This design comes from an exercise in tuning for small area, a short achievable clock period and few clock cycles on the open sky130 flow, not from production work. At most, simulation tests tie the RTL to the original design; equivalence was not proved. Some runs may be left out. An edit can pass the tests and still lose a function that they never use. Function not checked in runs 2 to 7 and 11 to 14: the RTL went through the layout flow alone. Power and IR drop assume default switching activity.

Figure 1. Clock network drawn from the DEF (run 1).
(3 px per um)
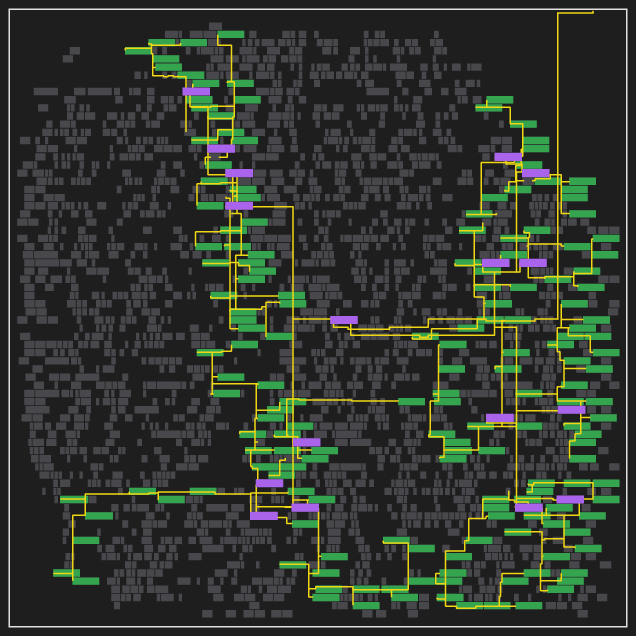
Figure 2. I/O pins on the die edge (run 1).
(2 px per um) Pins as bars across the die edge, other pins in grey.
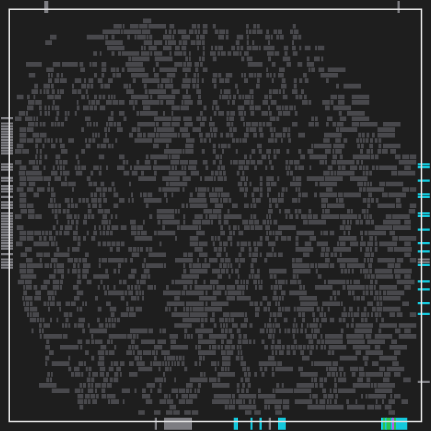
Figure 3. Sequential cells coloured by netlist name (run 1).
(2 px per um) Other sequential cells in the stronger grey, the rest of the logic in the fainter grey.
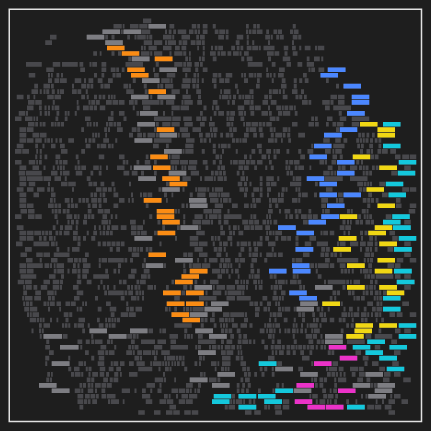
==> design/flow/design.v <==
module fpu(
    input  logic [31:0] op_A_in, 
    input  logic [31:0] op_B_in,
    input  logic clk, 
    input  logic reset, 
    input  logic start,            
    output logic [31:0] data_out, 
    output logic [3:0]  status_out,
    output logic done              
);
    typedef enum logic [3:0] { 
        PREPARACAO,          
        CALC_DIFERENCA,      
        ALINHAMENTO,         
        OPERACAO,            
        ANALISE_NORMALIZACAO,  
        NORMALIZACAO,        
        VERIFICA_ESTADO,     
        PRE_ARREDONDAMENTO,  
        ARREDONDAMENTO,      
        POS_ARREDONDAMENTO,  
        SAIDA_FINAL          
    } state_t;
    state_t current_state;   
    logic [7:0] expA, expB;       
    logic [7:0] exp_result;       
    logic [7:0] exp_dif;          
    logic [23:0] mant_result;     
    logic [25:0] mantA, mantB;    
    logic [25:0] mantA_shifted;   
    logic [25:0] mantB_shifted;   
    logic [26:0] mant_result_temp;  
    logic sinalA, sinalB;         
    logic sinal_result;           
    logic bit_overflow;           
    logic bit_inexact;            
    logic bit_underflow;          
    logic mantissa_zero_flag;     
    logic [7:0] counter;          
    always_comb begin
        sinalA = op_A_in[31];
        sinalB = op_B_in[31];
        expA   = op_A_in[30:23];
        expB   = op_B_in[30:23];
        mantA = (expA == 8'd0) ? {1'b0, op_A_in[22:0], 2'b00} : {1'b1, op_A_in[22:0], 2'b00};
        mantB = (expB == 8'd0) ? {1'b0, op_B_in[22:0], 2'b00} : {1'b1, op_B_in[22:0], 2'b00};
    end
    always @(posedge clk or negedge reset) begin
        if (!reset) begin
            current_state     <= PREPARACAO;
            {bit_inexact, bit_overflow, bit_underflow} <= 3'b0;
            sinal_result      <= 1'b0;
            status_out        <= 4'b0;
            exp_dif           <= 8'b0;
            exp_result        <= 8'b0;
            mant_result       <= 24'b0;
            mantA_shifted     <= 26'b0;
            mantB_shifted     <= 26'b0;
            mant_result_temp  <= 27'b0;
            data_out          <= 32'b0;
            mantissa_zero_flag <= 1'b0;
            counter           <= 8'b0;
            done              <= 1'b0;
        end else begin
            done <= 1'b0;
            case (current_state)
                PREPARACAO: begin
                    if (start) begin
                        bit_overflow  <= 1'b0;
                        bit_inexact   <= 1'b0;
                        bit_underflow <= 1'b0;
                        mantissa_zero_flag <= 1'b0;
                        current_state <= CALC_DIFERENCA;   
                    end
                end
                CALC_DIFERENCA: begin
                    if (expA > expB) begin
                        exp_dif <= expA - expB;
                    end else if (expB > expA) begin
                        exp_dif <= expB - expA;
                    end else begin
                        exp_dif <= 8'd0;   
                    end
                    current_state <= ALINHAMENTO;
                end
                ALINHAMENTO: begin
                    if (expA > expB) begin
                        if (exp_dif > 8'd24) begin
                            mantB_shifted <= 26'd0;
                            if (mantB != 0) bit_inexact <= 1'b1;  
                        end else begin
                            mantB_shifted <= mantB >> exp_dif;
                            for (int i = 0; i < 26; i++) begin
                                if (i < exp_dif && mantB[i]) bit_inexact <= 1'b1;  
                            end
                        end
                        mantA_shifted <= mantA;
                        exp_result    <= expA;   
                    end else if (expB > expA) begin
                        if (exp_dif > 8'd24) begin
                            mantA_shifted <= 26'd0;
                            if (mantA != 0) bit_inexact <= 1'b1;
                        end else begin
                            mantA_shifted <= mantA >> exp_dif;
                            for (int i = 0; i < 26; i++) begin
                                if (i < exp_dif && mantA[i]) bit_inexact <= 1'b1;
                            end
                        end
                        mantB_shifted <= mantB;
                        exp_result    <= expB;
                    end else begin
                        mantA_shifted <= mantA;
                        mantB_shifted <= mantB;
                        exp_result    <= expA;
                    end
                    current_state <= OPERACAO;
                end
                OPERACAO: begin
                    if (sinalA == sinalB) begin
                        mant_result_temp <= {1'b0, mantA_shifted} + {1'b0, mantB_shifted};
                        sinal_result     <= sinalA;   
                    end else begin
                        if (mantA_shifted >= mantB_shifted) begin
                            mant_result_temp <= {1'b0, mantA_shifted} - {1'b0, mantB_shifted};
                            sinal_result     <= sinalA;
                        end else begin
                            mant_result_temp <= {1'b0, mantB_shifted} - {1'b0, mantA_shifted};
                            sinal_result     <= sinalB;
                        end
                    end
                    current_state <= ANALISE_NORMALIZACAO;
                end
                ANALISE_NORMALIZACAO: begin
                    if (mant_result_temp == 27'd0) begin
                        mantissa_zero_flag <= 1'b1;   
                        current_state <= SAIDA_FINAL;
                    end else if (exp_result >= 8'd255) begin
                        bit_overflow <= 1'b1;          
                        current_state <= SAIDA_FINAL;
                    end else begin
                        counter <= 8'd0;               
                        current_state <= NORMALIZACAO;  
                    end
                end
                NORMALIZACAO: begin
                    if (mant_result_temp[26]) begin
                        mant_result_temp <= mant_result_temp >> 1;
                        exp_result <= exp_result + 1;
                    end else if (!mant_result_temp[25]) begin
                        if (exp_result == 8'd0) begin
                            bit_underflow <= 1'b1;
                            current_state <= SAIDA_FINAL;
                        end else begin
                            mant_result_temp <= mant_result_temp << 1;
                            exp_result <= exp_result - 1;
                            counter <= counter + 1;   
                            if (counter > 8'd24) begin
                                bit_underflow <= 1'b1;
                                current_state <= SAIDA_FINAL;
                            end
                        end
                    end else begin
                        current_state <= VERIFICA_ESTADO;
                    end
                end
                VERIFICA_ESTADO: begin
                    if (exp_result == 8'd0) begin
                        bit_underflow <= 1'b1;
                        current_state <= SAIDA_FINAL;
                    end else begin
                        mant_result <= mant_result_temp[25:2];
                        current_state <= PRE_ARREDONDAMENTO;
                    end
                end
                PRE_ARREDONDAMENTO: begin
                    current_state <= ARREDONDAMENTO;
                end
                ARREDONDAMENTO: begin
                    if (mant_result_temp[0] && |mant_result_temp[1:0]) begin
                        bit_inexact <= 1'b1;   
                        if (mant_result == 24'hFFFFFF) begin
                            mant_result <= 24'h800000;  
                            exp_result <= exp_result + 1;  
                        end else begin
                            mant_result <= mant_result + 1;  
                        end
                    end
                    current_state <= POS_ARREDONDAMENTO;
                end
                POS_ARREDONDAMENTO: begin
                    if (exp_result >= 8'd255) begin
                        bit_overflow <= 1'b1;
                    end
                    current_state <= SAIDA_FINAL;
                end
                SAIDA_FINAL: begin
                    if (bit_overflow) begin
                        data_out   <= {sinal_result, 8'hFF, 23'd0};
                        status_out <= 4'b0100;  
                    end else if (bit_underflow || mantissa_zero_flag) begin
                        data_out   <= 32'd0;   
                        status_out <= (mantissa_zero_flag && !bit_underflow) ? 
                                      4'b0001 :  
                                      4'b1000;   
                    end else begin 
                        data_out <= {sinal_result, exp_result, mant_result[22:0]};
                        status_out <= bit_inexact ? 
                                      4'b0010 :  
                                      4'b0001;   
                    end
                    done          <= 1'b1;         
                    current_state <= PREPARACAO;   
                end
                default: current_state <= PREPARACAO;  
            endcase
        end
    end
endmodule
==> design/flow/run.sh <==
#!/bin/bash
# synth_recipe.tcl (not shown) runs the flow's synth.tcl, then flattens the netlist and writes it again
# the make line also repeats each setting of config.mk as NAME=value (left out here)
make -C /OpenROAD-flow-scripts/flow DESIGN_CONFIG=/design/flow/config.mk WORK_HOME=/design/flow/orfs CLKGATE_MAP_FILE= SYNTH_SCRIPT=/design/flow/synth_recipe.tcl finish
==> design/flow/config.mk <==
export PLATFORM = sky130hd
export DESIGN_NAME = fpu
export DESIGN_NICKNAME = fpu
export VERILOG_FILES = /design/flow/design.v
export SDC_FILE = /design/flow/constraint.sdc
export NUM_CORES = 4
export LEC_CHECK = 0
export CAP_MARGIN = 20
export CORE_MARGIN = 2
export CORE_UTILIZATION = 40
export SLEW_MARGIN = 20
==> design/flow/constraint.sdc <==
create_clock -name core_clock -period 10.0 [get_ports {clk}]
set_input_delay 2.0000 -clock core_clock [delete_from_list [all_inputs] [get_ports {clk}]]
set_output_delay 2.0000 -clock core_clock [all_outputs]
set_load 0.01 [all_outputs]
==> flow_summary_export.csv, run 1 <==
group,metric,value,unit
timing,min_period,5.46,ns
floorplan,rows,73,
worst_setup_path,worst-path-buf-inv,2,
clock_network,cts_htree_levels,4,
finish,final_core_util,0.454,
timing,final.setup.tns,0,ns
power_and_ir_drop,powerDensity,393,nW/um^2
timing,max_freq,183,MHz
finish,largest_reg_flops,32,
grt,grt_usage,0.293,
finish,largest_class,"multi-input gates",
grt,grt_util_met3,0.0398,
timing,hold_ws,0.482,ns
finish,multiInputGateArea,10900,sq um
finish,multi_input_area_share,0.600,
detailed_routing,route.met3.wl,4.22,mm
detailed_routing,top_layer,"met4",
power_and_ir_drop,power_frac_seq,0.201,
finish,nFlopsAndLatches,173,
yosys,synth_adder_area_share,0.0826,
outcome,outcome,"complete, no violations",
yosys,syn_area_per_cell,7.62,sq um
yosys,async_reset_ff_frac,1.00,
power_and_ir_drop,peakVddDrop,0.000160,V
clock_network,cts-buffers-inserted,17,
worst_setup_path,r2r_start,"mantA_shifted[18]$_DFFE_PN0P_",
finish,fin_area,18100,sq um
worst_hold_path,hold_path_startpoint,"data_out[23]$_DFFE_PN0P_",
finish,final_cell_mix,"a21oi_1 (224), nand2_1 (211), o21ai_0 (187)",
power_and_ir_drop,p_clk,0.677,mW
detailed_routing,avgViaCountPerCell,6.29,
floorplan,die_area,42200,sq um
finish,top_regs,"data_out x32, mant_result_temp x27",
finish,nNonClkBuffers,127,
yosys,syn_inst,2129,
placed_design,numPortBuffers,103,
worst_hold_path,hold_depth,2,
timing,worst_slack,4.54,ns
clock_network,clk_latency,0.45,ns
floorplan,io_pins,104,
worst_setup_path,endpoint,"mantB_shifted[5]$_DFFE_PN0P_",
clock_network,clk_path_buf_depth,2,
grt,antenna_found_initial,0,
yosys,yosysWarnings,1,
clock_network,hold_buffers,0,
finish,clock_area_frac,0.0329,
finish,multi_input_gates,1683,
yosys,synthSimpleGateAreaFrac,0.186,
yosys,synth_top_area_cell,"dfrtp_1",
power_and_ir_drop,leakagePower,7.64,nW
worst_setup_path,critPathLaunchType,"primary input",
clock_network,root_buffer,"clkbuf_16",
yosys,synth_most_common_cell,"a21oi_1",
power_and_ir_drop,combPwrFrac,0.704,
floorplan,nWellTaps,525,
finish,n_antenna_cell,0,
worst_setup_path,crit_start,"op_A_in[28]",
detailed_routing,routedWlPerCell,23.0,um
power_and_ir_drop,clock_power_share,0.095,
clock_network,cts-resized-gates,0,
yosys,synth_top_family_by_area,"compound AO/OA/AOI/OAI gates",
finish,num-nonclk-inverters,122,
finish,syn_to_final_growth,11.8,%
grt,grtUsageMet1,0.390,
worst_setup_path,cp-end-kind,"flip-flop",
grt,grt_max_degree,90,
timing,slew_headroom,0.293,
Testbench counts for the RTL of run 1, summed over its fixed seeds: cycles 42,951.
About Figure 1:
Yellow shows clock wires, length 2380 um. Green shows flip-flops, count 173. Purple shows cells driving clock nets, count 17.
There are 18 routed clock nets.

About Figure 2:
Green shows status_out, pins 4, direction output, edge south. Cyan shows data_out, pins 32, direction output, edge 17 south, 15 east. Purple shows done, pins 1, direction output, edge south.
All pins by edge: 44 west, 39 south, 18 east, 3 north.

About Figure 3:
Blue shows mant_result_temp, placed flops 27. Orange shows mantA_shifted, placed flops 26. Yellow shows mant_result, placed flops 24. Cyan shows data_out, placed flops 32. Magenta shows counter, placed flops 8, where south-east.

==> run 1 -> run 2 <==
==> design/flow/design.v (replaced) <==
module fpu(
    input  logic [31:0] op_A_in,
    input  logic [31:0] op_B_in,
    input  logic clk,
    input  logic reset,
    input  logic start,
    output logic [31:0] data_out,
    output logic [3:0]  status_out,
    output logic done
);
    logic        a_ge;
    logic        s_l;
    logic [7:0]  e_l, e_s, dif;
    logic [25:0] m_l, m_s, m_s_sh, lost_mask;
    logic        sticky, eff_sub;
    logic [26:0] sum;
    logic [4:0]  sh_amt;
    always_comb begin
        a_ge = op_A_in[30:0] >= op_B_in[30:0];
        s_l  = a_ge ? op_A_in[31]    : op_B_in[31];
        e_l  = a_ge ? op_A_in[30:23] : op_B_in[30:23];
        e_s  = a_ge ? op_B_in[30:23] : op_A_in[30:23];
        m_l  = a_ge ? {|op_A_in[30:23], op_A_in[22:0], 2'b00} : {|op_B_in[30:23], op_B_in[22:0], 2'b00};
        m_s  = a_ge ? {|op_B_in[30:23], op_B_in[22:0], 2'b00} : {|op_A_in[30:23], op_A_in[22:0], 2'b00};
        dif  = e_l - e_s;
        sh_amt    = (dif > 8'd24) ? 5'd26 : dif[4:0];
        m_s_sh    = m_s >> sh_amt;
        lost_mask = ~(26'h3ffffff << sh_amt);
        sticky    = |(m_s & lost_mask);
        eff_sub   = op_A_in[31] ^ op_B_in[31];
        sum       = eff_sub ? {1'b0, m_l} - {1'b0, m_s_sh} : {1'b0, m_l} + {1'b0, m_s_sh};
    end
    logic [26:0] r;
    logic [7:0]  e_q;
    logic        s_q, sticky_q;
    always_ff @(posedge clk) begin
        r        <= sum;
        e_q      <= e_l;
        s_q      <= s_l;
        sticky_q <= sticky;
    end
    always_ff @(posedge clk or negedge reset) begin
        if (!reset) done <= 1'b0;
        else        done <= start;
    end
    logic        zero, ovf_in;
    logic [25:0] w;
    logic [24:0] inc;
    logic [7:0]  e_nr;
    logic [25:0] n0, n1, n2, n3, n4;
    logic [4:0]  k;
    logic [8:0]  e_left;
    logic        left, uf, ovf, inexact;
    logic [7:0]  e_out;
    logic [22:0] f_out;
    always_comb begin
        zero   = (r == 27'd0);
        ovf_in = &e_q;
        left   = ~r[26] & ~r[25];
        w      = r[26] ? r[26:1] : r[25:0];
        inc    = {1'b0, w[25:2]} + {24'd0, w[0]};
        e_nr   = e_q + {7'd0, r[26]} + {7'd0, inc[24]};
        k[4] = ~|r[25:10]; n1 = k[4] ? {r[9:0], 16'd0} : r[25:0];
        k[3] = ~|n1[25:18]; n2 = k[3] ? {n1[17:0], 8'd0} : n1;
        k[2] = ~|n2[25:22]; n3 = k[2] ? {n2[21:0], 4'd0} : n2;
        k[1] = ~|n3[25:24]; n4 = k[1] ? {n3[23:0], 2'd0} : n3;
        k[0] = ~n4[25];     n0 = k[0] ? {n4[24:0], 1'd0} : n4;
        e_left = {1'b0, e_q} - {4'd0, k};
        uf      = left ? (e_left[8] | (e_left[7:0] == 8'd0)) : (e_q == 8'd0);
        ovf     = ~left & (&e_nr);
        inexact = sticky_q | w[0];
        e_out   = left ? e_left[7:0] : e_nr;
        f_out   = left ? n0[24:2] : inc[22:0];
        if (zero) begin
            data_out = 32'd0;                   status_out = 4'b0001;
        end else if (ovf_in || (!uf && ovf)) begin
            data_out = {s_q, 8'hFF, 23'd0};     status_out = 4'b0100;
        end else if (uf) begin
            data_out = 32'd0;                   status_out = 4'b1000;
        end else begin
            data_out = {s_q, e_out, f_out};
            status_out = (inexact && !left) || sticky_q ? 4'b0010 : 4'b0001;
        end
    end
endmodule
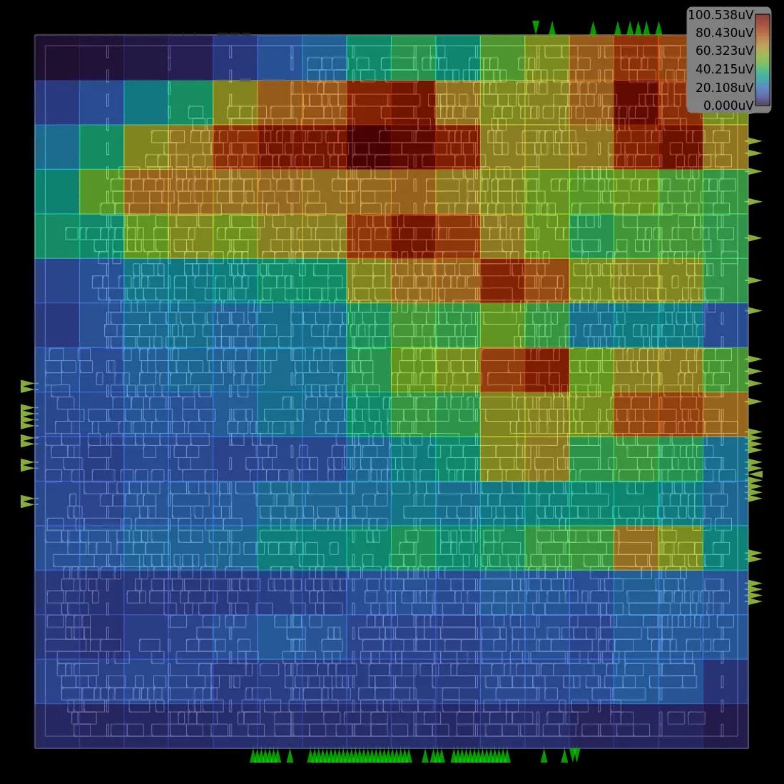
Figure 4: run 2, IR drop map.
cell area power density: 258 nW/um^2
Int Power: 1.71 mW
Sw Pwr: 1.72 mW

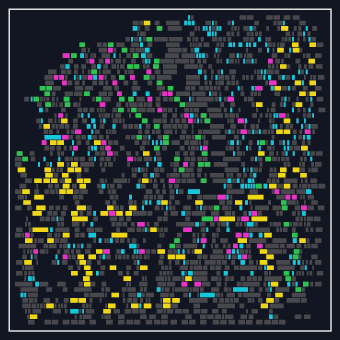
Figure 5: run 2, selected gate families.
(2 px per um)
Cyan shows NAND gates, cells 252, where widely spread. Yellow shows multiplexers, cells 117, where widely spread. Magenta shows AND-OR and OR-AND gates, cells 65. Green shows XOR/XNOR gates, cells 66.

==> run 2 against run 1 <==
- sequential power is 72% lower
- count of clock-buffer cells in the layout is 12 lower
- non-clock buffer count increased by 228
- largest power group unchanged
==> flow_summary_export.csv, run 2 <==
group,metric,value,unit
timing,final.setup.tns,0,ns
clock_network,hold_buffers,0,
placed_design,place_hpwl,32.5,mm
worst_hold_path,hp-class,"primary input to async pin",
detailed_routing,first_pass_iters,6,
yosys,synth_adder_area_share,0.0939,
clock_network,cts-resized-gates,1,
timing,hold_ws,1.87,ns
timing,worstMarginPinSlew,0.785,ns
detailed_routing,vias,12100,
yosys,yosysUniqueCellTypes,91,
worst_setup_path,worstSetupPathType,"primary input to flip-flop",
clock_network,cts_htree_levels,2,
detailed_routing,route.met3.wl,2.41,mm
placed_design,numPortBuffers,103,
yosys,synth_commonest_cells,"a21oi_1 (162), nand2_1 (159), nor2_1 (129)",
yosys,yosys.area_share.xor_xnor,0.0600,
yosys,synth.area.mux_share,0.130,
grt,antenna_found_initial,1,
worst_setup_path,arrival,9.85,ns
yosys,synth_most_common_cell,"a21oi_1",
timing,slew_headroom,0.475,
power_and_ir_drop,combPwrFrac,0.823,
finish,layout.nets,1847,
outcome,outcome,"complete, no violations",
detailed_routing,top_layer,"met4",
timing,hold_viol,0,
grt,grtUsageMet1,0.406,
power_and_ir_drop,p_sw_frac,0.502,
finish,multi_input_area_share,0.650,
clock_network,clk_path_buf_depth,2,
yosys,synth_top_area_cell,"ha_1",
grt,met2_usage,0.487,
finish,nFlopsAndLatches,38,
power_and_ir_drop,pwr.group.combinational,2.82,mW
worst_setup_path,cp-end-kind,"flip-flop",
detailed_routing,dr_wl_met2,18.2,mm
yosys,synthSimpleGateAreaFrac,0.255,
placed_design,dp_slack,-0.382,ns
yosys,synth_top_family_by_area,"compound AO/OA/AOI/OAI gates",
worst_setup_path,crit_start,"op_B_in[14]",
placed_design,placed_cell_area,12700,sq um
finish,top_regs,"r x27, e_q x8",
yosys,syn_area_per_cell,6.77,sq um
worst_setup_path,crit_path_max_incr_delay,0.47,ns
finish,drive_above_1_share,0.236,
detailed_routing,drc,0,
floorplan,fp.dieW,160,um
finish,final_core_util,0.553,
detailed_routing,drt_iter0_drc,1008,
floorplan,start_util,0.405,
power_and_ir_drop,leakagePower,5.72,nW
finish,multiInputGateArea,8660,sq um
worst_setup_path,crit_cells,50,
floorplan,io_pins,104,
finish,fin_area,13300,sq um
timing,min_period,9.64,ns
clock_network,cts_sinks,38,
finish,largest_class,"multi-input gates",
clock_network,root_buffer,"clkbuf_16",
clock_network,cts-buffers-inserted,5,
timing,slew_violations,0,
worst_setup_path,cpMaxStageDelayCell,"clkdlybuf4s50_1",
power_and_ir_drop,peakVddDrop,0.000149,V
finish,regArea,767,sq um
detailed_routing,wl,39.8,mm
finish,multi_input_gates,1233,
yosys,synth-seq-area-share,0.0785,
finish,layout_commonest_cell,"buf_4",
grt,grt_max_degree,71,
yosys,syn_area,9760,sq um
yosys,ys_seq_elements,38,
finish,largest_reg_flops,27,
timing,rsz0062_at_grt,"yes",
power_and_ir_drop,p_clk,0.206,mW
detailed_routing,routedWlPerCell,19.6,um
worst_setup_path,critPathLaunchType,"primary input",
floorplan,rows,57,
worst_setup_path,endpoint,"r[26]$_DFF_P_",
timing,max_freq,104,MHz
finish,num-nonclk-inverters,75,
yosys,syn_inst,1441,
finish,nNonClkBuffers,355,
finish,largest_register,"r",
placed_design,gp_congestion,1.01,
power_and_ir_drop,seq_power,0.400,mW
yosys,synth_edf_count,0,
clock_network,path_clk_slew,0.06,ns
grt,grt_util_met3,0.0234,
detailed_routing,drtAntennaViolNets,0,
grt,first_global_vias,11200,
grt,grt_pass1_wl,62.0,mm
yosys,async_reset_ff_frac,0.0263,
worst_setup_path,worstPathRequired,10.21,ns
finish,sh_seq_area,0.0576,
finish,final_cell_mix,"buf_4 (241), nand2_1 (155), a21oi_1 (154)",
finish,n_antenna_cell,0,
placed_design,placed_cells,2004,
clock_network,cts_tree,"yes",
finish,finalNonFillerCells,2033,
detailed_routing,avgViaCountPerCell,5.95,
finish,clock_area_frac,0.0146,
power_and_ir_drop,p_total,3.43,mW
grt,grt_usage,0.300,
grt,busiest_layer,"met2",
finish,syn_to_final_growth,36.6,%
timing,layout_worst_path_cycle_share,0.964,
floorplan,die_area,25700,sq um
power_and_ir_drop,power_leader,"combinational cells",
yosys,yosysTopAreaCellShare,0.0898,
worst_setup_path,worst-path-buf-inv,9,
yosys,yosysWarnings,1,
detailed_routing,drt-met1-wl,17.4,mm
power_and_ir_drop,clock_power_share,0.060,
timing,worst_slack,0.365,ns
power_and_ir_drop,power_frac_seq,0.117,
floorplan,nWellTaps,324,
finish,num-clock-buffers,5,
==> run 2 -> run 3 <==
--- a/design/flow/design.v
+++ b/design/flow/design.v
@@ -10,17 +10,25 @@
 );
-    logic        a_ge;
-    logic        s_l;
-    logic [7:0]  e_l, e_s, dif;
-    logic [25:0] m_l, m_s, m_s_sh, lost_mask;
-    logic        sticky, eff_sub;
-    logic [26:0] sum;
+    logic [7:0]  ea, eb, e_l, e_s, dif;
+    logic [8:0]  d_ab, d_ba;
+    logic        a_ge_e, e_eq, fa_lt, a_big, s_l, eff_sub, swap_f;
+    logic [25:0] m_a, m_b, m_l, m_s, m_s_sh, lost_mask;
+    logic        sticky;
+    logic [26:0] t;
     logic [4:0]  sh_amt;
     always_comb begin
-        a_ge = op_A_in[30:0] >= op_B_in[30:0];
-        s_l  = a_ge ? op_A_in[31]    : op_B_in[31];
-        e_l  = a_ge ? op_A_in[30:23] : op_B_in[30:23];
-        e_s  = a_ge ? op_B_in[30:23] : op_A_in[30:23];
-        m_l  = a_ge ? {|op_A_in[30:23], op_A_in[22:0], 2'b00} : {|op_B_in[30:23], op_B_in[22:0], 2'b00};
-        m_s  = a_ge ? {|op_B_in[30:23], op_B_in[22:0], 2'b00} : {|op_A_in[30:23], op_A_in[22:0], 2'b00};
-        dif  = e_l - e_s;
+        ea   = op_A_in[30:23];
+        eb   = op_B_in[30:23];
+        m_a  = {|ea, op_A_in[22:0], 2'b00};
+        m_b  = {|eb, op_B_in[22:0], 2'b00};
+        d_ab = {1'b0, ea} - {1'b0, eb};
+        d_ba = {1'b0, eb} - {1'b0, ea};
+        a_ge_e = ~d_ab[8];
+        e_eq   = (ea == eb);
+        fa_lt  = op_A_in[22:0] < op_B_in[22:0];
+        e_l  = a_ge_e ? ea  : eb;
+        m_l  = a_ge_e ? m_a : m_b;
+        m_s  = a_ge_e ? m_b : m_a;
+        dif  = a_ge_e ? d_ab[7:0] : d_ba[7:0];
+        a_big = e_eq ? ~fa_lt : a_ge_e;
+        s_l   = a_big ? op_A_in[31] : op_B_in[31];
         sh_amt    = (dif > 8'd24) ? 5'd26 : dif[4:0];
@@ -30,9 +38,10 @@
         eff_sub   = op_A_in[31] ^ op_B_in[31];
-        sum       = eff_sub ? {1'b0, m_l} - {1'b0, m_s_sh} : {1'b0, m_l} + {1'b0, m_s_sh};
+        swap_f    = eff_sub & e_eq & fa_lt;
+        t = {1'b0, m_l} + ({1'b0, m_s_sh} ^ {27{eff_sub}}) + {26'd0, eff_sub & ~swap_f};
     end
-    logic [26:0] r;
+    logic [26:0] t_q;
     logic [7:0]  e_q;
-    logic        s_q, sticky_q;
+    logic        s_q, sticky_q, swap_q;
     always_ff @(posedge clk) begin
-        r        <= sum;
+        t_q      <= t;
         e_q      <= e_l;
@@ -40,2 +49,3 @@
         sticky_q <= sticky;
+        swap_q   <= swap_f;
     end
@@ -45,2 +55,3 @@
     end
+    logic [26:0] r;
     logic        zero, ovf_in;
@@ -52,3 +63,3 @@
     logic [8:0]  e_left;
-    logic        left, uf, ovf, inexact;
+    logic        left, uf, ovf;
     logic [7:0]  e_out;
@@ -56,2 +67,3 @@
     always_comb begin
+        r      = t_q ^ {27{swap_q}};
         zero   = (r == 27'd0);
@@ -70,3 +82,2 @@
         ovf     = ~left & (&e_nr);
-        inexact = sticky_q | w[0];
         e_out   = left ? e_left[7:0] : e_nr;
@@ -81,3 +92,3 @@
             data_out = {s_q, e_out, f_out};
-            status_out = (inexact && !left) || sticky_q ? 4'b0010 : 4'b0001;
+            status_out = (w[0] && !left) || sticky_q ? 4'b0010 : 4'b0001;
         end
--- a/design/flow/config.mk
+++ b/design/flow/config.mk
@@ -7,5 +7,7 @@
 export LEC_CHECK = 0
+export ABC_AREA = 1
 export CAP_MARGIN = 20
 export CORE_MARGIN = 2
-export CORE_UTILIZATION = 40
+export CORE_UTILIZATION = 45
+export GPL_TIMING_DRIVEN = 0
 export SLEW_MARGIN = 20
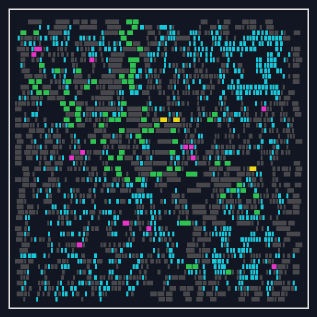
Figure 6: run 3, selected gate families.
(2 px per um)
Green shows XOR/XNOR gates, cells 84. Yellow shows multiplexers, cells 3. Cyan shows NAND gates, cells 679, where widely spread. Magenta shows AND-OR and OR-AND gates, cells 13, where widely spread.

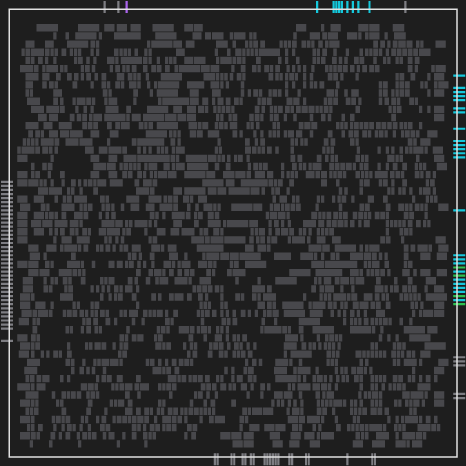
Figure 7: run 3, I/O pins on the die edge.
(3 px per um) Pins as bars across the die edge, other pins in grey.
Purple shows done, pins 1, direction output, edge north. Cyan shows data_out, pins 32, direction output, edge 23 east, 9 north. Green shows status_out, pins 4, direction output, edge east.
All pins by edge: 38 west, 32 east, 21 south, 13 north.

==> run 3 against run 2 <==
- still clean on timing, DRC and antenna
- synthesized area fell by 3.4%
- via count decreased by 2.7%
- flip-flop and latch count increased by 1
- setup slack improved by 0.16 ns
==> flow_summary_export.csv, run 3 <==
group,metric,value,unit
outcome,outcome,"complete, no violations",
worst_setup_path,arrival,9.63,ns
detailed_routing,avgViaCountPerCell,5.56,
worst_hold_path,hp-class,"primary input to async pin",
placed_design,placed_cell_area,10800,sq um
timing,layout_worst_path_cycle_share,0.947,
timing,worstMarginPinSlew,0.933,ns
finish,multiInputGateArea,7360,sq um
yosys,synth_adder_area_share,0.107,
finish,largest_class,"multi-input gates",
yosys,yosysWarnings,1,
power_and_ir_drop,leakagePower,5.49,nW
finish,nNonClkBuffers,170,
finish,num-clock-buffers,5,
yosys,synth.area.mux_share,0.00319,
timing,final.setup.tns,0,ns
detailed_routing,drt-met1-wl,15.8,mm
clock_network,cts_tree,"yes",
yosys,yosys.area_share.xor_xnor,0.0796,
worst_setup_path,critPathLaunchType,"primary input",
power_and_ir_drop,p_sw_frac,0.560,
yosys,syn_area,9430,sq um
power_and_ir_drop,power_frac_seq,0.095,
timing,rsz0062_at_grt,"no",
timing,hold_ws,1.83,ns
placed_design,place_hpwl,31.0,mm
finish,n_antenna_cell,0,
detailed_routing,drc,0,
clock_network,root_buffer,"clkbuf_16",
clock_network,cts_sinks,39,
yosys,yosysTopAreaCellShare,0.198,
yosys,synth_most_common_cell,"nand2_1",
detailed_routing,drtAntennaViolNets,0,
yosys,syn_area_per_cell,5.43,sq um
worst_setup_path,worst-path-buf-inv,8,
power_and_ir_drop,internal_power,1.18,mW
clock_network,hold_buffers,0,
floorplan,start_util,0.463,
worst_setup_path,crit_cells,41,
power_and_ir_drop,seq_power,0.254,mW
timing,slew_headroom,0.376,
power_and_ir_drop,p_clk,0.216,mW
power_and_ir_drop,clock_power_share,0.081,
worst_setup_path,worstPathRequired,10.15,ns
clock_network,cts_htree_levels,2,
grt,first_global_vias,10900,
floorplan,io_pins,104,
finish,syn_to_final_growth,16.7,%
yosys,ys_seq_elements,39,
timing,hold_viol,0,
detailed_routing,wl,36.7,mm
finish,fin_area,11000,sq um
detailed_routing,first_pass_iters,6,
worst_setup_path,cpMaxStageDelayCell,"clkdlybuf4s50_1",
yosys,synthSimpleGateAreaFrac,0.387,
floorplan,fp.dieW,149,um
yosys,synth-seq-area-share,0.0834,
grt,grtUsageMet1,0.426,
power_and_ir_drop,p_switching,1.50,mW
clock_network,cts-buffers-inserted,5,
finish,num-nonclk-inverters,246,
power_and_ir_drop,power_leader,"combinational cells",
grt,grt_util_met3,0.0509,
worst_setup_path,crit_start,"op_A_in[23]",
yosys,synth_top_family_by_area,"simple AND/OR/NAND/NOR gates",
finish,multi_input_gates,1384,
worst_setup_path,endpoint,"t_q[26]$_DFF_P_",
power_and_ir_drop,combPwrFrac,0.825,
detailed_routing,top_layer,"met4",
grt,grt_max_degree,15,
finish,top_regs,"t_q x27, e_q x8",
finish,final_core_util,0.540,
finish,layout.nets,1991,
detailed_routing,vias,11800,
yosys,async_reset_ff_frac,0.0256,
finish,final_cell_mix,"nand2_1 (497), inv_1 (235), o21ai_0 (177)",
detailed_routing,route.met3.wl,2.76,mm
placed_design,placed_cells,2110,
yosys,synth_edf_count,0,
power_and_ir_drop,peakVddDrop,0.0000968,V
finish,regArea,786,sq um
finish,nFlopsAndLatches,39,
power_and_ir_drop,pwr.group.combinational,2.21,mW
finish,drive_above_1_share,0.0422,
worst_setup_path,cp-end-kind,"flip-flop",
grt,busiest_layer,"met2",
finish,largest_register,"t_q",
detailed_routing,dr_wl_met2,16.7,mm
grt,antenna_found_initial,0,
placed_design,dp_slack,-0.192,ns
worst_setup_path,crit_path_max_incr_delay,0.57,ns
timing,slew_violations,0,
clock_network,path_clk_slew,0.06,ns
yosys,syn_inst,1737,
worst_setup_path,worstSetupPathType,"primary input to flip-flop",
==> run 3 -> run 4 <==
--- a/design/flow/config.mk
+++ b/design/flow/config.mk
@@ -12,2 +12,3 @@
 export GPL_TIMING_DRIVEN = 0
+export SETUP_SLACK_MARGIN = 2
 export SLEW_MARGIN = 20
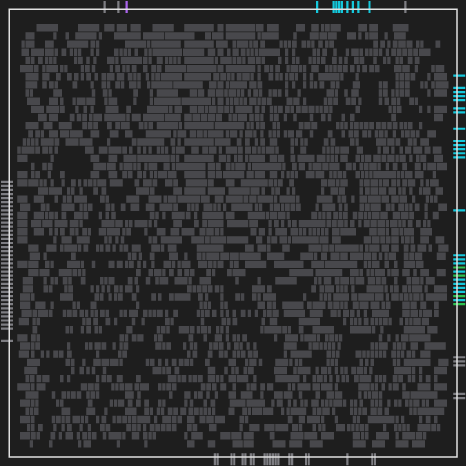
Figure 8: run 4, I/O pins on the die edge.
(3 px per um) Pins as bars across the die edge, other pins in grey.
Purple shows done, pins 1, direction output, edge north. Green shows status_out, pins 4, direction output, edge east. Cyan shows data_out, pins 32, direction output, edge 23 east, 9 north.

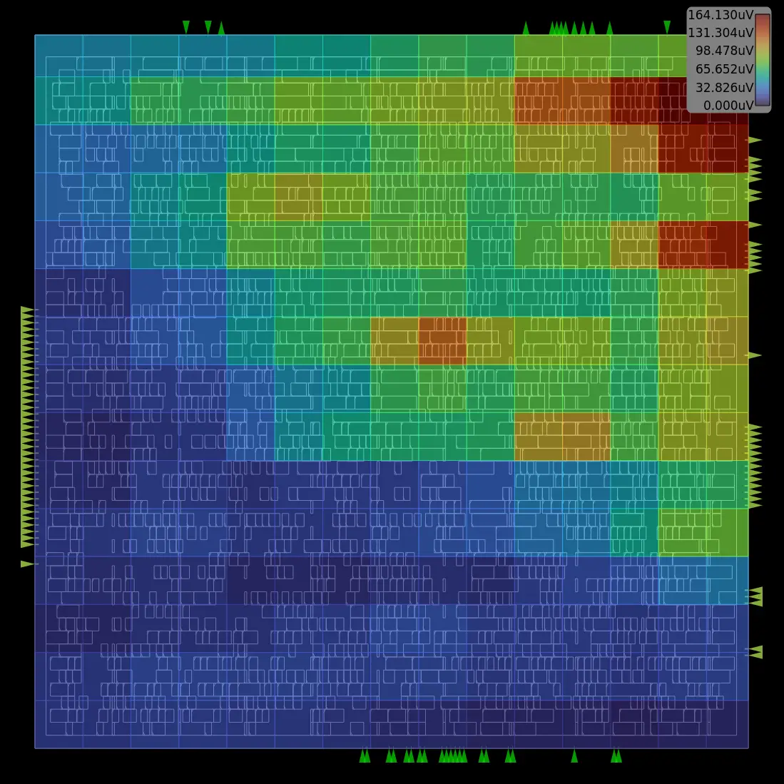
Figure 9: run 4, IR drop map.
cell area power density: 240 nW/um^2
PnR Total Power: 3.09 mW
Int Power: 1.37 mW
Sw Pwr: 1.72 mW

==> run 4 against run 3 <==
- sequential share of layout area is 1.0 points lower
- critical path type is now flip-flop to output port
- total power increased by 15%
- global-route usage rose by 1.4 points
- final area is 17% higher
- largest power group unchanged
- cell count increased by 5.1%
- fmax up 18%
- first-iteration DRC count rose by 9.1%
- utilization is 9.2 points higher
==> flow_summary_export.csv, run 4 <==
group,metric,value,unit
outcome,outcome,"complete, no violations",
detailed_routing,routedWlPerCell,18.2,um
detailed_routing,drtAntennaViolNets,0,
floorplan,fp.dieW,149,um
finish,layout_commonest_cell,"nand2_1",
yosys,syn_area,9430,sq um
floorplan,rows,52,
timing,rsz0062_at_grt,"yes",
grt,met2_usage,0.588,
worst_setup_path,cpMaxStageDelayCell,"xnor2_1",
power_and_ir_drop,pwr.group.combinational,2.57,mW
yosys,synth_edf_count,0,
timing,min_period,8.03,ns
yosys,synth_most_common_cell,"nand2_1",
worst_setup_path,endpoint,"status_out[0]",
placed_design,placed_cell_area,10800,sq um
yosys,synth.area.mux_share,0.00319,
finish,largest_class,"multi-input gates",
worst_setup_path,worstPathRequired,8.00,ns
worst_setup_path,arrival,6.03,ns
clock_network,cts-resized-gates,151,
power_and_ir_drop,combPwrFrac,0.833,
worst_setup_path,crit_path_max_incr_delay,0.45,ns
yosys,synth_adder_area_share,0.107,
worst_setup_path,worst-path-buf-inv,16,
finish,top_regs,"t_q x27, e_q x8",
clock_network,root_buffer,"clkbuf_16",
finish,num-nonclk-inverters,246,
power_and_ir_drop,peakVddDrop,0.0000947,V
finish,drive_above_1_share,0.171,
worst_setup_path,crit_cells,41,
clock_network,path_clk_slew,0.07,ns
grt,antenna_found_initial,0,
yosys,synth_top_family_by_area,"simple AND/OR/NAND/NOR gates",
placed_design,place_hpwl,31.0,mm
finish,clock_area_frac,0.0152,
worst_setup_path,worstSetupPathType,"flip-flop to output port",
timing,slew_violations,0,
floorplan,io_pins,104,
finish,sh_seq_area,0.0613,
detailed_routing,first_pass_iters,6,
power_and_ir_drop,power_leader,"combinational cells",
yosys,synth_commonest_cells,"nand2_1 (497), inv_1 (235), o21ai_0 (181)",
yosys,synth-seq-area-share,0.0834,
grt,grt-ovfl-total,0,
timing,final.setup.tns,0,ns
detailed_routing,vias,12700,
floorplan,nWellTaps,270,
finish,num-clock-buffers,5,
finish,finalNonFillerCells,2226,
worst_setup_path,critPathTopFamily,"buffers and inverters",
detailed_routing,drt_iter0_drc,1148,
yosys,yosysWarnings,1,
timing,max_freq,125,MHz
finish,largest_register,"t_q",
detailed_routing,route.met3.wl,3.22,mm
clock_network,cts-buffers-inserted,5,
clock_network,cts_sinks,39,
timing,hold_ws,1.83,ns
finish,fin_area,12900,sq um
yosys,ys.flop_type,"dfxtp_1",
grt,grt_max_degree,15,
detailed_routing,dr_wl_met2,18.7,mm
finish,buffer_area_frac,0.186,
detailed_routing,avgViaCountPerCell,5.69,
power_and_ir_drop,clock_power_share,0.071,
power_and_ir_drop,leakagePower,6.45,nW
yosys,async_reset_ff_frac,0.0256,
yosys,yosysUniqueCellTypes,54,
placed_design,dp_slack,-0.192,ns
yosys,ys_seq_elements,39,
finish,multiInputGateArea,8230,sq um
finish,regArea,790,sq um
finish,nNonClkBuffers,279,
clock_network,cts_htree_levels,2,
job,drv_cap,0,
placed_design,gp_congestion,1.02,
floorplan,die_area,22100,sq um
detailed_routing,drc,0,
clock_network,cts_tree,"yes",
grt,grt_usage,0.345,
finish,final_cell_mix,"nand2_1 (477), inv_1 (229), o21ai_0 (158)",
yosys,yosys.area_share.xor_xnor,0.0796,
clock_network,clk_path_buf_depth,2,
finish,final_core_util,0.633,
clock_network,post_cts_buffers,47,
power_and_ir_drop,seq_power,0.295,mW
detailed_routing,wl,40.4,mm
placed_design,placed_cells,2110,
timing,worst_slack,1.97,ns
yosys,yosys-top-cells-area,"nand2_1 (20%), ha_1 (9.8%), o21ai_0 (9.6%)",
floorplan,die_h,149,um
worst_setup_path,critPathLaunchType,"flip-flop",
yosys,syn_area_per_cell,5.43,sq um
grt,busiest_layer,"met2",
timing,setup_viol,0,
worst_setup_path,path_max_fanout,10,
worst_setup_path,cpMostUsedCell,"buf_4",
timing,worstMarginPinSlew,0.951,ns
finish,layout.nets,2100,
floorplan,core_region_area,20400,sq um
grt,grt_pass1_wl,60.3,mm
finish,nFlopsAndLatches,39,
worst_setup_path,cp-end-kind,"output port",
finish,largest_reg_flops,27,
power_and_ir_drop,power_frac_seq,0.096,
grt,grt_util_met3,0.0534,
power_and_ir_drop,p_sw_frac,0.555,
finish,multi_input_area_share,0.639,
detailed_routing,drt-met1-wl,16.6,mm
finish,fillCellCount,1997,
finish,multi_input_gates,1384,
finish,n_antenna_cell,0,
yosys,synth_top_area_cell,"nand2_1",
worst_setup_path,crit_start,"swap_q$_DFF_P_",
yosys,synthSimpleGateAreaFrac,0.387,
grt,grtUsageMet1,0.436,
clock_network,hold_buffers,0,
timing,hold_viol,0,
placed_design,numPortBuffers,103,
yosys,synth_compound_area_frac,0.203,
floorplan,start_util,0.463,
timing,layout_worst_path_cycle_share,0.803,
power_and_ir_drop,p_clk,0.219,mW
yosys,yosysTopAreaCellShare,0.198,
worst_hold_path,hp-class,"primary input to async pin",
timing,slew_headroom,0.363,
detailed_routing,top_layer,"met4",
yosys,syn_inst,1737,
finish,syn_to_final_growth,36.7,%
grt,first_global_vias,11300,
==> run 4 -> run 5 <==
==> design/flow/design.v (replaced) <==
module fpu(
    input  logic [31:0] op_A_in,
    input  logic [31:0] op_B_in,
    input  logic clk,
    input  logic reset,
    input  logic start,
    output logic [31:0] data_out,
    output logic [3:0]  status_out,
    output logic done
);
    logic [7:0]  ea, eb, e_l, dif;
    logic [8:0]  d_ab, d_ba;
    logic        a_ge_e, e_eq, fa_lt, a_big, s_l, eff_sub, swap_f, big;
    logic [25:0] m_a, m_b, m_l, m_s, m_s_sh, lost_mask;
    logic        sticky;
    logic [26:0] x, y, g, p, gg, pp, sum;
    always_comb begin
        ea   = op_A_in[30:23];
        eb   = op_B_in[30:23];
        m_a  = {|ea, op_A_in[22:0], 2'b00};
        m_b  = {|eb, op_B_in[22:0], 2'b00};
        d_ab = {1'b0, ea} - {1'b0, eb};
        d_ba = {1'b0, eb} - {1'b0, ea};
        a_ge_e = ~d_ab[8];
        e_eq   = (ea == eb);
        fa_lt  = op_A_in[22:0] < op_B_in[22:0];
        e_l  = a_ge_e ? ea  : eb;
        m_l  = a_ge_e ? m_a : m_b;
        m_s  = a_ge_e ? m_b : m_a;
        dif  = a_ge_e ? d_ab[7:0] : d_ba[7:0];
        a_big = e_eq ? ~fa_lt : a_ge_e;
        s_l   = a_big ? op_A_in[31] : op_B_in[31];
        eff_sub = op_A_in[31] ^ op_B_in[31];
        swap_f  = eff_sub & e_eq & fa_lt;
        big       = dif > 8'd24;
        m_s_sh    = big ? 26'd0 : (m_s >> dif[4:0]);
        lost_mask = big ? 26'h3ffffff : ~(26'h3ffffff << dif[4:0]);
        sticky    = |(m_s & lost_mask);
        x = {1'b0, m_l};
        y = {1'b0, m_s_sh} ^ {27{eff_sub}};
        g = x & y;
        p = x ^ y;
        gg = g;
        pp = p;
        gg[0] = g[0] | (p[0] & eff_sub & ~swap_f);
        for (int l = 0; l < 5; l++)
            for (int i = 0; i < 27; i++)
                if (i[l]) begin
                    gg[i] = gg[i] | (pp[i] & gg[((i >> (l + 1)) << (l + 1)) + (1 << l) - 1]);
                    pp[i] = pp[i] & pp[((i >> (l + 1)) << (l + 1)) + (1 << l) - 1];
                end
        sum = (p ^ {27{swap_f}}) ^ {gg[25:0], eff_sub & ~swap_f};
    end
    logic [26:0] r;
    logic [7:0]  e_q;
    logic        s_q, sticky_q;
    always_ff @(posedge clk) begin
        r        <= sum;
        e_q      <= e_l;
        s_q      <= s_l;
        sticky_q <= sticky;
    end
    always_ff @(posedge clk or negedge reset) begin
        if (!reset) done <= 1'b0;
        else        done <= start;
    end
    logic        zero, left, c_out, uf, ovf;
    logic [25:0] w, n0, n1, n2, n3, n4, keep;
    logic [23:0] ca;
    logic [22:0] inc, f_out;
    logic [4:0]  k;
    logic [7:0]  e_p1, e_p2, e_nr, e_left, e_out;
    always_comb begin
        zero = ~|r;
        left = ~r[26] & ~r[25];
        w  = r[26] ? r[26:1] : r[25:0];
        ca = w[25:2];
        for (int l = 0; l < 5; l++)
            for (int i = 0; i < 24; i++)
                if (i[l]) ca[i] = ca[i] & ca[((i >> (l + 1)) << (l + 1)) + (1 << l) - 1];
        inc   = w[24:2] ^ ({ca[21:0], 1'b1} & {23{w[0]}});
        c_out = w[0] & ca[23];
        e_p1  = e_q + 8'd1;
        e_p2  = e_q + 8'd2;
        e_nr  = (r[26] & c_out) ? e_p2 : (r[26] | c_out) ? e_p1 : e_q;
        k[4] = ~|r[25:10]; n1 = k[4] ? {r[9:0], 16'd0} : r[25:0];
        k[3] = ~|n1[25:18]; n2 = k[3] ? {n1[17:0], 8'd0} : n1;
        k[2] = ~|n2[25:22]; n3 = k[2] ? {n2[21:0], 4'd0} : n2;
        k[1] = ~|n3[25:24]; n4 = k[1] ? {n3[23:0], 2'd0} : n3;
        k[0] = ~n4[25];     n0 = k[0] ? {n4[24:0], 1'd0} : n4;
        e_left = e_q - {3'd0, k};
        keep = ~(26'h3ffffff >> e_q);
        uf   = ~r[26] & ~|(r[25:0] & keep);
        ovf  = (&e_q) | (~left & ((e_q == 8'd254 & (r[26] | c_out)) | (e_q == 8'd253 & r[26] & c_out)));
        e_out = left ? e_left : e_nr;
        f_out = left ? n0[24:2] : inc;
        if (zero) begin
            data_out = 32'd0;                   status_out = 4'b0001;
        end else if (ovf) begin
            data_out = {s_q, 8'hFF, 23'd0};     status_out = 4'b0100;
        end else if (uf) begin
            data_out = 32'd0;                   status_out = 4'b1000;
        end else begin
            data_out = {s_q, e_out, f_out};
            status_out = (w[0] && !left) || sticky_q ? 4'b0010 : 4'b0001;
        end
    end
endmodule
--- a/design/flow/config.mk
+++ b/design/flow/config.mk
@@ -12,3 +12,2 @@
 export GPL_TIMING_DRIVEN = 0
-export SETUP_SLACK_MARGIN = 2
 export SLEW_MARGIN = 20
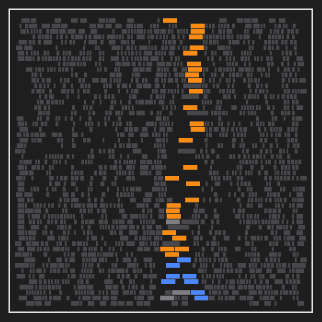
Figure 10: run 5, sequential cells coloured by netlist name.
(2 px per um) Other sequential cells in the stronger grey, the rest of the logic in the fainter grey.
Orange shows r, placed flops 27. Blue shows e_q, placed flops 8, where south.
Another 3 sequential cells are not coloured.

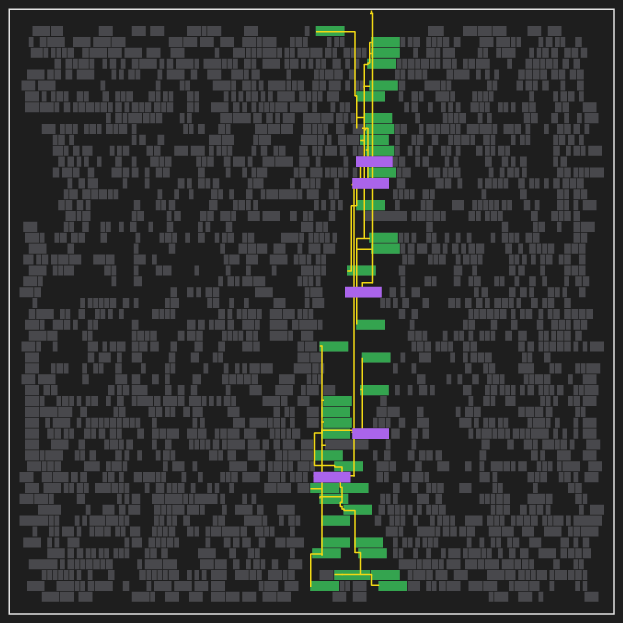
Figure 11: run 5, clock network drawn from the DEF.
(4 px per um)
Green shows flip-flops, count 38. Purple shows cells driving clock nets, count 5. Yellow shows clock wires, length 521 um.
Position of the flops: a column down the middle. There are 6 routed clock nets.

==> run 5 against run 4 <==
- total power down 16%
- count of clock-buffer cells in the layout unchanged
- routed wire length down 6.1%
- first-iteration DRC count down 28%
- non-clock buffer count down 91
- largest cell class unchanged
- critical endpoint is now r[26]$_DFF_P_
- still clean
==> flow_summary_export.csv, run 5 <==
group,metric,value,unit
finish,sh_seq_area,0.0680,
finish,largest_register,"r",
grt,busiest_layer,"met2",
finish,largest_reg_flops,27,
worst_hold_path,hp-class,"primary input to async pin",
detailed_routing,vias,12000,
timing,worstMarginPinSlew,0.888,ns
timing,slew_headroom,0.406,
worst_setup_path,cpMaxStageDelayCell,"clkdlybuf4s50_1",
detailed_routing,route.met3.wl,1.86,mm
detailed_routing,drt-met1-wl,15.5,mm
clock_network,path_clk_slew,0.06,ns
floorplan,die_area,22700,sq um
clock_network,cts_sinks,38,
finish,layout.nets,2022,
finish,final_core_util,0.534,
detailed_routing,avgViaCountPerCell,5.55,
yosys,syn_inst,1767,
finish,clock_area_frac,0.0172,
detailed_routing,drt_iter0_drc,831,
worst_setup_path,arrival,8.86,ns
yosys,synth_compound_area_frac,0.184,
worst_setup_path,endpoint,"r[26]$_DFF_P_",
timing,rsz0062_at_grt,"no",
worst_setup_path,cp-end-kind,"flip-flop",
placed_design,placed_cell_area,11100,sq um
finish,multiInputGateArea,7720,sq um
floorplan,rows,53,
detailed_routing,routedWlPerCell,17.6,um
power_and_ir_drop,leakagePower,5.69,nW
yosys,yosysTopAreaCellShare,0.192,
placed_design,numPortBuffers,103,
finish,n_antenna_cell,0,
clock_network,post_cts_buffers,0,
finish,nFlopsAndLatches,38,
timing,slew_violations,0,
finish,fin_area,11300,sq um
grt,grt-ovfl-total,0,
worst_setup_path,path_max_fanout,10,
placed_design,placed_cells,2145,
clock_network,hold_buffers,0,
floorplan,nWellTaps,275,
timing,hold_ws,1.85,ns
grt,grt_max_degree,14,
timing,final.setup.tns,0,ns
grt,met2_usage,0.593,
yosys,ys_seq_elements,38,
clock_network,root_buffer,"clkbuf_16",
grt,grt_usage,0.334,
worst_setup_path,critPathTopFamily,"simple AND/OR/NAND/NOR gates",
clock_network,cts-resized-gates,0,
yosys,async_reset_ff_frac,0.0263,
finish,drive_above_1_share,0.0538,
clock_network,cts-buffers-inserted,5,
worst_setup_path,crit_cells,39,
yosys,syn_area,9700,sq um
worst_setup_path,crit_path_max_incr_delay,0.64,ns
clock_network,cts_htree_levels,2,
yosys,yosys-top-cells-area,"nand2_1 (19%), nand3_1 (12%), ha_1 (9.7%)",
worst_setup_path,worstPathRequired,10.17,ns
detailed_routing,drtAntennaViolNets,0,
finish,num-clock-buffers,5,
outcome,outcome,"complete, no violations",
detailed_routing,first_pass_iters,5,
job,drv_cap,0,
detailed_routing,wl,38.0,mm
finish,largest_class,"multi-input gates",
yosys,synth_commonest_cells,"nand2_1 (496), nand3_1 (231), inv_1 (203)",
finish,multi_input_area_share,0.686,
detailed_routing,drc,0,
power_and_ir_drop,p_clk,0.205,mW
timing,setup_viol,0,
worst_setup_path,critPathLaunchType,"primary input",
==> run 5 -> run 6 <==
==> design/flow/flow/run.sh (new file) <==
#!/bin/bash
# The standard layout, with plain buffers (sky130_fd_sc_hd__buf_2) on the
# ports in place of the delay cells that buffer_ports picks by default.
set -euo pipefail
export BUFFER_PORTS_ARGS="-buffer_cell sky130_fd_sc_hd__buf_2"
bash standard.sh > standard_make.log 2>&1
==> design/flow/standard.sh (new file) <==
#!/bin/bash
# synth_recipe.tcl (not shown) runs the flow's synth.tcl, then flattens the netlist and writes it again
# the make line also repeats each setting of config.mk as NAME=value (left out here)
make -C /OpenROAD-flow-scripts/flow DESIGN_CONFIG=/design/flow/config.mk WORK_HOME=/design/flow/orfs CLKGATE_MAP_FILE= SYNTH_SCRIPT=/design/flow/synth_recipe.tcl "${@:-finish}"
removed: design/flow/run.sh
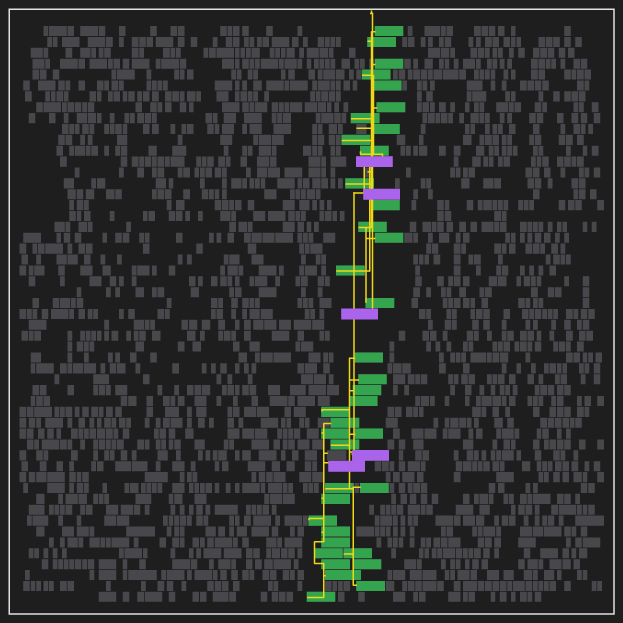
Figure 12: run 6, clock network drawn from the DEF.
(4 px per um)
Yellow shows clock wires, length 513 um. Green shows flip-flops, count 38. Purple shows cells driving clock nets, count 5.
There are 6 routed clock nets.

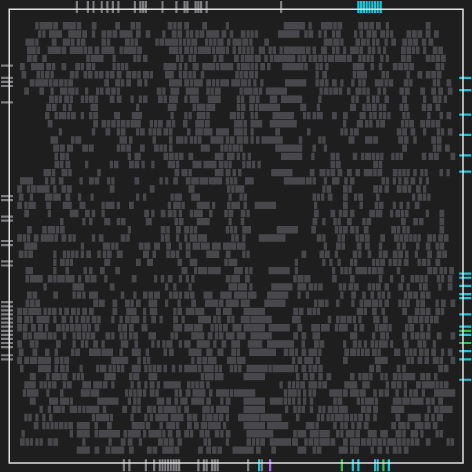
Figure 13: run 6, I/O pins on the die edge.
(3 px per um) Pins as bars across the die edge, other pins in grey.
Cyan shows data_out, pins 32, direction output, edge 17 east, 9 north, 6 south. Purple shows done, pins 1, direction output, edge south. Green shows status_out, pins 4, direction output, edge 2 east, 2 south.

==> run 6 against run 5 <==
- critical path depth stayed put
- flip-flop and latch count stayed put
- total power is 5.9% lower
- non-clock buffer count stayed put
- cell count stayed put
- largest cell class unchanged
- utilization is 2.6 points lower
- synthesized area stayed put
- routed wire length is 0.94% higher
- combinational power is 5% lower
- sequential share of layout area is 0.35 points higher
==> flow_summary_export.csv, run 6 <==
group,metric,value,unit
timing,max_freq,124,MHz
finish,buffer_area_frac,0.0857,
floorplan,rows,53,
worst_hold_path,hp-class,"primary input to async pin",
worst_setup_path,path_max_fanout,10,
clock_network,post_cts_buffers,0,
yosys,syn_inst,1767,
power_and_ir_drop,clock_power_share,0.064,
outcome,outcome,"complete, no violations",
finish,multi_input_area_share,0.721,
detailed_routing,vias,12000,
finish,multi_input_gates,1430,
grt,grt_max_degree,13,
yosys,ys_seq_elements,38,
finish,drive_above_1_share,0.109,
detailed_routing,first_pass_iters,6,
job,drv_cap,0,
timing,slew_headroom,0.392,
detailed_routing,routedWlPerCell,17.8,um
yosys,synth_most_common_cell,"nand2_1",
clock_network,hold_buffers,0,
grt,grtUsageMet1,0.395,
grt,grt-ovfl-total,0,
worst_setup_path,crit_path_max_incr_delay,0.53,ns
floorplan,io_pins,104,
detailed_routing,drt-met1-wl,15.5,mm
timing,hold_ws,1.49,ns
yosys,synth_top_area_cell,"nand2_1",
finish,fillCellCount,2384,
finish,fin_area,10700,sq um
finish,nNonClkBuffers,188,
power_and_ir_drop,powerDensity,229,nW/um^2
detailed_routing,drtAntennaViolNets,0,
placed_design,numPortBuffers,103,
finish,num-nonclk-inverters,214,
worst_setup_path,critPathLaunchType,"primary input",
worst_setup_path,endpoint,"r[26]$_DFF_P_",
power_and_ir_drop,leakagePower,5.67,nW
clock_network,cts-buffers-inserted,5,
finish,finalNonFillerCells,2153,
floorplan,fp.dieW,151,um
yosys,synth_adder_area_share,0.103,
floorplan,die_h,151,um
clock_network,root_buffer,"clkbuf_16",
placed_design,gp_congestion,0.981,
clock_network,clk_path_buf_depth,2,
power_and_ir_drop,combPwrFrac,0.808,
finish,largest_class,"multi-input gates",
timing,worst_slack,1.91,ns
detailed_routing,drt_iter0_drc,884,
detailed_routing,avgViaCountPerCell,5.59,
power_and_ir_drop,p_total,2.45,mW
yosys,syn_area,9700,sq um
grt,busiest_layer,"met2",
detailed_routing,route.met3.wl,2.08,mm
yosys,synth_edf_count,0,
clock_network,cts-resized-gates,0,
timing,hold_viol,0,
detailed_routing,drc,0,
finish,layout_commonest_cell,"nand2_1",
finish,syn_to_final_growth,10.4,%
finish,sh_seq_area,0.0715,
grt,met2_usage,0.597,
grt,grt_usage,0.334,
yosys,synth_compound_area_frac,0.184,
power_and_ir_drop,power_leader,"combinational cells",
placed_design,place_hpwl,32.0,mm
worst_setup_path,critPathTopFamily,"simple AND/OR/NAND/NOR gates",
placed_design,dp_slack,1.77,ns
power_and_ir_drop,p_switching,1.49,mW
worst_setup_path,worst-path-buf-inv,9,
grt,antenna_found_initial,0,
worst_setup_path,worstPathRequired,10.17,ns
yosys,synth-seq-area-share,0.0790,
power_and_ir_drop,internal_power,0.962,mW
yosys,syn_area_per_cell,5.49,sq um
==> run 6 -> run 7 <==
==> design/flow/flow/run.sh (replaced) <==
#!/bin/bash
# The standard layout, with plain buffers (sky130_fd_sc_hd__buf_1) on the
# ports in place of the delay cells that buffer_ports picks by default.
set -euo pipefail
export BUFFER_PORTS_ARGS="-buffer_cell sky130_fd_sc_hd__buf_1"
bash standard.sh > standard_make.log 2>&1
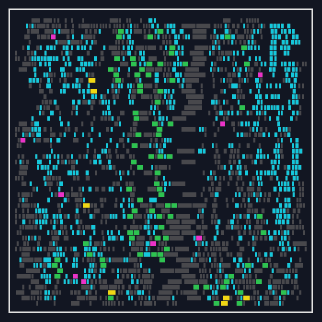
Figure 14: run 7, selected gate families.
(2 px per um)
Cyan shows NAND gates, cells 781, where widely spread. Yellow shows multiplexers, cells 7. Green shows XOR/XNOR gates, cells 87. Magenta shows AND-OR and OR-AND gates, cells 9, where widely spread.

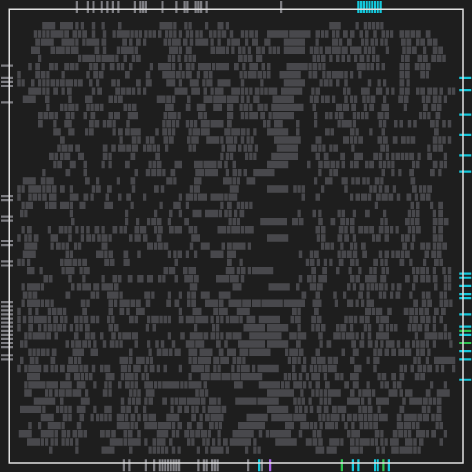
Figure 15: run 7, I/O pins on the die edge.
(3 px per um) Pins as bars across the die edge, other pins in grey.
Purple shows done, pins 1, direction output, edge south. Green shows status_out, pins 4, direction output, edge 2 east, 2 south. Cyan shows data_out, pins 32, direction output, edge 17 east, 9 north, 6 south.
All pins by edge: 29 north, 29 south, 27 west, 19 east.

==> run 7 against run 6 <==
- still clean on timing, DRC and antenna
- sequential share of layout area up 0.058 points
- synthesized cell count unchanged
- critical path depth unchanged
- sequential power about the same
- setup slack worse by 0.11 ns
- synthesized area unchanged
- utilization down 0.41 points
==> flow_summary_export.csv, run 7 <==
group,metric,value,unit
grt,first_global_vias,11000,
finish,largest_class,"multi-input gates",
timing,worst_slack,1.80,ns
finish,final_cell_mix,"nand2_1 (496), nand3_1 (231), inv_1 (203)",
detailed_routing,routedWlPerCell,17.7,um
yosys,ys_seq_elements,38,
floorplan,start_util,0.460,
floorplan,io_pins,104,
yosys,syn_area,9700,sq um
finish,top_regs,"r x27, e_q x8",
power_and_ir_drop,p_total,2.46,mW
grt,grt_pass1_wl,58.1,mm
finish,multi_input_gates,1430,
finish,buffer_area_frac,0.0742,
clock_network,cts_sinks,38,
grt,grtUsageMet1,0.388,
power_and_ir_drop,seq_power,0.315,mW
finish,nFlopsAndLatches,38,
finish,largest_register,"r",
worst_hold_path,hp-class,"primary input to async pin",
outcome,outcome,"complete, no violations",
finish,layout_commonest_cell,"nand2_1",
placed_design,placed_cell_area,10400,sq um
placed_design,placed_cells,2145,
yosys,synth.area.mux_share,0.00736,
floorplan,core_region_area,21100,sq um
detailed_routing,drt_iter0_drc,841,
grt,grt-ovfl-total,0,
grt,antenna_found_initial,0,
clock_network,clk_path_buf_depth,2,
worst_setup_path,worstPathRequired,10.17,ns
placed_design,numPortBuffers,103,
floorplan,die_area,22700,sq um
power_and_ir_drop,power_leader,"combinational cells",
grt,busiest_layer,"met2",
finish,syn_to_final_growth,9.54,%
timing,max_freq,122,MHz
worst_setup_path,crit_start,"op_A_in[23]",
power_and_ir_drop,power_frac_seq,0.128,
power_and_ir_drop,p_clk,0.205,mW
yosys,synth_top_area_cell,"nand2_1",
worst_setup_path,critPathTopFamily,"simple AND/OR/NAND/NOR gates",
clock_network,hold_buffers,0,
placed_design,place_hpwl,31.9,mm
finish,regArea,766,sq um
clock_network,post_cts_buffers,0,
finish,fin_area,10600,sq um
grt,met2_usage,0.594,
placed_design,dp_slack,1.63,ns
finish,largest_reg_flops,27,
yosys,yosysWarnings,1,
worst_setup_path,cpMaxStageDelayCell,"a21oi_1",
clock_network,cts-resized-gates,0,
floorplan,nWellTaps,275,
yosys,synthSimpleGateAreaFrac,0.423,
finish,layout.nets,2022,
yosys,synth_adder_area_share,0.103,
yosys,yosys.area_share.xor_xnor,0.0786,
detailed_routing,drt-met1-wl,15.4,mm
finish,n_antenna_cell,0,
grt,grt_usage,0.329,
finish,nNonClkBuffers,188,
worst_setup_path,critPathLaunchType,"primary input",
clock_network,cts-buffers-inserted,5,
yosys,yosys-top-cells-area,"nand2_1 (19%), nand3_1 (12%), ha_1 (9.7%)",
yosys,synth_top_family_by_area,"simple AND/OR/NAND/NOR gates",
finish,num-nonclk-inverters,214,
finish,num-clock-buffers,5,
yosys,synth_compound_area_frac,0.184,
worst_setup_path,crit_path_max_incr_delay,0.32,ns
power_and_ir_drop,p_sw_frac,0.604,
timing,slew_violations,0,
clock_network,path_clk_slew,0.06,ns
yosys,synth_most_common_cell,"nand2_1",
power_and_ir_drop,combPwrFrac,0.789,
power_and_ir_drop,pwr.group.combinational,1.94,mW
worst_setup_path,worst-path-buf-inv,9,
worst_setup_path,arrival,8.37,ns
finish,drive_above_1_share,0.0538,
power_and_ir_drop,clock_power_share,0.083,
floorplan,rows,53,
power_and_ir_drop,internal_power,0.975,mW
detailed_routing,avgViaCountPerCell,5.60,
finish,finalNonFillerCells,2153,
worst_setup_path,cp-end-kind,"flip-flop",
timing,hold_ws,1.47,ns
placed_design,gp_congestion,1.04,
finish,multiInputGateArea,7720,sq um
timing,final.setup.tns,0,ns
finish,final_core_util,0.504,
timing,hold_viol,0,
timing,setup_viol,0,
timing,layout_worst_path_cycle_share,0.820,
power_and_ir_drop,leakagePower,5.40,nW
yosys,synth_commonest_cells,"nand2_1 (496), nand3_1 (231), inv_1 (203)",
yosys,yosysUniqueCellTypes,63,
yosys,synth-seq-area-share,0.0790,
floorplan,die_h,151,um
worst_setup_path,crit_cells,39,
worst_setup_path,cpMostUsedCell,"nor2_1",
yosys,yosysTopAreaCellShare,0.192,
detailed_routing,first_pass_iters,8,
power_and_ir_drop,peakVddDrop,0.0000850,V
timing,min_period,8.20,ns
worst_setup_path,worstSetupPathType,"primary input to flip-flop",
clock_network,cts_htree_levels,2,
==> run 7 -> run 8 <==
--- a/design/flow/design.v
+++ b/design/flow/design.v
@@ -10,4 +10,5 @@
 );
-    logic [7:0]  ea, eb, e_l, dif;
+    logic [7:0]  ea, eb, e_l, gt, eq;
     logic [8:0]  d_ab, d_ba;
+    logic [4:0]  sh;
     logic        a_ge_e, e_eq, fa_lt, a_big, s_l, eff_sub, swap_f, big;
@@ -23,4 +24,11 @@
         d_ba = {1'b0, eb} - {1'b0, ea};
-        a_ge_e = ~d_ab[8];
-        e_eq   = (ea == eb);
+        gt = ea & ~eb;
+        eq = ~(ea ^ eb);
+        for (int l = 0; l < 3; l++)
+            for (int i = 0; i < 8; i += 2 << l) begin
+                gt[i] = gt[i + (1 << l)] | (eq[i + (1 << l)] & gt[i]);
+                eq[i] = eq[i + (1 << l)] & eq[i];
+            end
+        a_ge_e = gt[0] | eq[0];
+        e_eq   = eq[0];
         fa_lt  = op_A_in[22:0] < op_B_in[22:0];
@@ -29,3 +37,3 @@
         m_s  = a_ge_e ? m_b : m_a;
-        dif  = a_ge_e ? d_ab[7:0] : d_ba[7:0];
+        sh   = a_ge_e ? ea[4:0] - eb[4:0] : eb[4:0] - ea[4:0];
         a_big = e_eq ? ~fa_lt : a_ge_e;
@@ -34,5 +42,5 @@
         swap_f  = eff_sub & e_eq & fa_lt;
-        big       = dif > 8'd24;
-        m_s_sh    = big ? 26'd0 : (m_s >> dif[4:0]);
-        lost_mask = big ? 26'h3ffffff : ~(26'h3ffffff << dif[4:0]);
+        big       = a_ge_e ? d_ab[7:0] > 8'd24 : d_ba[7:0] > 8'd24;
+        m_s_sh    = big ? 26'd0 : (m_s >> sh);
+        lost_mask = big ? 26'h3ffffff : ~(26'h3ffffff << sh);
         sticky    = |(m_s & lost_mask);
@@ -46,7 +54,6 @@
         for (int l = 0; l < 5; l++)
-            for (int i = 0; i < 27; i++)
-                if (i[l]) begin
-                    gg[i] = gg[i] | (pp[i] & gg[((i >> (l + 1)) << (l + 1)) + (1 << l) - 1]);
-                    pp[i] = pp[i] & pp[((i >> (l + 1)) << (l + 1)) + (1 << l) - 1];
-                end
+            for (int i = 26; i >= (1 << l); i--) begin
+                gg[i] = gg[i] | (pp[i] & gg[i - (1 << l)]);
+                pp[i] = pp[i] & pp[i - (1 << l)];
+            end
         sum = (p ^ {27{swap_f}}) ^ {gg[25:0], eff_sub & ~swap_f};
--- a/design/flow/config.mk
+++ b/design/flow/config.mk
@@ -12,2 +12,3 @@
 export GPL_TIMING_DRIVEN = 0
+export SETUP_SLACK_MARGIN = 4.0
 export SLEW_MARGIN = 20
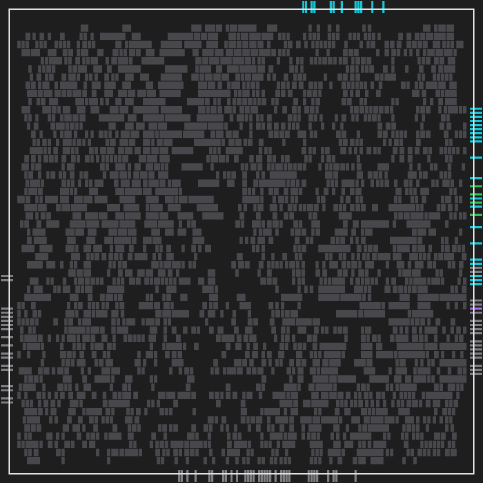
Figure 16: run 8, I/O pins on the die edge.
(3 px per um) Pins as bars across the die edge, other pins in grey.
Die Height: 154 um
I/O Buffers: 103
Die Width: 154 um

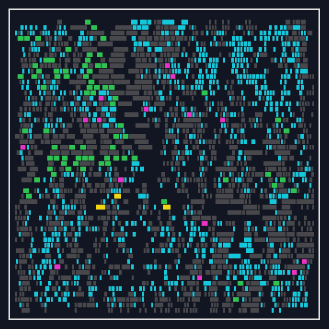
Figure 17: run 8, selected gate families.
(2 px per um)
Post-Layout Cell Count: 2360
fraction of area in multi-input gates: 0.699
most common cell after layout, fill and taps aside: nand2_1

==> run 8 against run 7 <==
- still clean
- die area grew 4.7%
- synthesized cell count is 6.6% higher
- combinational power rose by 24%
- final area grew 20%
- total power grew 20%
- worst hold slack lost 0.0040 ns
- sequential share of layout area fell by 0.87 points
- non-clock buffer count is 70 higher
- sequential power increased by 8.3%
- synthesized area increased by 4.8%
- via count rose by 11%
- first-iteration DRC count up 68%
- largest power group unchanged
==> flow_summary_export.csv, run 8 <==
group,metric,value,unit
outcome,outcome,"complete, no violations",
grt,antenna_found_initial,1,
power_and_ir_drop,leakagePower,6.26,nW
timing,slew_violations,0,
finish,fillCellCount,2352,
finish,largest_class,"multi-input gates",
yosys,yosysUniqueCellTypes,58,
clock_network,cts_tree,"yes",
finish,buffer_area_frac,0.122,
finish,drive_above_1_share,0.190,
worst_setup_path,critPathLaunchType,"flip-flop",
detailed_routing,route.met3.wl,3.82,mm
finish,final_cell_mix,"nand2_1 (530), inv_1 (204), nand3_1 (193)",
finish,largest_register,"r",
clock_network,cts_htree_levels,2,
worst_setup_path,crit_cells,32,
clock_network,hold_buffers,0,
clock_network,root_buffer,"clkbuf_16",
yosys,yosys.area_share.xor_xnor,0.0655,
floorplan,die_area,23800,sq um
job,drv_cap,0,
worst_hold_path,hp-class,"primary input to async pin",
finish,clock_area_frac,0.0153,
yosys,synth.area.mux_share,0.00308,
finish,top_regs,"r x27, e_q x8",
power_and_ir_drop,powerDensity,233,nW/um^2
timing,final.setup.tns,0,ns
worst_setup_path,endpoint,"data_out[30]",
finish,nNonClkBuffers,258,
floorplan,rows,54,
finish,final_core_util,0.577,
worst_setup_path,critPathTopFamily,"simple AND/OR/NAND/NOR gates",
detailed_routing,drc,0,
worst_setup_path,crit_path_max_incr_delay,0.40,ns
grt,grt_max_degree,14,
finish,fin_area,12700,sq um
clock_network,clk_path_buf_depth,2,
yosys,synth_compound_area_frac,0.195,
clock_network,post_cts_buffers,34,
finish,nFlopsAndLatches,38,
yosys,syn_area_per_cell,5.40,sq um
power_and_ir_drop,p_total,2.96,mW
grt,grt_util_met3,0.0471,
grt,grt_pass1_wl,66.6,mm
floorplan,io_pins,104,
power_and_ir_drop,power_leader,"combinational cells",
placed_design,gp_congestion,1.07,
grt,met2_usage,0.583,
detailed_routing,drt_iter0_drc,1412,
yosys,yosysTopAreaCellShare,0.207,
finish,num-clock-buffers,5,
worst_setup_path,crit_start,"r[24]$_DFF_P_",
yosys,yosys-top-cells-area,"nand2_1 (21%), nand3_1 (9.9%), ha_1 (9.1%)",
grt,grt_usage,0.351,
power_and_ir_drop,clock_power_share,0.072,
worst_setup_path,worstSetupPathType,"flip-flop to output port",
detailed_routing,drt-met1-wl,18.3,mm
clock_network,path_clk_slew,0.06,ns
finish,regArea,806,sq um
worst_setup_path,worstPathRequired,8.00,ns
grt,first_global_vias,12400,
detailed_routing,drtAntennaViolNets,0,
yosys,synth_edf_count,0,
timing,min_period,5.99,ns
finish,num-nonclk-inverters,239,
worst_setup_path,path_max_fanout,6,
placed_design,dp_slack,3.00,ns
finish,syn_to_final_growth,25.1,%
clock_network,cts-buffers-inserted,5,
finish,sh_seq_area,0.0634,
finish,multiInputGateArea,8890,sq um
yosys,synth_top_area_cell,"nand2_1",
placed_design,place_hpwl,34.2,mm
grt,grt-ovfl-total,0,
yosys,synth_top_family_by_area,"simple AND/OR/NAND/NOR gates",
finish,n_antenna_cell,1,
timing,hold_ws,1.46,ns
detailed_routing,top_layer,"met4",
clock_network,cts_sinks,38,
detailed_routing,avgViaCountPerCell,5.67,
grt,grtUsageMet1,0.466,
yosys,syn_inst,1884,
detailed_routing,wl,42.7,mm
power_and_ir_drop,internal_power,1.24,mW
power_and_ir_drop,power_frac_seq,0.115,
timing,hold_viol,0,
yosys,ys_seq_elements,38,
finish,layout.nets,2222,
timing,setup_viol,0,
power_and_ir_drop,peakVddDrop,0.000116,V
placed_design,placed_cell_area,10900,sq um
yosys,syn_area,10200,sq um
power_and_ir_drop,seq_power,0.341,mW
timing,worst_slack,4.01,ns
timing,layout_worst_path_cycle_share,0.599,
finish,multi_input_gates,1536,
floorplan,core_region_area,22000,sq um
power_and_ir_drop,p_switching,1.73,mW
power_and_ir_drop,combPwrFrac,0.813,
timing,slew_headroom,0.305,
floorplan,nWellTaps,280,
yosys,ys.flop_type,"dfxtp_1",
timing,rsz0062_at_grt,"yes",
placed_design,placed_cells,2267,
power_and_ir_drop,p_clk,0.212,mW
worst_setup_path,worst-path-buf-inv,7,
yosys,synth_commonest_cells,"nand2_1 (560), inv_1 (220), nand3_1 (202)",
power_and_ir_drop,p_sw_frac,0.583,
yosys,synth_most_common_cell,"nand2_1",
timing,worstMarginPinSlew,1.03,ns
worst_setup_path,cpMaxStageDelayCell,"dfxtp_4",
yosys,yosysWarnings,1,
worst_setup_path,cp-end-kind,"output port",
detailed_routing,routedWlPerCell,18.1,um
detailed_routing,dr_wl_met2,19.0,mm
Testbench counts for the RTL of run 8, summed over its fixed seeds: cycles 3,200.
==> run 8 -> run 9 <==
--- a/design/flow/config.mk
+++ b/design/flow/config.mk
@@ -12,3 +12,2 @@
 export GPL_TIMING_DRIVEN = 0
-export SETUP_SLACK_MARGIN = 4.0
 export SLEW_MARGIN = 20
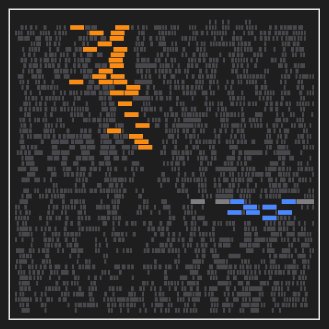
Figure 18: run 9, sequential cells coloured by netlist name.
(2 px per um) Other sequential cells in the stronger grey, the rest of the logic in the fainter grey.
Orange shows r, placed flops 27. Blue shows e_q, placed flops 8.
Another 3 sequential cells are not coloured.

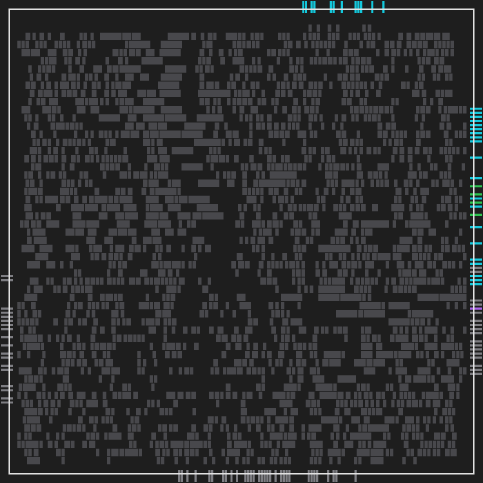
Figure 19: run 9, I/O pins on the die edge.
(3 px per um) Pins as bars across the die edge, other pins in grey.

==> run 9 against run 8 <==
- still clean
- worst hold slack got worse by 0.00079 ns
- sequential power decreased by 7.0%
- first-iteration DRC count decreased by 5.9%
- non-clock buffer count decreased by 84
- count of clock-buffer cells in the layout unchanged
- utilization decreased by 7.3 points
- fmax decreased by 13%
==> flow_summary_export.csv, run 9 <==
group,metric,value,unit
yosys,yosys.area_share.xor_xnor,0.0655,
yosys,yosys-top-cells-area,"nand2_1 (21%), nand3_1 (9.9%), ha_1 (9.1%)",
yosys,syn_area,10200,sq um
timing,rsz0062_at_grt,"no",
power_and_ir_drop,seq_power,0.317,mW
detailed_routing,avgViaCountPerCell,5.67,
power_and_ir_drop,leakagePower,5.61,nW
finish,nFlopsAndLatches,38,
power_and_ir_drop,pwr.group.combinational,2.02,mW
finish,buffer_area_frac,0.0667,
finish,largest_class,"multi-input gates",
timing,final.setup.tns,0,ns
yosys,yosysUniqueCellTypes,58,
power_and_ir_drop,peakVddDrop,0.000107,V
finish,final_core_util,0.504,
finish,drive_above_1_share,0.0586,
clock_network,hold_buffers,0,
detailed_routing,drt_iter0_drc,1328,
job,drv_cap,0,
grt,busiest_layer,"met2",
worst_setup_path,path_max_fanout,10,
yosys,ys_seq_elements,38,
detailed_routing,dr_wl_met2,17.8,mm
floorplan,rows,54,
yosys,yosysTopAreaCellShare,0.207,
worst_setup_path,crit_cells,25,
finish,multi_input_gates,1536,
finish,layout_commonest_cell,"nand2_1",
finish,num-nonclk-inverters,239,
grt,grtUsageMet1,0.458,
worst_hold_path,hp-class,"primary input to async pin",
clock_network,cts_sinks,38,
power_and_ir_drop,power_leader,"combinational cells",
floorplan,start_util,0.461,
worst_setup_path,cpMaxStageDelayCell,"clkinv_1",
worst_setup_path,worstSetupPathType,"primary input to flip-flop",
timing,slew_headroom,0.305,
detailed_routing,vias,12900,
grt,antenna_found_initial,2,
finish,multiInputGateArea,8150,sq um
worst_setup_path,worst-path-buf-inv,6,
detailed_routing,drtAntennaViolNets,0,
yosys,synth_top_family_by_area,"simple AND/OR/NAND/NOR gates",
finish,top_regs,"r x27, e_q x8",
worst_setup_path,critPathTopFamily,"compound AO/OA/AOI/OAI gates",
power_and_ir_drop,powerDensity,230,nW/um^2
worst_setup_path,critPathLaunchType,"primary input",
clock_network,cts_tree,"yes",
grt,grt-ovfl-total,0,
timing,worstMarginPinSlew,1.04,ns
finish,layout.nets,2138,
yosys,synth_adder_area_share,0.0970,
finish,nNonClkBuffers,174,
worst_setup_path,worstPathRequired,10.18,ns
worst_setup_path,crit_start,"op_A_in[23]",
detailed_routing,drc,0,
timing,layout_worst_path_cycle_share,0.690,
finish,fin_area,11100,sq um
detailed_routing,first_pass_iters,6,
finish,num-clock-buffers,5,
clock_network,clk_path_buf_depth,2,
clock_network,post_cts_buffers,0,
detailed_routing,drt-met1-wl,18.1,mm
outcome,outcome,"complete, no violations",
timing,worst_slack,3.10,ns
floorplan,die_area,23800,sq um
yosys,synth_most_common_cell,"nand2_1",
finish,finalNonFillerCells,2276,
worst_setup_path,cp-end-kind,"flip-flop",
finish,fillCellCount,2525,
yosys,synth.area.mux_share,0.00308,
placed_design,gp_congestion,1.07,
power_and_ir_drop,p_total,2.55,mW
yosys,synth_top_area_cell,"nand2_1",
yosys,async_reset_ff_frac,0.0263,
floorplan,die_h,154,um
finish,regArea,766,sq um
timing,setup_viol,0,
detailed_routing,top_layer,"met5",
power_and_ir_drop,combPwrFrac,0.793,
timing,min_period,6.90,ns
grt,grt_util_met3,0.0448,
clock_network,path_clk_slew,0.06,ns
power_and_ir_drop,p_sw_frac,0.612,
finish,largest_reg_flops,27,
detailed_routing,route.met3.wl,3.40,mm
placed_design,numPortBuffers,103,
detailed_routing,routedWlPerCell,17.9,um
yosys,ys.flop_type,"dfxtp_1",
timing,max_freq,145,MHz
placed_design,place_hpwl,34.2,mm
power_and_ir_drop,power_frac_seq,0.124,
floorplan,nWellTaps,280,
grt,grt_pass1_wl,64.6,mm
floorplan,io_pins,104,
finish,syn_to_final_growth,9.18,%
floorplan,fp.dieW,154,um
yosys,synth_commonest_cells,"nand2_1 (560), inv_1 (220), nand3_1 (202)",
finish,final_cell_mix,"nand2_1 (560), inv_1 (220), nand3_1 (202)",
grt,grt_max_degree,14,
placed_design,placed_cell_area,10900,sq um
clock_network,cts-buffers-inserted,5,
grt,grt_usage,0.340,
yosys,synth-seq-area-share,0.0753,
floorplan,core_region_area,22000,sq um
yosys,syn_area_per_cell,5.40,sq um
timing,slew_violations,0,
power_and_ir_drop,internal_power,0.992,mW
yosys,synth_compound_area_frac,0.195,
yosys,synthSimpleGateAreaFrac,0.441,
==> run 9 -> run 10 <==
--- a/design/flow/config.mk
+++ b/design/flow/config.mk
@@ -12,2 +12,3 @@
 export GPL_TIMING_DRIVEN = 0
+export SETUP_SLACK_MARGIN = 3.3
 export SLEW_MARGIN = 20
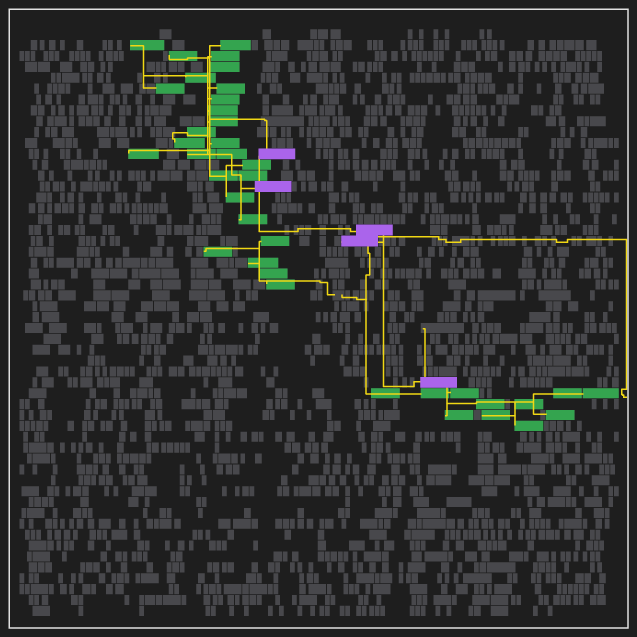
Figure 20: run 10, clock network drawn from the DEF.
(4 px per um)
Clk power: 0.213 mW
Clock Power Share: 0.081

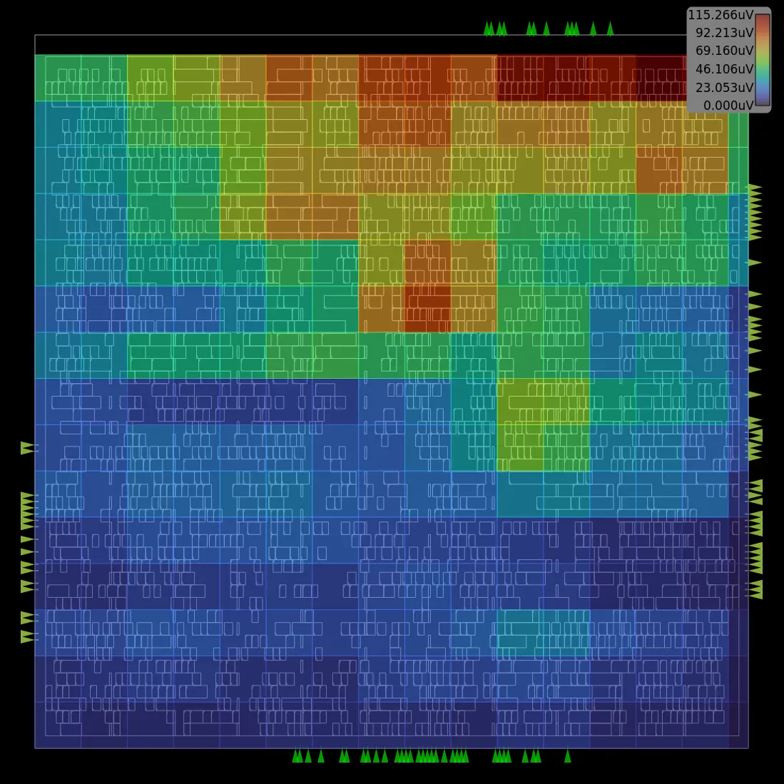
Figure 21: run 10, IR drop map.
PnR Total Power: 2.62 mW
Sw Pwr: 1.59 mW
Int Power: 1.03 mW

==> run 10 against run 9 <==
- global-route usage about the same
- final area up 2.2%
- largest power group unchanged
- fmax up 7.4%
- sequential power up 3%
- critical endpoint is now r[25]$_DFF_P_
- non-clock buffer count up 9
- cell count up 0.44%
- worst hold slack worse by 0.00062 ns
- synthesized area unchanged
- first-iteration DRC count up 0.53%
- routed wire length up 0.51%
- utilization up 1.1 points
- highest routed layer unchanged
==> flow_summary_export.csv, run 10 <==
group,metric,value,unit
clock_network,cts_htree_levels,2,
clock_network,root_buffer,"clkbuf_16",
finish,nFlopsAndLatches,38,
worst_setup_path,cp-end-kind,"flip-flop",
timing,slew_violations,0,
yosys,yosysUniqueCellTypes,58,
detailed_routing,route.met3.wl,3.31,mm
yosys,synth.area.mux_share,0.00308,
worst_setup_path,worstPathRequired,10.16,ns
yosys,syn_area_per_cell,5.40,sq um
floorplan,fp.dieW,154,um
worst_setup_path,endpoint,"r[25]$_DFF_P_",
finish,top_regs,"r x27, e_q x8",
power_and_ir_drop,leakagePower,5.71,nW
clock_network,cts_tree,"yes",
worst_setup_path,worstSetupPathType,"primary input to flip-flop",
finish,multi_input_area_share,0.729,
grt,grt_usage,0.341,
power_and_ir_drop,p_sw_frac,0.605,
clock_network,cts-resized-gates,2,
worst_setup_path,crit_start,"op_A_in[25]",
finish,sh_seq_area,0.0687,
timing,hold_viol,0,
detailed_routing,first_pass_iters,8,
floorplan,nWellTaps,280,
clock_network,path_clk_slew,0.06,ns
floorplan,die_h,154,um
finish,syn_to_final_growth,11.6,%
yosys,synth_top_area_cell,"nand2_1",
power_and_ir_drop,seq_power,0.326,mW
worst_setup_path,crit_cells,22,
worst_setup_path,path_max_fanout,10,
yosys,yosys.area_share.xor_xnor,0.0655,
finish,num-clock-buffers,5,
yosys,synth_adder_area_share,0.0970,
clock_network,cts_sinks,38,
outcome,outcome,"complete, no violations",
yosys,async_reset_ff_frac,0.0263,
floorplan,die_area,23800,sq um
finish,multi_input_gates,1536,
finish,multiInputGateArea,8260,sq um
detailed_routing,top_layer,"met5",
timing,hold_ws,1.46,ns
grt,grt_util_met3,0.0454,
grt,busiest_layer,"met2",
power_and_ir_drop,power_frac_seq,0.124,
detailed_routing,drt-met1-wl,18.1,mm
finish,buffer_area_frac,0.0746,
yosys,yosysWarnings,1,
worst_hold_path,hp-class,"primary input to async pin",
yosys,ys.flop_type,"dfxtp_1",
placed_design,gp_congestion,1.07,
grt,first_global_vias,12100,
floorplan,core_region_area,22000,sq um
yosys,syn_inst,1884,
grt,grtUsageMet1,0.458,
finish,fin_area,11300,sq um
yosys,yosysTopAreaCellShare,0.207,
detailed_routing,drt_iter0_drc,1335,
worst_setup_path,critPathTopFamily,"buffers and inverters",
worst_setup_path,cpMaxStageDelayCell,"clkbuf_1",
power_and_ir_drop,combPwrFrac,0.794,
worst_setup_path,critPathLaunchType,"primary input",
yosys,synth_edf_count,0,
finish,final_core_util,0.515,
finish,final_cell_mix,"nand2_1 (554), inv_1 (217), nand3_1 (202)",
timing,setup_viol,0,
grt,antenna_found_initial,2,
power_and_ir_drop,peakVddDrop,0.000107,V
yosys,yosys-top-cells-area,"nand2_1 (21%), nand3_1 (9.9%), ha_1 (9.1%)",
finish,fillCellCount,2513,
job,drv_cap,0,
worst_setup_path,arrival,6.57,ns
grt,grt_pass1_wl,64.6,mm
yosys,synthSimpleGateAreaFrac,0.441,
timing,min_period,6.42,ns
detailed_routing,drc,0,
placed_design,dp_slack,3.00,ns
timing,worstMarginPinSlew,1.05,ns
finish,drive_above_1_share,0.0878,
detailed_routing,drtAntennaViolNets,0,
yosys,synth_compound_area_frac,0.195,
detailed_routing,wl,40.9,mm
clock_network,clk_path_buf_depth,2,
finish,n_antenna_cell,2,
worst_setup_path,worst-path-buf-inv,7,
detailed_routing,vias,13000,
grt,met2_usage,0.559,
power_and_ir_drop,powerDensity,231,nW/um^2
finish,nNonClkBuffers,183,
yosys,synth-seq-area-share,0.0753,
clock_network,post_cts_buffers,4,
==> run 10 -> run 11 <==
--- a/design/flow/design.v
+++ b/design/flow/design.v
@@ -78,3 +78,3 @@
     logic [4:0]  k;
-    logic [7:0]  e_p1, e_p2, e_nr, e_left, e_out;
+    logic [7:0]  e_p1, e_p2, e_nr, e_left, e_out, e4, e3, e2, e1;
     always_comb begin
@@ -93,7 +93,11 @@
         k[4] = ~|r[25:10]; n1 = k[4] ? {r[9:0], 16'd0} : r[25:0];
+        e4 = k[4] ? e_q - 8'd16 : e_q;
         k[3] = ~|n1[25:18]; n2 = k[3] ? {n1[17:0], 8'd0} : n1;
+        e3 = k[3] ? e4 - 8'd8 : e4;
         k[2] = ~|n2[25:22]; n3 = k[2] ? {n2[21:0], 4'd0} : n2;
+        e2 = k[2] ? e3 - 8'd4 : e3;
         k[1] = ~|n3[25:24]; n4 = k[1] ? {n3[23:0], 2'd0} : n3;
+        e1 = k[1] ? e2 - 8'd2 : e2;
         k[0] = ~n4[25];     n0 = k[0] ? {n4[24:0], 1'd0} : n4;
-        e_left = e_q - {3'd0, k};
+        e_left = k[0] ? e1 - 8'd1 : e1;
         keep = ~(26'h3ffffff >> e_q);
--- a/design/flow/config.mk
+++ b/design/flow/config.mk
@@ -12,3 +12,2 @@
 export GPL_TIMING_DRIVEN = 0
-export SETUP_SLACK_MARGIN = 3.3
 export SLEW_MARGIN = 20
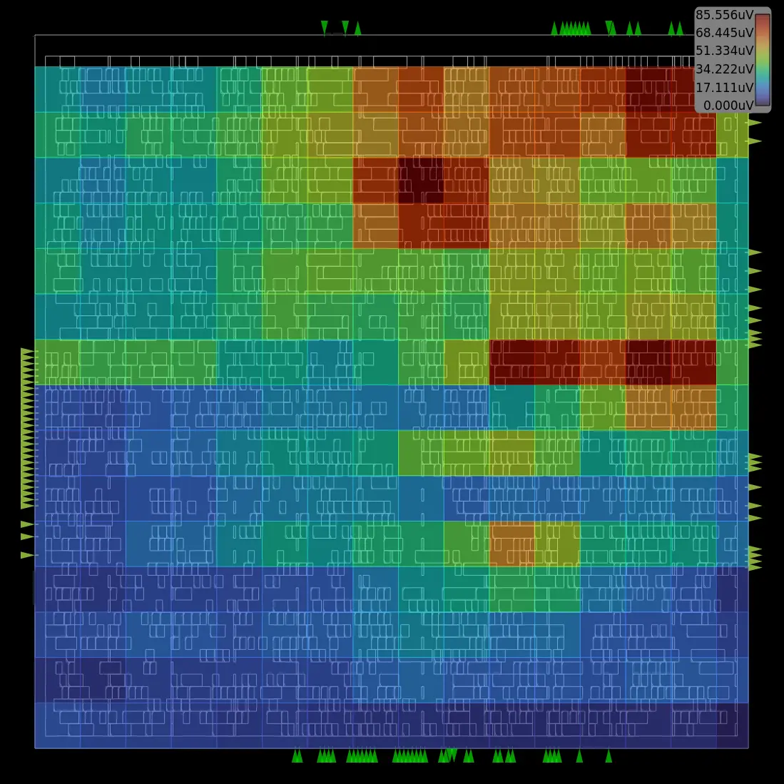
Figure 22: run 11, IR drop map.
Int Power: 1.11 mW
Sw Pwr: 1.70 mW
PnR Total Power: 2.80 mW
cell area power density: 243 nW/um^2

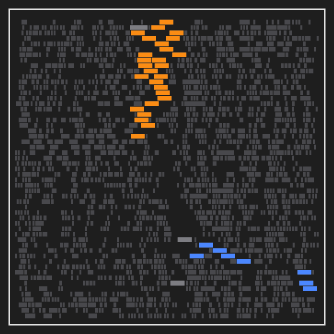
Figure 23: run 11, sequential cells coloured by netlist name.
(2 px per um) Other sequential cells in the stronger grey, the rest of the logic in the fainter grey.
Orange shows r, placed flops 27, where north. Blue shows e_q, placed flops 8.

==> run 11 against run 10 <==
- still clean
- count of clock-buffer cells in the layout is the same
- highest routed layer is now met4
- routed wire length grew 1.0%
- setup slack lost 0.88 ns
- non-clock buffer count grew 1
==> flow_summary_export.csv, run 11 <==
group,metric,value,unit
yosys,synth_adder_area_share,0.0929,
power_and_ir_drop,p_sw_frac,0.605,
yosys,synthSimpleGateAreaFrac,0.355,
worst_setup_path,critPathLaunchType,"primary input",
yosys,yosys.area_share.xor_xnor,0.0889,
yosys,synth_edf_count,0,
grt,grtUsageMet1,0.449,
worst_hold_path,hp-class,"primary input to async pin",
power_and_ir_drop,power_frac_seq,0.111,
yosys,yosysTopAreaCellShare,0.180,
outcome,outcome,"complete, no violations",
finish,num-clock-buffers,5,
worst_setup_path,cpMaxStageDelayCell,"o21ai_0",
finish,regArea,766,sq um
grt,busiest_layer,"met2",
grt,grt_usage,0.333,
yosys,synth-seq-area-share,0.0727,
finish,fin_area,11500,sq um
finish,clock_area_frac,0.0169,
worst_setup_path,path_max_fanout,10,
yosys,synth_compound_area_frac,0.247,
power_and_ir_drop,p_clk,0.216,mW
detailed_routing,drt-met1-wl,18.4,mm
detailed_routing,drc,0,
detailed_routing,routedWlPerCell,18.3,um
finish,final_core_util,0.505,
floorplan,die_area,24600,sq um
power_and_ir_drop,clock_power_share,0.077,
placed_design,placed_cells,2255,
clock_network,clk_path_buf_depth,2,
yosys,synth_top_family_by_area,"simple AND/OR/NAND/NOR gates",
detailed_routing,route.met3.wl,2.47,mm
worst_setup_path,crit_cells,26,
finish,multiInputGateArea,8490,sq um
floorplan,start_util,0.462,
placed_design,place_hpwl,35.0,mm
power_and_ir_drop,combPwrFrac,0.812,
worst_setup_path,worst-path-buf-inv,9,
finish,drive_above_1_share,0.0774,
floorplan,rows,55,
worst_setup_path,crit_path_max_incr_delay,0.76,ns
finish,finalNonFillerCells,2263,
finish,layout.nets,2093,
finish,final_cell_mix,"nand2_1 (505), inv_1 (206), o21ai_0 (189)",
floorplan,die_h,157,um
yosys,synth_commonest_cells,"nand2_1 (505), inv_1 (206), o21ai_0 (189)",
worst_setup_path,arrival,7.50,ns
worst_setup_path,cp-end-kind,"flip-flop",
timing,slew_headroom,0.375,
grt,grt_max_degree,14,
finish,n_antenna_cell,0,
power_and_ir_drop,seq_power,0.311,mW
worst_setup_path,worstSetupPathType,"primary input to flip-flop",
yosys,yosysUniqueCellTypes,61,
yosys,synth_top_area_cell,"nand2_1",
yosys,syn_inst,1839,
clock_network,path_clk_slew,0.06,ns
finish,nFlopsAndLatches,38,
detailed_routing,top_layer,"met4",
worst_setup_path,worstPathRequired,10.20,ns
detailed_routing,avgViaCountPerCell,5.63,
finish,multi_input_area_share,0.738,
yosys,synth_most_common_cell,"nand2_1",
worst_setup_path,crit_start,"op_A_in[28]",
finish,buffer_area_frac,0.0731,
clock_network,hold_buffers,0,
finish,nNonClkBuffers,184,
yosys,ys_seq_elements,38,
detailed_routing,wl,41.3,mm
timing,min_period,7.30,ns
detailed_routing,first_pass_iters,6,
placed_design,gp_congestion,1.00,
clock_network,cts_tree,"yes",
timing,hold_viol,0,
timing,slew_violations,0,
power_and_ir_drop,leakagePower,5.49,nW
==> run 11 -> run 12 <==
--- a/design/flow/design.v
+++ b/design/flow/design.v
@@ -46,4 +46,4 @@
         sticky    = |(m_s & lost_mask);
-        x = {1'b0, m_l};
-        y = {1'b0, m_s_sh} ^ {27{eff_sub}};
+        x = {1'b0, m_l} ^ {27{eff_sub}};
+        y = {1'b0, m_s_sh};
         g = x & y;
@@ -52,3 +52,3 @@
         pp = p;
-        gg[0] = g[0] | (p[0] & eff_sub & ~swap_f);
+        gg[0] = g[0] | (p[0] & swap_f);
         for (int l = 0; l < 5; l++)
@@ -58,3 +58,3 @@
             end
-        sum = (p ^ {27{swap_f}}) ^ {gg[25:0], eff_sub & ~swap_f};
+        sum = (p ^ {27{eff_sub & ~swap_f}}) ^ {gg[25:0], swap_f};
     end
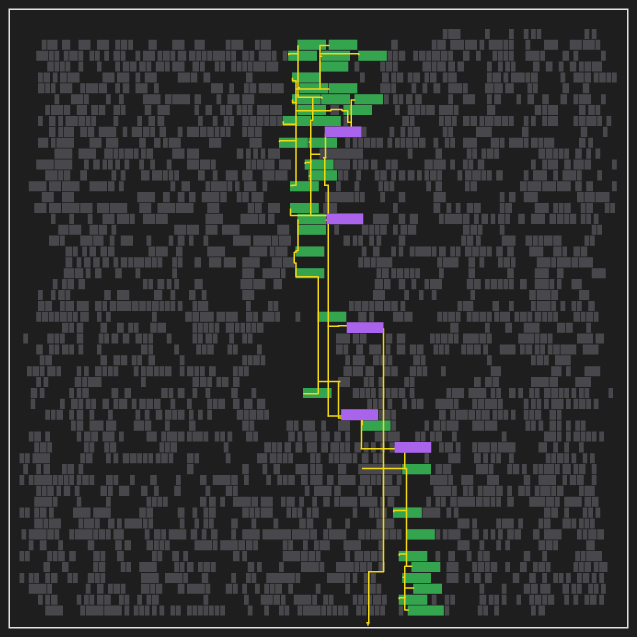
Figure 24: run 12, clock network drawn from the DEF.
(4 px per um)
Purple shows cells driving clock nets, count 5. Green shows flip-flops, count 38. Yellow shows clock wires, length 514 um.
Position of the flops: a column down the middle. There are 6 routed clock nets.

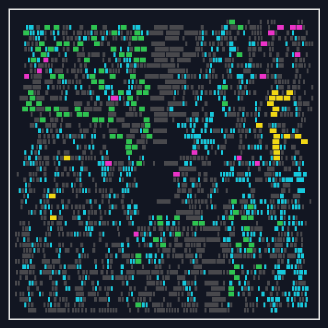
Figure 25: run 12, selected gate families.
(2 px per um)
Green shows XOR/XNOR gates, cells 108, where widely spread. Yellow shows multiplexers, cells 21. Magenta shows AND-OR and OR-AND gates, cells 17. Cyan shows NAND gates, cells 584, where widely spread.

==> run 12 against run 11 <==
- still clean on timing, DRC and antenna
- critical path depth down 1
- sequential power down 4%
- die area down 3.5%
- synthesized cell count down 1.3%
- fmax down 2.6%
- clock power down 6%
- worst hold slack better by 0.019 ns
- count of clock-buffer cells in the layout unchanged
- total power down 15%
==> flow_summary_export.csv, run 12 <==
group,metric,value,unit
detailed_routing,drt-met1-wl,16.5,mm
detailed_routing,wl,39.3,mm
yosys,syn_area_per_cell,5.59,sq um
power_and_ir_drop,p_total,2.38,mW
floorplan,core_region_area,22000,sq um
yosys,async_reset_ff_frac,0.0263,
outcome,outcome,"complete, no violations",
yosys,synth.area.mux_share,0.0207,
power_and_ir_drop,clock_power_share,0.086,
timing,slew_headroom,0.243,
yosys,synth_adder_area_share,0.0964,
floorplan,io_pins,104,
finish,n_antenna_cell,0,
worst_setup_path,path_max_fanout,10,
power_and_ir_drop,combPwrFrac,0.789,
grt,grt-ovfl-total,0,
timing,hold_ws,1.47,ns
finish,largest_reg_flops,27,
finish,multi_input_area_share,0.732,
finish,nFlopsAndLatches,38,
finish,final_core_util,0.505,
detailed_routing,top_layer,"met4",
finish,multi_input_gates,1457,
worst_setup_path,critPathTopFamily,"compound AO/OA/AOI/OAI gates",
worst_setup_path,endpoint,"r[24]$_DFF_P_",
clock_network,path_clk_slew,0.06,ns
yosys,synth_edf_count,0,
grt,antenna_found_initial,1,
worst_setup_path,cpMaxStageDelayCell,"buf_1",
clock_network,post_cts_buffers,0,
power_and_ir_drop,seq_power,0.299,mW
yosys,ys.flop_type,"dfxtp_1",
grt,grt_max_degree,14,
finish,finalNonFillerCells,2206,
finish,drive_above_1_share,0.0462,
worst_setup_path,critPathLaunchType,"primary input",
floorplan,start_util,0.462,
detailed_routing,drt_iter0_drc,1271,
yosys,synthSimpleGateAreaFrac,0.337,
detailed_routing,drtAntennaViolNets,0,
floorplan,nWellTaps,280,
worst_setup_path,crit_path_max_incr_delay,0.47,ns
placed_design,gp_congestion,1.01,
clock_network,cts_htree_levels,2,
power_and_ir_drop,leakagePower,5.44,nW
timing,layout_worst_path_cycle_share,0.749,
finish,clock_area_frac,0.0175,
detailed_routing,route.met3.wl,2.00,mm
worst_setup_path,crit_start,"op_A_in[28]",
power_and_ir_drop,p_clk,0.204,mW
worst_setup_path,worst-path-buf-inv,9,
worst_setup_path,cp-end-kind,"flip-flop",
grt,busiest_layer,"met2",
finish,final_cell_mix,"nand2_1 (449), o21ai_0 (238), inv_1 (231)",
yosys,yosysTopAreaCellShare,0.166,
power_and_ir_drop,power_leader,"combinational cells",
finish,top_regs,"r x27, e_q x8",
grt,grtUsageMet1,0.406,
finish,buffer_area_frac,0.0683,
detailed_routing,drc,0,
finish,layout_commonest_cell,"nand2_1",
power_and_ir_drop,powerDensity,215,nW/um^2
grt,first_global_vias,11700,
yosys,synth-seq-area-share,0.0754,
worst_hold_path,hp-class,"primary input to async pin",
timing,final.setup.tns,0,ns
power_and_ir_drop,pwr.group.combinational,1.88,mW
yosys,synth_top_family_by_area,"simple AND/OR/NAND/NOR gates",
finish,syn_to_final_growth,9.17,%
worst_setup_path,worstPathRequired,10.18,ns
timing,min_period,7.49,ns
finish,nNonClkBuffers,182,
detailed_routing,dr_wl_met2,18.2,mm
detailed_routing,first_pass_iters,8,
yosys,ys_seq_elements,38,
worst_setup_path,cpMostUsedCell,"inv_1",
yosys,yosys-top-cells-area,"nand2_1 (17%), o21ai_0 (12%), ha_1 (9.2%)",
finish,fin_area,11100,sq um
timing,hold_viol,0,
yosys,synth_most_common_cell,"nand2_1",
==> run 12 -> run 13 <==
--- a/design/flow/config.mk
+++ b/design/flow/config.mk
@@ -12,2 +12,3 @@
 export GPL_TIMING_DRIVEN = 0
+export SETUP_SLACK_MARGIN = 3.3
 export SLEW_MARGIN = 20
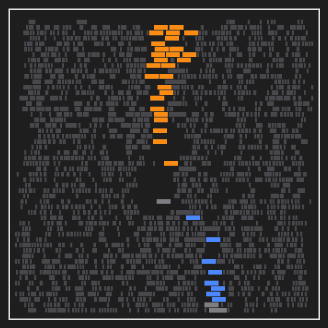
Figure 26: run 13, sequential cells coloured by netlist name.
(2 px per um) Other sequential cells in the stronger grey, the rest of the logic in the fainter grey.
Blue shows e_q, placed flops 8. Orange shows r, placed flops 27, where north.
Another 3 sequential cells are not coloured.

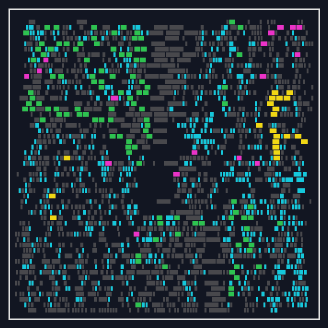
Figure 27: run 13, selected gate families.
(2 px per um)
Magenta shows AND-OR and OR-AND gates, cells 17. Green shows XOR/XNOR gates, cells 108, where widely spread. Yellow shows multiplexers, cells 21. Cyan shows NAND gates, cells 584, where widely spread.

==> run 13 against run 12 <==
- global-route usage rose by 0.095 points
- sequential share of layout area fell by 0.19 points
- non-clock buffer count rose by 7
- via count rose by 0.48%
- still clean on timing, DRC and antenna
- clock power barely moved
- critical path depth rose by 2
- first-iteration DRC count fell by 5.5%
- die area did not move
- utilization rose by 1.4 points
- final area rose by 2.8%
==> flow_summary_export.csv, run 13 <==
group,metric,value,unit
finish,layout.nets,2076,
grt,met2_usage,0.574,
power_and_ir_drop,powerDensity,214,nW/um^2
grt,grt-ovfl-total,0,
finish,sh_seq_area,0.0672,
worst_setup_path,path_max_fanout,10,
detailed_routing,dr_wl_met2,18.7,mm
power_and_ir_drop,peakVddDrop,0.0000728,V
floorplan,start_util,0.462,
timing,final.setup.tns,0,ns
finish,fillCellCount,2448,
finish,multi_input_area_share,0.730,
finish,buffer_area_frac,0.0756,
yosys,synthSimpleGateAreaFrac,0.337,
power_and_ir_drop,seq_power,0.299,mW
detailed_routing,drtAntennaViolNets,0,
floorplan,nWellTaps,280,
detailed_routing,drc,0,
timing,rsz0062_at_grt,"no",
clock_network,cts-resized-gates,68,
power_and_ir_drop,leakagePower,5.59,nW
worst_setup_path,endpoint,"r[13]$_DFF_P_",
worst_setup_path,crit_cells,27,
detailed_routing,drt_iter0_drc,1201,
floorplan,rows,54,
yosys,ys.flop_type,"dfxtp_1",
clock_network,cts_htree_levels,2,
timing,slew_violations,0,
yosys,synth_top_area_cell,"nand2_1",
power_and_ir_drop,p_total,2.44,mW
finish,syn_to_final_growth,12.2,%
finish,num-nonclk-inverters,241,
worst_hold_path,hp-class,"primary input to async pin",
yosys,yosysTopAreaCellShare,0.166,
yosys,syn_area,10200,sq um
finish,regArea,766,sq um
grt,busiest_layer,"met2",
yosys,async_reset_ff_frac,0.0263,
detailed_routing,route.met3.wl,1.92,mm
yosys,syn_area_per_cell,5.59,sq um
yosys,synth.area.mux_share,0.0207,
detailed_routing,avgViaCountPerCell,5.61,
worst_setup_path,worstSetupPathType,"primary input to flip-flop",
grt,grt_max_degree,14,
power_and_ir_drop,power_leader,"combinational cells",
power_and_ir_drop,internal_power,0.966,mW
worst_setup_path,worst-path-buf-inv,9,
finish,n_antenna_cell,0,
finish,nFlopsAndLatches,38,
timing,slew_headroom,0.504,
timing,worstMarginPinSlew,0.744,ns
worst_setup_path,arrival,6.72,ns
yosys,yosysWarnings,1,
detailed_routing,wl,39.8,mm
finish,multiInputGateArea,8320,sq um
power_and_ir_drop,pwr.group.combinational,1.93,mW
power_and_ir_drop,p_switching,1.47,mW
clock_network,cts-buffers-inserted,5,
timing,hold_viol,0,
grt,antenna_found_initial,1,
yosys,yosysUniqueCellTypes,59,
floorplan,die_area,23800,sq um
finish,clock_area_frac,0.0170,
power_and_ir_drop,combPwrFrac,0.793,
job,drv_cap,0,
finish,layout_commonest_cell,"nand2_1",
placed_design,numPortBuffers,103,
grt,grtUsageMet1,0.409,
yosys,synth_commonest_cells,"nand2_1 (449), o21ai_0 (238), inv_1 (231)",
placed_design,gp_congestion,1.01,
yosys,synth_adder_area_share,0.0964,
yosys,yosys-top-cells-area,"nand2_1 (17%), o21ai_0 (12%), ha_1 (9.2%)",
timing,hold_ws,1.47,ns
finish,num-clock-buffers,5,
clock_network,cts_sinks,38,
yosys,synth_top_family_by_area,"simple AND/OR/NAND/NOR gates",
worst_setup_path,crit_start,"op_A_in[28]",
yosys,synth_most_common_cell,"nand2_1",
yosys,syn_inst,1815,
grt,grt_util_met3,0.0182,
floorplan,core_region_area,22000,sq um
finish,top_regs,"r x27, e_q x8",
timing,worst_slack,3.46,ns
finish,multi_input_gates,1457,
finish,largest_register,"r",
worst_setup_path,critPathLaunchType,"primary input",
detailed_routing,top_layer,"met4",
clock_network,post_cts_buffers,1,
yosys,synth_edf_count,0,
grt,grt_pass1_wl,62.3,mm
floorplan,io_pins,104,
timing,layout_worst_path_cycle_share,0.654,
yosys,ys_seq_elements,38,
timing,max_freq,153,MHz
yosys,synth_compound_area_frac,0.251,
power_and_ir_drop,p_clk,0.204,mW
yosys,yosys.area_share.xor_xnor,0.0931,
grt,first_global_vias,11600,
detailed_routing,vias,12400,
power_and_ir_drop,power_frac_seq,0.123,
finish,nNonClkBuffers,189,
finish,drive_above_1_share,0.0869,
timing,min_period,6.54,ns
floorplan,fp.dieW,154,um
power_and_ir_drop,clock_power_share,0.084,
outcome,outcome,"complete, no violations",
worst_setup_path,cpMaxStageDelayCell,"ha_2",
finish,finalNonFillerCells,2213,
clock_network,clk_path_buf_depth,2,
placed_design,placed_cell_area,10900,sq um
grt,grt_usage,0.330,
yosys,synth-seq-area-share,0.0754,
worst_setup_path,cpMostUsedCell,"inv_1",
worst_setup_path,cp-end-kind,"flip-flop",
finish,fin_area,11400,sq um
finish,largest_reg_flops,27,
worst_setup_path,crit_path_max_incr_delay,0.39,ns
finish,final_cell_mix,"nand2_1 (446), inv_1 (228), o21ai_0 (185)",
clock_network,root_buffer,"clkbuf_16",
timing,setup_viol,0,
worst_setup_path,critPathTopFamily,"simple AND/OR/NAND/NOR gates",
placed_design,placed_cells,2198,
detailed_routing,first_pass_iters,8,
clock_network,path_clk_slew,0.06,ns
worst_setup_path,worstPathRequired,10.17,ns
finish,final_core_util,0.519,
floorplan,die_h,154,um
finish,largest_class,"multi-input gates",
placed_design,dp_slack,2.39,ns
clock_network,hold_buffers,0,
power_and_ir_drop,p_sw_frac,0.603,
detailed_routing,routedWlPerCell,18.0,um
placed_design,place_hpwl,33.5,mm
detailed_routing,drt-met1-wl,16.8,mm
clock_network,cts_tree,"yes",
==> run 13 -> run 14 <==
==> design/flow/flow/run.sh (replaced) <==
#!/bin/bash
# The standard layout, with plain buffers (sky130_fd_sc_hd__buf_1) on the
# ports in place of the delay cells that buffer_ports picks by default, and
# the buffers that synthesis inserted removed at floorplan (the resizer
# buffers the nets again where they need it).
set -euo pipefail
export BUFFER_PORTS_ARGS="-buffer_cell sky130_fd_sc_hd__buf_1"
export REMOVE_ABC_BUFFERS=1
bash standard.sh > standard_make.log 2>&1
--- a/design/flow/config.mk
+++ b/design/flow/config.mk
@@ -12,3 +12,2 @@
 export GPL_TIMING_DRIVEN = 0
-export SETUP_SLACK_MARGIN = 3.3
 export SLEW_MARGIN = 20
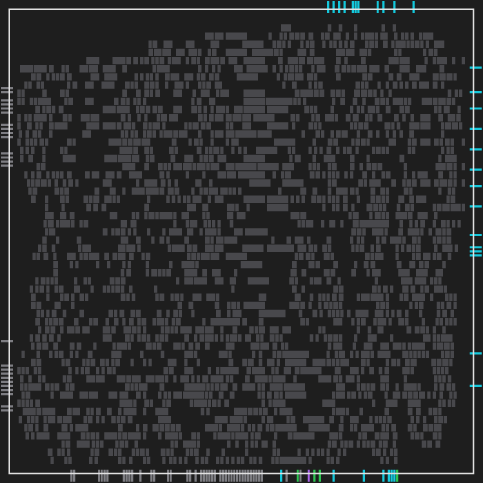
Figure 28: run 14, I/O pins on the die edge.
(3 px per um) Pins as bars across the die edge, other pins in grey.
Cyan shows data_out, pins 32, direction output, edge 14 east, 11 north, 7 south. Purple shows done, pins 1, direction output, edge south. Green shows status_out, pins 4, direction output, edge south.

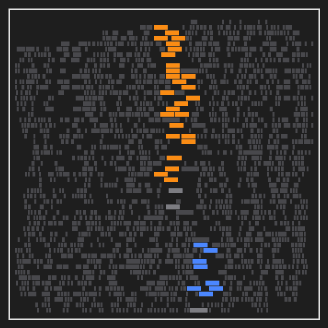
Figure 29: run 14, sequential cells coloured by netlist name.
(2 px per um) Other sequential cells in the stronger grey, the rest of the logic in the fainter grey.
Orange shows r, placed flops 27. Blue shows e_q, placed flops 8.
Another 3 sequential cells are not coloured.

==> run 14 against run 13 <==
- die area is the same
- utilization fell by 2.9 points
- worst hold slack got worse by 0.0049 ns
- first-iteration DRC count down 44%
- global-route usage is 5.1 points lower
- count of clock-buffer cells in the layout rose by 1
- synthesized cell count unchanged
- routed wire length down 15%
- critical path depth down 6
- setup slack got worse by 2.4 ns
- critical path type unchanged
- largest cell class unchanged
==> flow_summary_export.csv, run 14 <==
group,metric,value,unit
outcome,outcome,"complete, no violations",
yosys,synth_compound_area_frac,0.251,
grt,antenna_found_initial,0,
timing,final.setup.tns,0,ns
power_and_ir_drop,pwr.group.combinational,1.74,mW
finish,nNonClkBuffers,106,
clock_network,cts_sinks,38,
finish,drive_above_1_share,0.0384,
finish,top_regs,"r x27, e_q x8",
finish,syn_to_final_growth,6.06,%
detailed_routing,drc,0,
worst_setup_path,endpoint,"r[25]$_DFF_P_",
finish,multiInputGateArea,8140,sq um
finish,regArea,767,sq um
yosys,synth_top_family_by_area,"simple AND/OR/NAND/NOR gates",
power_and_ir_drop,p_switching,1.33,mW
timing,worst_slack,1.02,ns
detailed_routing,vias,11700,
worst_hold_path,hp-class,"primary input to async pin",
finish,buffer_area_frac,0.0421,
finish,finalNonFillerCells,2130,
detailed_routing,drt_iter0_drc,674,
yosys,yosys-top-cells-area,"nand2_1 (17%), o21ai_0 (12%), ha_1 (9.2%)",
power_and_ir_drop,powerDensity,205,nW/um^2
power_and_ir_drop,leakagePower,5.26,nW
worst_setup_path,arrival,9.19,ns
detailed_routing,drt-met1-wl,14.2,mm
finish,largest_register,"r",
worst_setup_path,worst-path-buf-inv,5,
timing,hold_viol,0,
finish,fin_area,10800,sq um
floorplan,io_pins,104,
power_and_ir_drop,power_frac_seq,0.138,
floorplan,start_util,0.462,
grt,grt_max_degree,81,
yosys,synth.area.mux_share,0.0207,
grt,grt-ovfl-total,0,
yosys,synth_edf_count,0,
grt,grt_util_met3,0.00785,
yosys,synth-seq-area-share,0.0754,
power_and_ir_drop,p_total,2.21,mW
finish,n_antenna_cell,0,
floorplan,die_area,23800,sq um
timing,min_period,8.98,ns
placed_design,numPortBuffers,103,
detailed_routing,routedWlPerCell,16.0,um
worst_setup_path,crit_cells,21,
worst_setup_path,cpMostUsedCell,"inv_1",
timing,hold_ws,1.47,ns
detailed_routing,route.met3.wl,1.13,mm
detailed_routing,top_layer,"met4",
power_and_ir_drop,combPwrFrac,0.791,
yosys,yosys.area_share.xor_xnor,0.0931,
worst_setup_path,critPathLaunchType,"primary input",
yosys,synth_most_common_cell,"nand2_1",
worst_setup_path,worstSetupPathType,"primary input to flip-flop",
worst_setup_path,crit_start,"op_A_in[23]",
timing,slew_violations,0,
grt,first_global_vias,10800,
yosys,syn_inst,1815,
finish,num-nonclk-inverters,241,
grt,grt_pass1_wl,54.6,mm
grt,busiest_layer,"met2",
worst_setup_path,cpMaxStageDelayCell,"o21ai_0",
finish,sh_seq_area,0.0712,
timing,slew_headroom,0.303,
grt,met2_usage,0.520,
finish,multi_input_gates,1457,
worst_setup_path,critPathTopFamily,"simple AND/OR/NAND/NOR gates",
timing,max_freq,111,MHz
yosys,ys_seq_elements,38,
placed_design,placed_cell_area,10600,sq um
yosys,async_reset_ff_frac,0.0263,
yosys,yosysWarnings,1,
power_and_ir_drop,p_sw_frac,0.602,
clock_network,post_cts_buffers,0,
detailed_routing,dr_wl_met2,17.0,mm
yosys,ys.flop_type,"dfxtp_1",
placed_design,place_hpwl,28.3,mm
timing,setup_viol,0,
finish,nFlopsAndLatches,38,
floorplan,rows,54,
clock_network,cts_tree,"yes",
power_and_ir_drop,seq_power,0.305,mW
power_and_ir_drop,clock_power_share,0.071,
finish,num-clock-buffers,6,
clock_network,root_buffer,"clkbuf_16",
worst_setup_path,worstPathRequired,10.21,ns
yosys,synth_top_area_cell,"nand2_1",
job,drv_cap,0,
grt,grtUsageMet1,0.330,
placed_design,gp_congestion,0.992,
worst_setup_path,cp-end-kind,"flip-flop",
placed_design,placed_cells,2122,
power_and_ir_drop,peakVddDrop,0.0000712,V
placed_design,dp_slack,1.02,ns
finish,final_core_util,0.490,
clock_network,clk_path_buf_depth,2,
detailed_routing,wl,34.0,mm
yosys,synthSimpleGateAreaFrac,0.337,
clock_network,hold_buffers,0,
floorplan,die_h,154,um
worst_setup_path,crit_path_max_incr_delay,0.92,ns
timing,rsz0062_at_grt,"no",
timing,worstMarginPinSlew,1.05,ns
detailed_routing,avgViaCountPerCell,5.51,
yosys,yosysUniqueCellTypes,59,
power_and_ir_drop,power_leader,"combinational cells",
floorplan,fp.dieW,154,um
yosys,syn_area_per_cell,5.59,sq um
yosys,syn_area,10200,sq um
detailed_routing,first_pass_iters,5,
finish,layout_commonest_cell,"nand2_1",
finish,largest_class,"multi-input gates",
clock_network,cts-resized-gates,0,
power_and_ir_drop,p_clk,0.157,mW
finish,largest_reg_flops,27,
finish,fillCellCount,2501,
detailed_routing,drtAntennaViolNets,0,
clock_network,cts_htree_levels,2,
finish,final_cell_mix,"nand2_1 (448), o21ai_0 (237), inv_1 (231)",
timing,layout_worst_path_cycle_share,0.898,
worst_setup_path,path_max_fanout,29,
power_and_ir_drop,internal_power,0.879,mW
clock_network,cts-buffers-inserted,5,
floorplan,nWellTaps,280,
finish,layout.nets,1993,
yosys,synth_adder_area_share,0.0964,
==> run 14 -> run 15 <==
--- a/design/flow/design.v
+++ b/design/flow/design.v
@@ -78,3 +78,3 @@
     logic [4:0]  k;
-    logic [7:0]  e_p1, e_p2, e_nr, e_left, e_out, e4, e3, e2, e1;
+    logic [7:0]  e_p1, e_p2, e_nr, e_left, e_out;
     always_comb begin
@@ -93,11 +93,7 @@
         k[4] = ~|r[25:10]; n1 = k[4] ? {r[9:0], 16'd0} : r[25:0];
-        e4 = k[4] ? e_q - 8'd16 : e_q;
         k[3] = ~|n1[25:18]; n2 = k[3] ? {n1[17:0], 8'd0} : n1;
-        e3 = k[3] ? e4 - 8'd8 : e4;
         k[2] = ~|n2[25:22]; n3 = k[2] ? {n2[21:0], 4'd0} : n2;
-        e2 = k[2] ? e3 - 8'd4 : e3;
         k[1] = ~|n3[25:24]; n4 = k[1] ? {n3[23:0], 2'd0} : n3;
-        e1 = k[1] ? e2 - 8'd2 : e2;
         k[0] = ~n4[25];     n0 = k[0] ? {n4[24:0], 1'd0} : n4;
-        e_left = k[0] ? e1 - 8'd1 : e1;
+        e_left = e_q - {3'd0, k};
         keep = ~(26'h3ffffff >> e_q);
==> design/flow/flow/run.sh (replaced) <==
#!/bin/bash
# The standard layout, with plain buffers (sky130_fd_sc_hd__buf_1) on the
# ports in place of the delay cells that buffer_ports picks by default.
set -euo pipefail
export BUFFER_PORTS_ARGS="-buffer_cell sky130_fd_sc_hd__buf_1"
bash standard.sh > standard_make.log 2>&1
--- a/design/flow/config.mk
+++ b/design/flow/config.mk
@@ -12,2 +12,3 @@
 export GPL_TIMING_DRIVEN = 0
+export SETUP_SLACK_MARGIN = 2.8
 export SLEW_MARGIN = 20
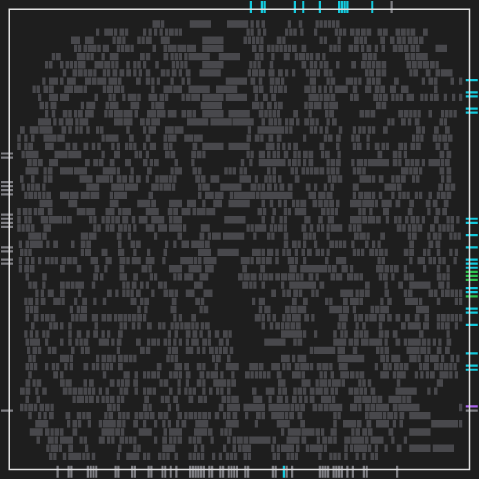
Figure 30: run 15, I/O pins on the die edge.
(3 px per um) Pins as bars across the die edge, other pins in grey.
Purple shows done, pins 1, direction output, edge east. Green shows status_out, pins 4, direction output, edge east. Cyan shows data_out, pins 32, direction output, edge 20 east, 11 north, 1 south.
All pins by edge: 51 south, 26 east, 15 west, 12 north.

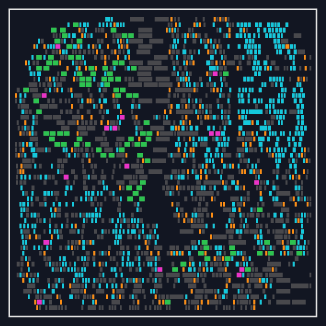
Figure 31: run 15, selected gate families.
(2 px per um)
Post-Layout Cell Count: 2230
fraction of area in multi-input gates: 0.728

==> run 15 against run 14 <==
- die area down 1.7%
- highest routed layer unchanged
- largest power group unchanged
- routed wire length up 10%
- sequential power about the same
- worst hold slack worse by 0.0047 ns
- fmax up 35%
- cell count up 4.7%
- first-iteration DRC count up 32%
- synthesized cell count up 1.3%
- still clean on timing, DRC and antenna
- total power up 8.2%
- utilization up 0.88 points
- global-route usage up 3.4 points
- critical path type is now flip-flop to output port
==> flow_summary_export.csv, run 15 <==
group,metric,value,unit
placed_design,placed_cell_area,10700,sq um
finish,num-clock-buffers,5,
yosys,synth_commonest_cells,"nand2_1 (496), inv_1 (227), o21ai_0 (197)",
yosys,synth-seq-area-share,0.0768,
worst_setup_path,critPathLaunchType,"flip-flop",
worst_setup_path,cpMostUsedCell,"nand2_1",
detailed_routing,vias,12500,
placed_design,placed_cells,2222,
finish,sh_seq_area,0.0703,
finish,nFlopsAndLatches,38,
timing,rsz0062_at_grt,"no",
finish,layout_commonest_cell,"nand2_1",
detailed_routing,routedWlPerCell,16.8,um
timing,slew_violations,0,
worst_setup_path,crit_cells,31,
yosys,yosysTopAreaCellShare,0.187,
detailed_routing,avgViaCountPerCell,5.60,
finish,multiInputGateArea,7930,sq um
grt,met2_usage,0.549,
clock_network,cts-resized-gates,0,
detailed_routing,wl,37.5,mm
power_and_ir_drop,combPwrFrac,0.792,
finish,largest_class,"multi-input gates",
detailed_routing,drt_iter0_drc,892,
yosys,yosysUniqueCellTypes,56,
yosys,yosys.area_share.xor_xnor,0.0799,
yosys,syn_area,9980,sq um
power_and_ir_drop,leakagePower,5.55,nW
floorplan,io_pins,104,
power_and_ir_drop,clock_power_share,0.079,
power_and_ir_drop,pwr.group.combinational,1.89,mW
power_and_ir_drop,power_frac_seq,0.129,
detailed_routing,first_pass_iters,9,
finish,buffer_area_frac,0.0732,
timing,hold_viol,0,
detailed_routing,drc,0,
finish,fin_area,10900,sq um
clock_network,post_cts_buffers,0,
yosys,synth_most_common_cell,"nand2_1",
yosys,synth_edf_count,0,
finish,final_core_util,0.499,
yosys,syn_area_per_cell,5.42,sq um
finish,regArea,766,sq um
finish,nNonClkBuffers,181,
detailed_routing,top_layer,"met4",
grt,grt_pass1_wl,59.7,mm
timing,worstMarginPinSlew,0.743,ns
finish,layout.nets,2093,
worst_setup_path,crit_path_max_incr_delay,0.45,ns
floorplan,fp.dieW,153,um
clock_network,cts-buffers-inserted,5,
clock_network,hold_buffers,0,
worst_setup_path,worstSetupPathType,"flip-flop to output port",
placed_design,dp_slack,3.04,ns
grt,busiest_layer,"met2",
floorplan,rows,54,
timing,setup_viol,0,
floorplan,nWellTaps,280,
grt,grt_max_degree,14,
grt,grt_usage,0.313,
finish,fillCellCount,2471,
worst_setup_path,path_max_fanout,10,
finish,n_antenna_cell,0,
clock_network,path_clk_slew,0.06,ns
finish,multi_input_gates,1488,
worst_setup_path,critPathTopFamily,"simple AND/OR/NAND/NOR gates",
finish,final_cell_mix,"nand2_1 (496), inv_1 (227), o21ai_0 (194)",
grt,grt-ovfl-total,0,
placed_design,gp_congestion,0.993,
worst_setup_path,worst-path-buf-inv,6,
worst_setup_path,arrival,4.63,ns
detailed_routing,drt-met1-wl,16.4,mm
power_and_ir_drop,seq_power,0.308,mW
timing,max_freq,151,MHz
power_and_ir_drop,p_clk,0.188,mW
yosys,yosys-top-cells-area,"nand2_1 (19%), o21ai_0 (9.9%), ha_1 (9.3%)",
timing,min_period,6.63,ns
floorplan,die_h,153,um
timing,layout_worst_path_cycle_share,0.663,
power_and_ir_drop,p_sw_frac,0.603,
yosys,ys_seq_elements,38,
finish,clock_area_frac,0.0156,
yosys,ys.flop_type,"dfxtp_1",
grt,grtUsageMet1,0.404,
power_and_ir_drop,peakVddDrop,0.0000777,V
timing,worst_slack,3.37,ns
grt,antenna_found_initial,0,
power_and_ir_drop,internal_power,0.947,mW
floorplan,start_util,0.457,
worst_setup_path,cpMaxStageDelayCell,"fa_1",
power_and_ir_drop,powerDensity,219,nW/um^2
clock_network,root_buffer,"clkbuf_16",
worst_setup_path,endpoint,"data_out[29]",
power_and_ir_drop,power_leader,"combinational cells",
finish,syn_to_final_growth,9.22,%
detailed_routing,dr_wl_met2,17.7,mm
worst_setup_path,crit_start,"r[24]$_DFF_P_",
power_and_ir_drop,p_switching,1.44,mW
worst_setup_path,worstPathRequired,8.00,ns
finish,largest_register,"r",
outcome,outcome,"complete, no violations",
placed_design,numPortBuffers,103,
worst_hold_path,hp-class,"primary input to async pin",
yosys,yosysWarnings,1,
yosys,syn_inst,1839,
timing,final.setup.tns,0,ns
clock_network,cts_tree,"yes",
yosys,synth.area.mux_share,0.00201,
clock_network,cts_sinks,38,
floorplan,die_area,23400,sq um
clock_network,clk_path_buf_depth,2,
timing,slew_headroom,0.505,
yosys,async_reset_ff_frac,0.0263,
yosys,synth_compound_area_frac,0.217,
grt,first_global_vias,11400,
finish,num-nonclk-inverters,235,
grt,grt_util_met3,0.0156,
finish,largest_reg_flops,27,
yosys,synth_top_family_by_area,"simple AND/OR/NAND/NOR gates",
detailed_routing,drtAntennaViolNets,0,
worst_setup_path,cp-end-kind,"output port",
power_and_ir_drop,p_total,2.39,mW
finish,top_regs,"r x27, e_q x8",
floorplan,core_region_area,21800,sq um
yosys,synth_top_area_cell,"nand2_1",
placed_design,place_hpwl,31.5,mm
detailed_routing,route.met3.wl,1.88,mm
yosys,synth_adder_area_share,0.0988,
finish,drive_above_1_share,0.0513,
job,drv_cap,0,
timing,hold_ws,1.46,ns
clock_network,cts_htree_levels,2,
yosys,synthSimpleGateAreaFrac,0.396,
Testbench counts for the RTL of run 15, summed over its fixed seeds: cycles 3,200.

[port drivers added, routing unchanged]
In the flow no input, the clock included, has a driving cell. The finished layouts below were timed again as built, in two steps. Step 1, drivers: a clkbuf_16 drives clk and a buf_2 each remaining input, both assumed. Step 2 moves the port delays by t, midway between the first and last clock arrival at a register: inputs arrive t later, outputs are due t later. That takes back most of the time a late clock gives input paths. a / b / c = ideal / step 1 / step 2; a / b = the first two.
| run | t, ns | setup slack, ns | hold WS [ns] |
|---|---|---|---|
| run 1 | 0.502 | 4.538 / 4.560 / 4.057 | 0.482 / 0.482 / 0.482 |
| run 2 | 0.321 | 0.365 / 0.338 / 0.017 | 1.867 / 1.866 / 2.187 |
| run 3 | 0.343 | 0.525 / 0.548 / 0.205 | 1.832 / 1.809 / 2.151 |
| run 4 | 0.338 | 1.974 / 1.933 / 1.940 | 1.830 / 1.811 / 2.149 |
| run 5 | 0.316 | 1.317 / 1.324 / 1.009 | 1.853 / 1.841 / 2.156 |
| run 6 | 0.312 | 1.912 / 1.930 / 1.617 | 1.487 / 1.473 / 1.786 |
| run 7 | 0.317 | 1.801 / 1.813 / 1.497 | 1.469 / 1.462 / 1.778 |
| run 8 | 0.328 | 4.007 / 3.966 / 3.824 | 1.465 / 1.448 / 1.776 |
| run 9 | 0.329 | 3.104 / 3.109 / 2.795 | 1.464 / 1.448 / 1.776 |
| run 10 | 0.329 | 3.582 / 3.595 / 3.266 | 1.463 / 1.447 / 1.776 |
| run 11 | 0.331 | 2.702 / 2.716 / 2.385 | 1.453 / 1.439 / 1.770 |
| run 12 | 0.321 | 2.511 / 2.529 / 2.208 | 1.472 / 1.457 / 1.778 |
| run 13 | 0.321 | 3.458 / 3.472 / 3.151 | 1.472 / 1.457 / 1.778 |
| run 14 | 0.318 | 1.022 / 1.034 / 0.716 | 1.467 / 1.454 / 1.772 |
| run 15 | 0.333 | 3.366 / 3.322 / 3.056 | 1.463 / 1.443 / 1.776 |
After both steps setup and hold are still met in every run listed. The setup slack of run 1, which loses most, moves by +0.022 ns with the drivers and by -0.481 ns with both steps.
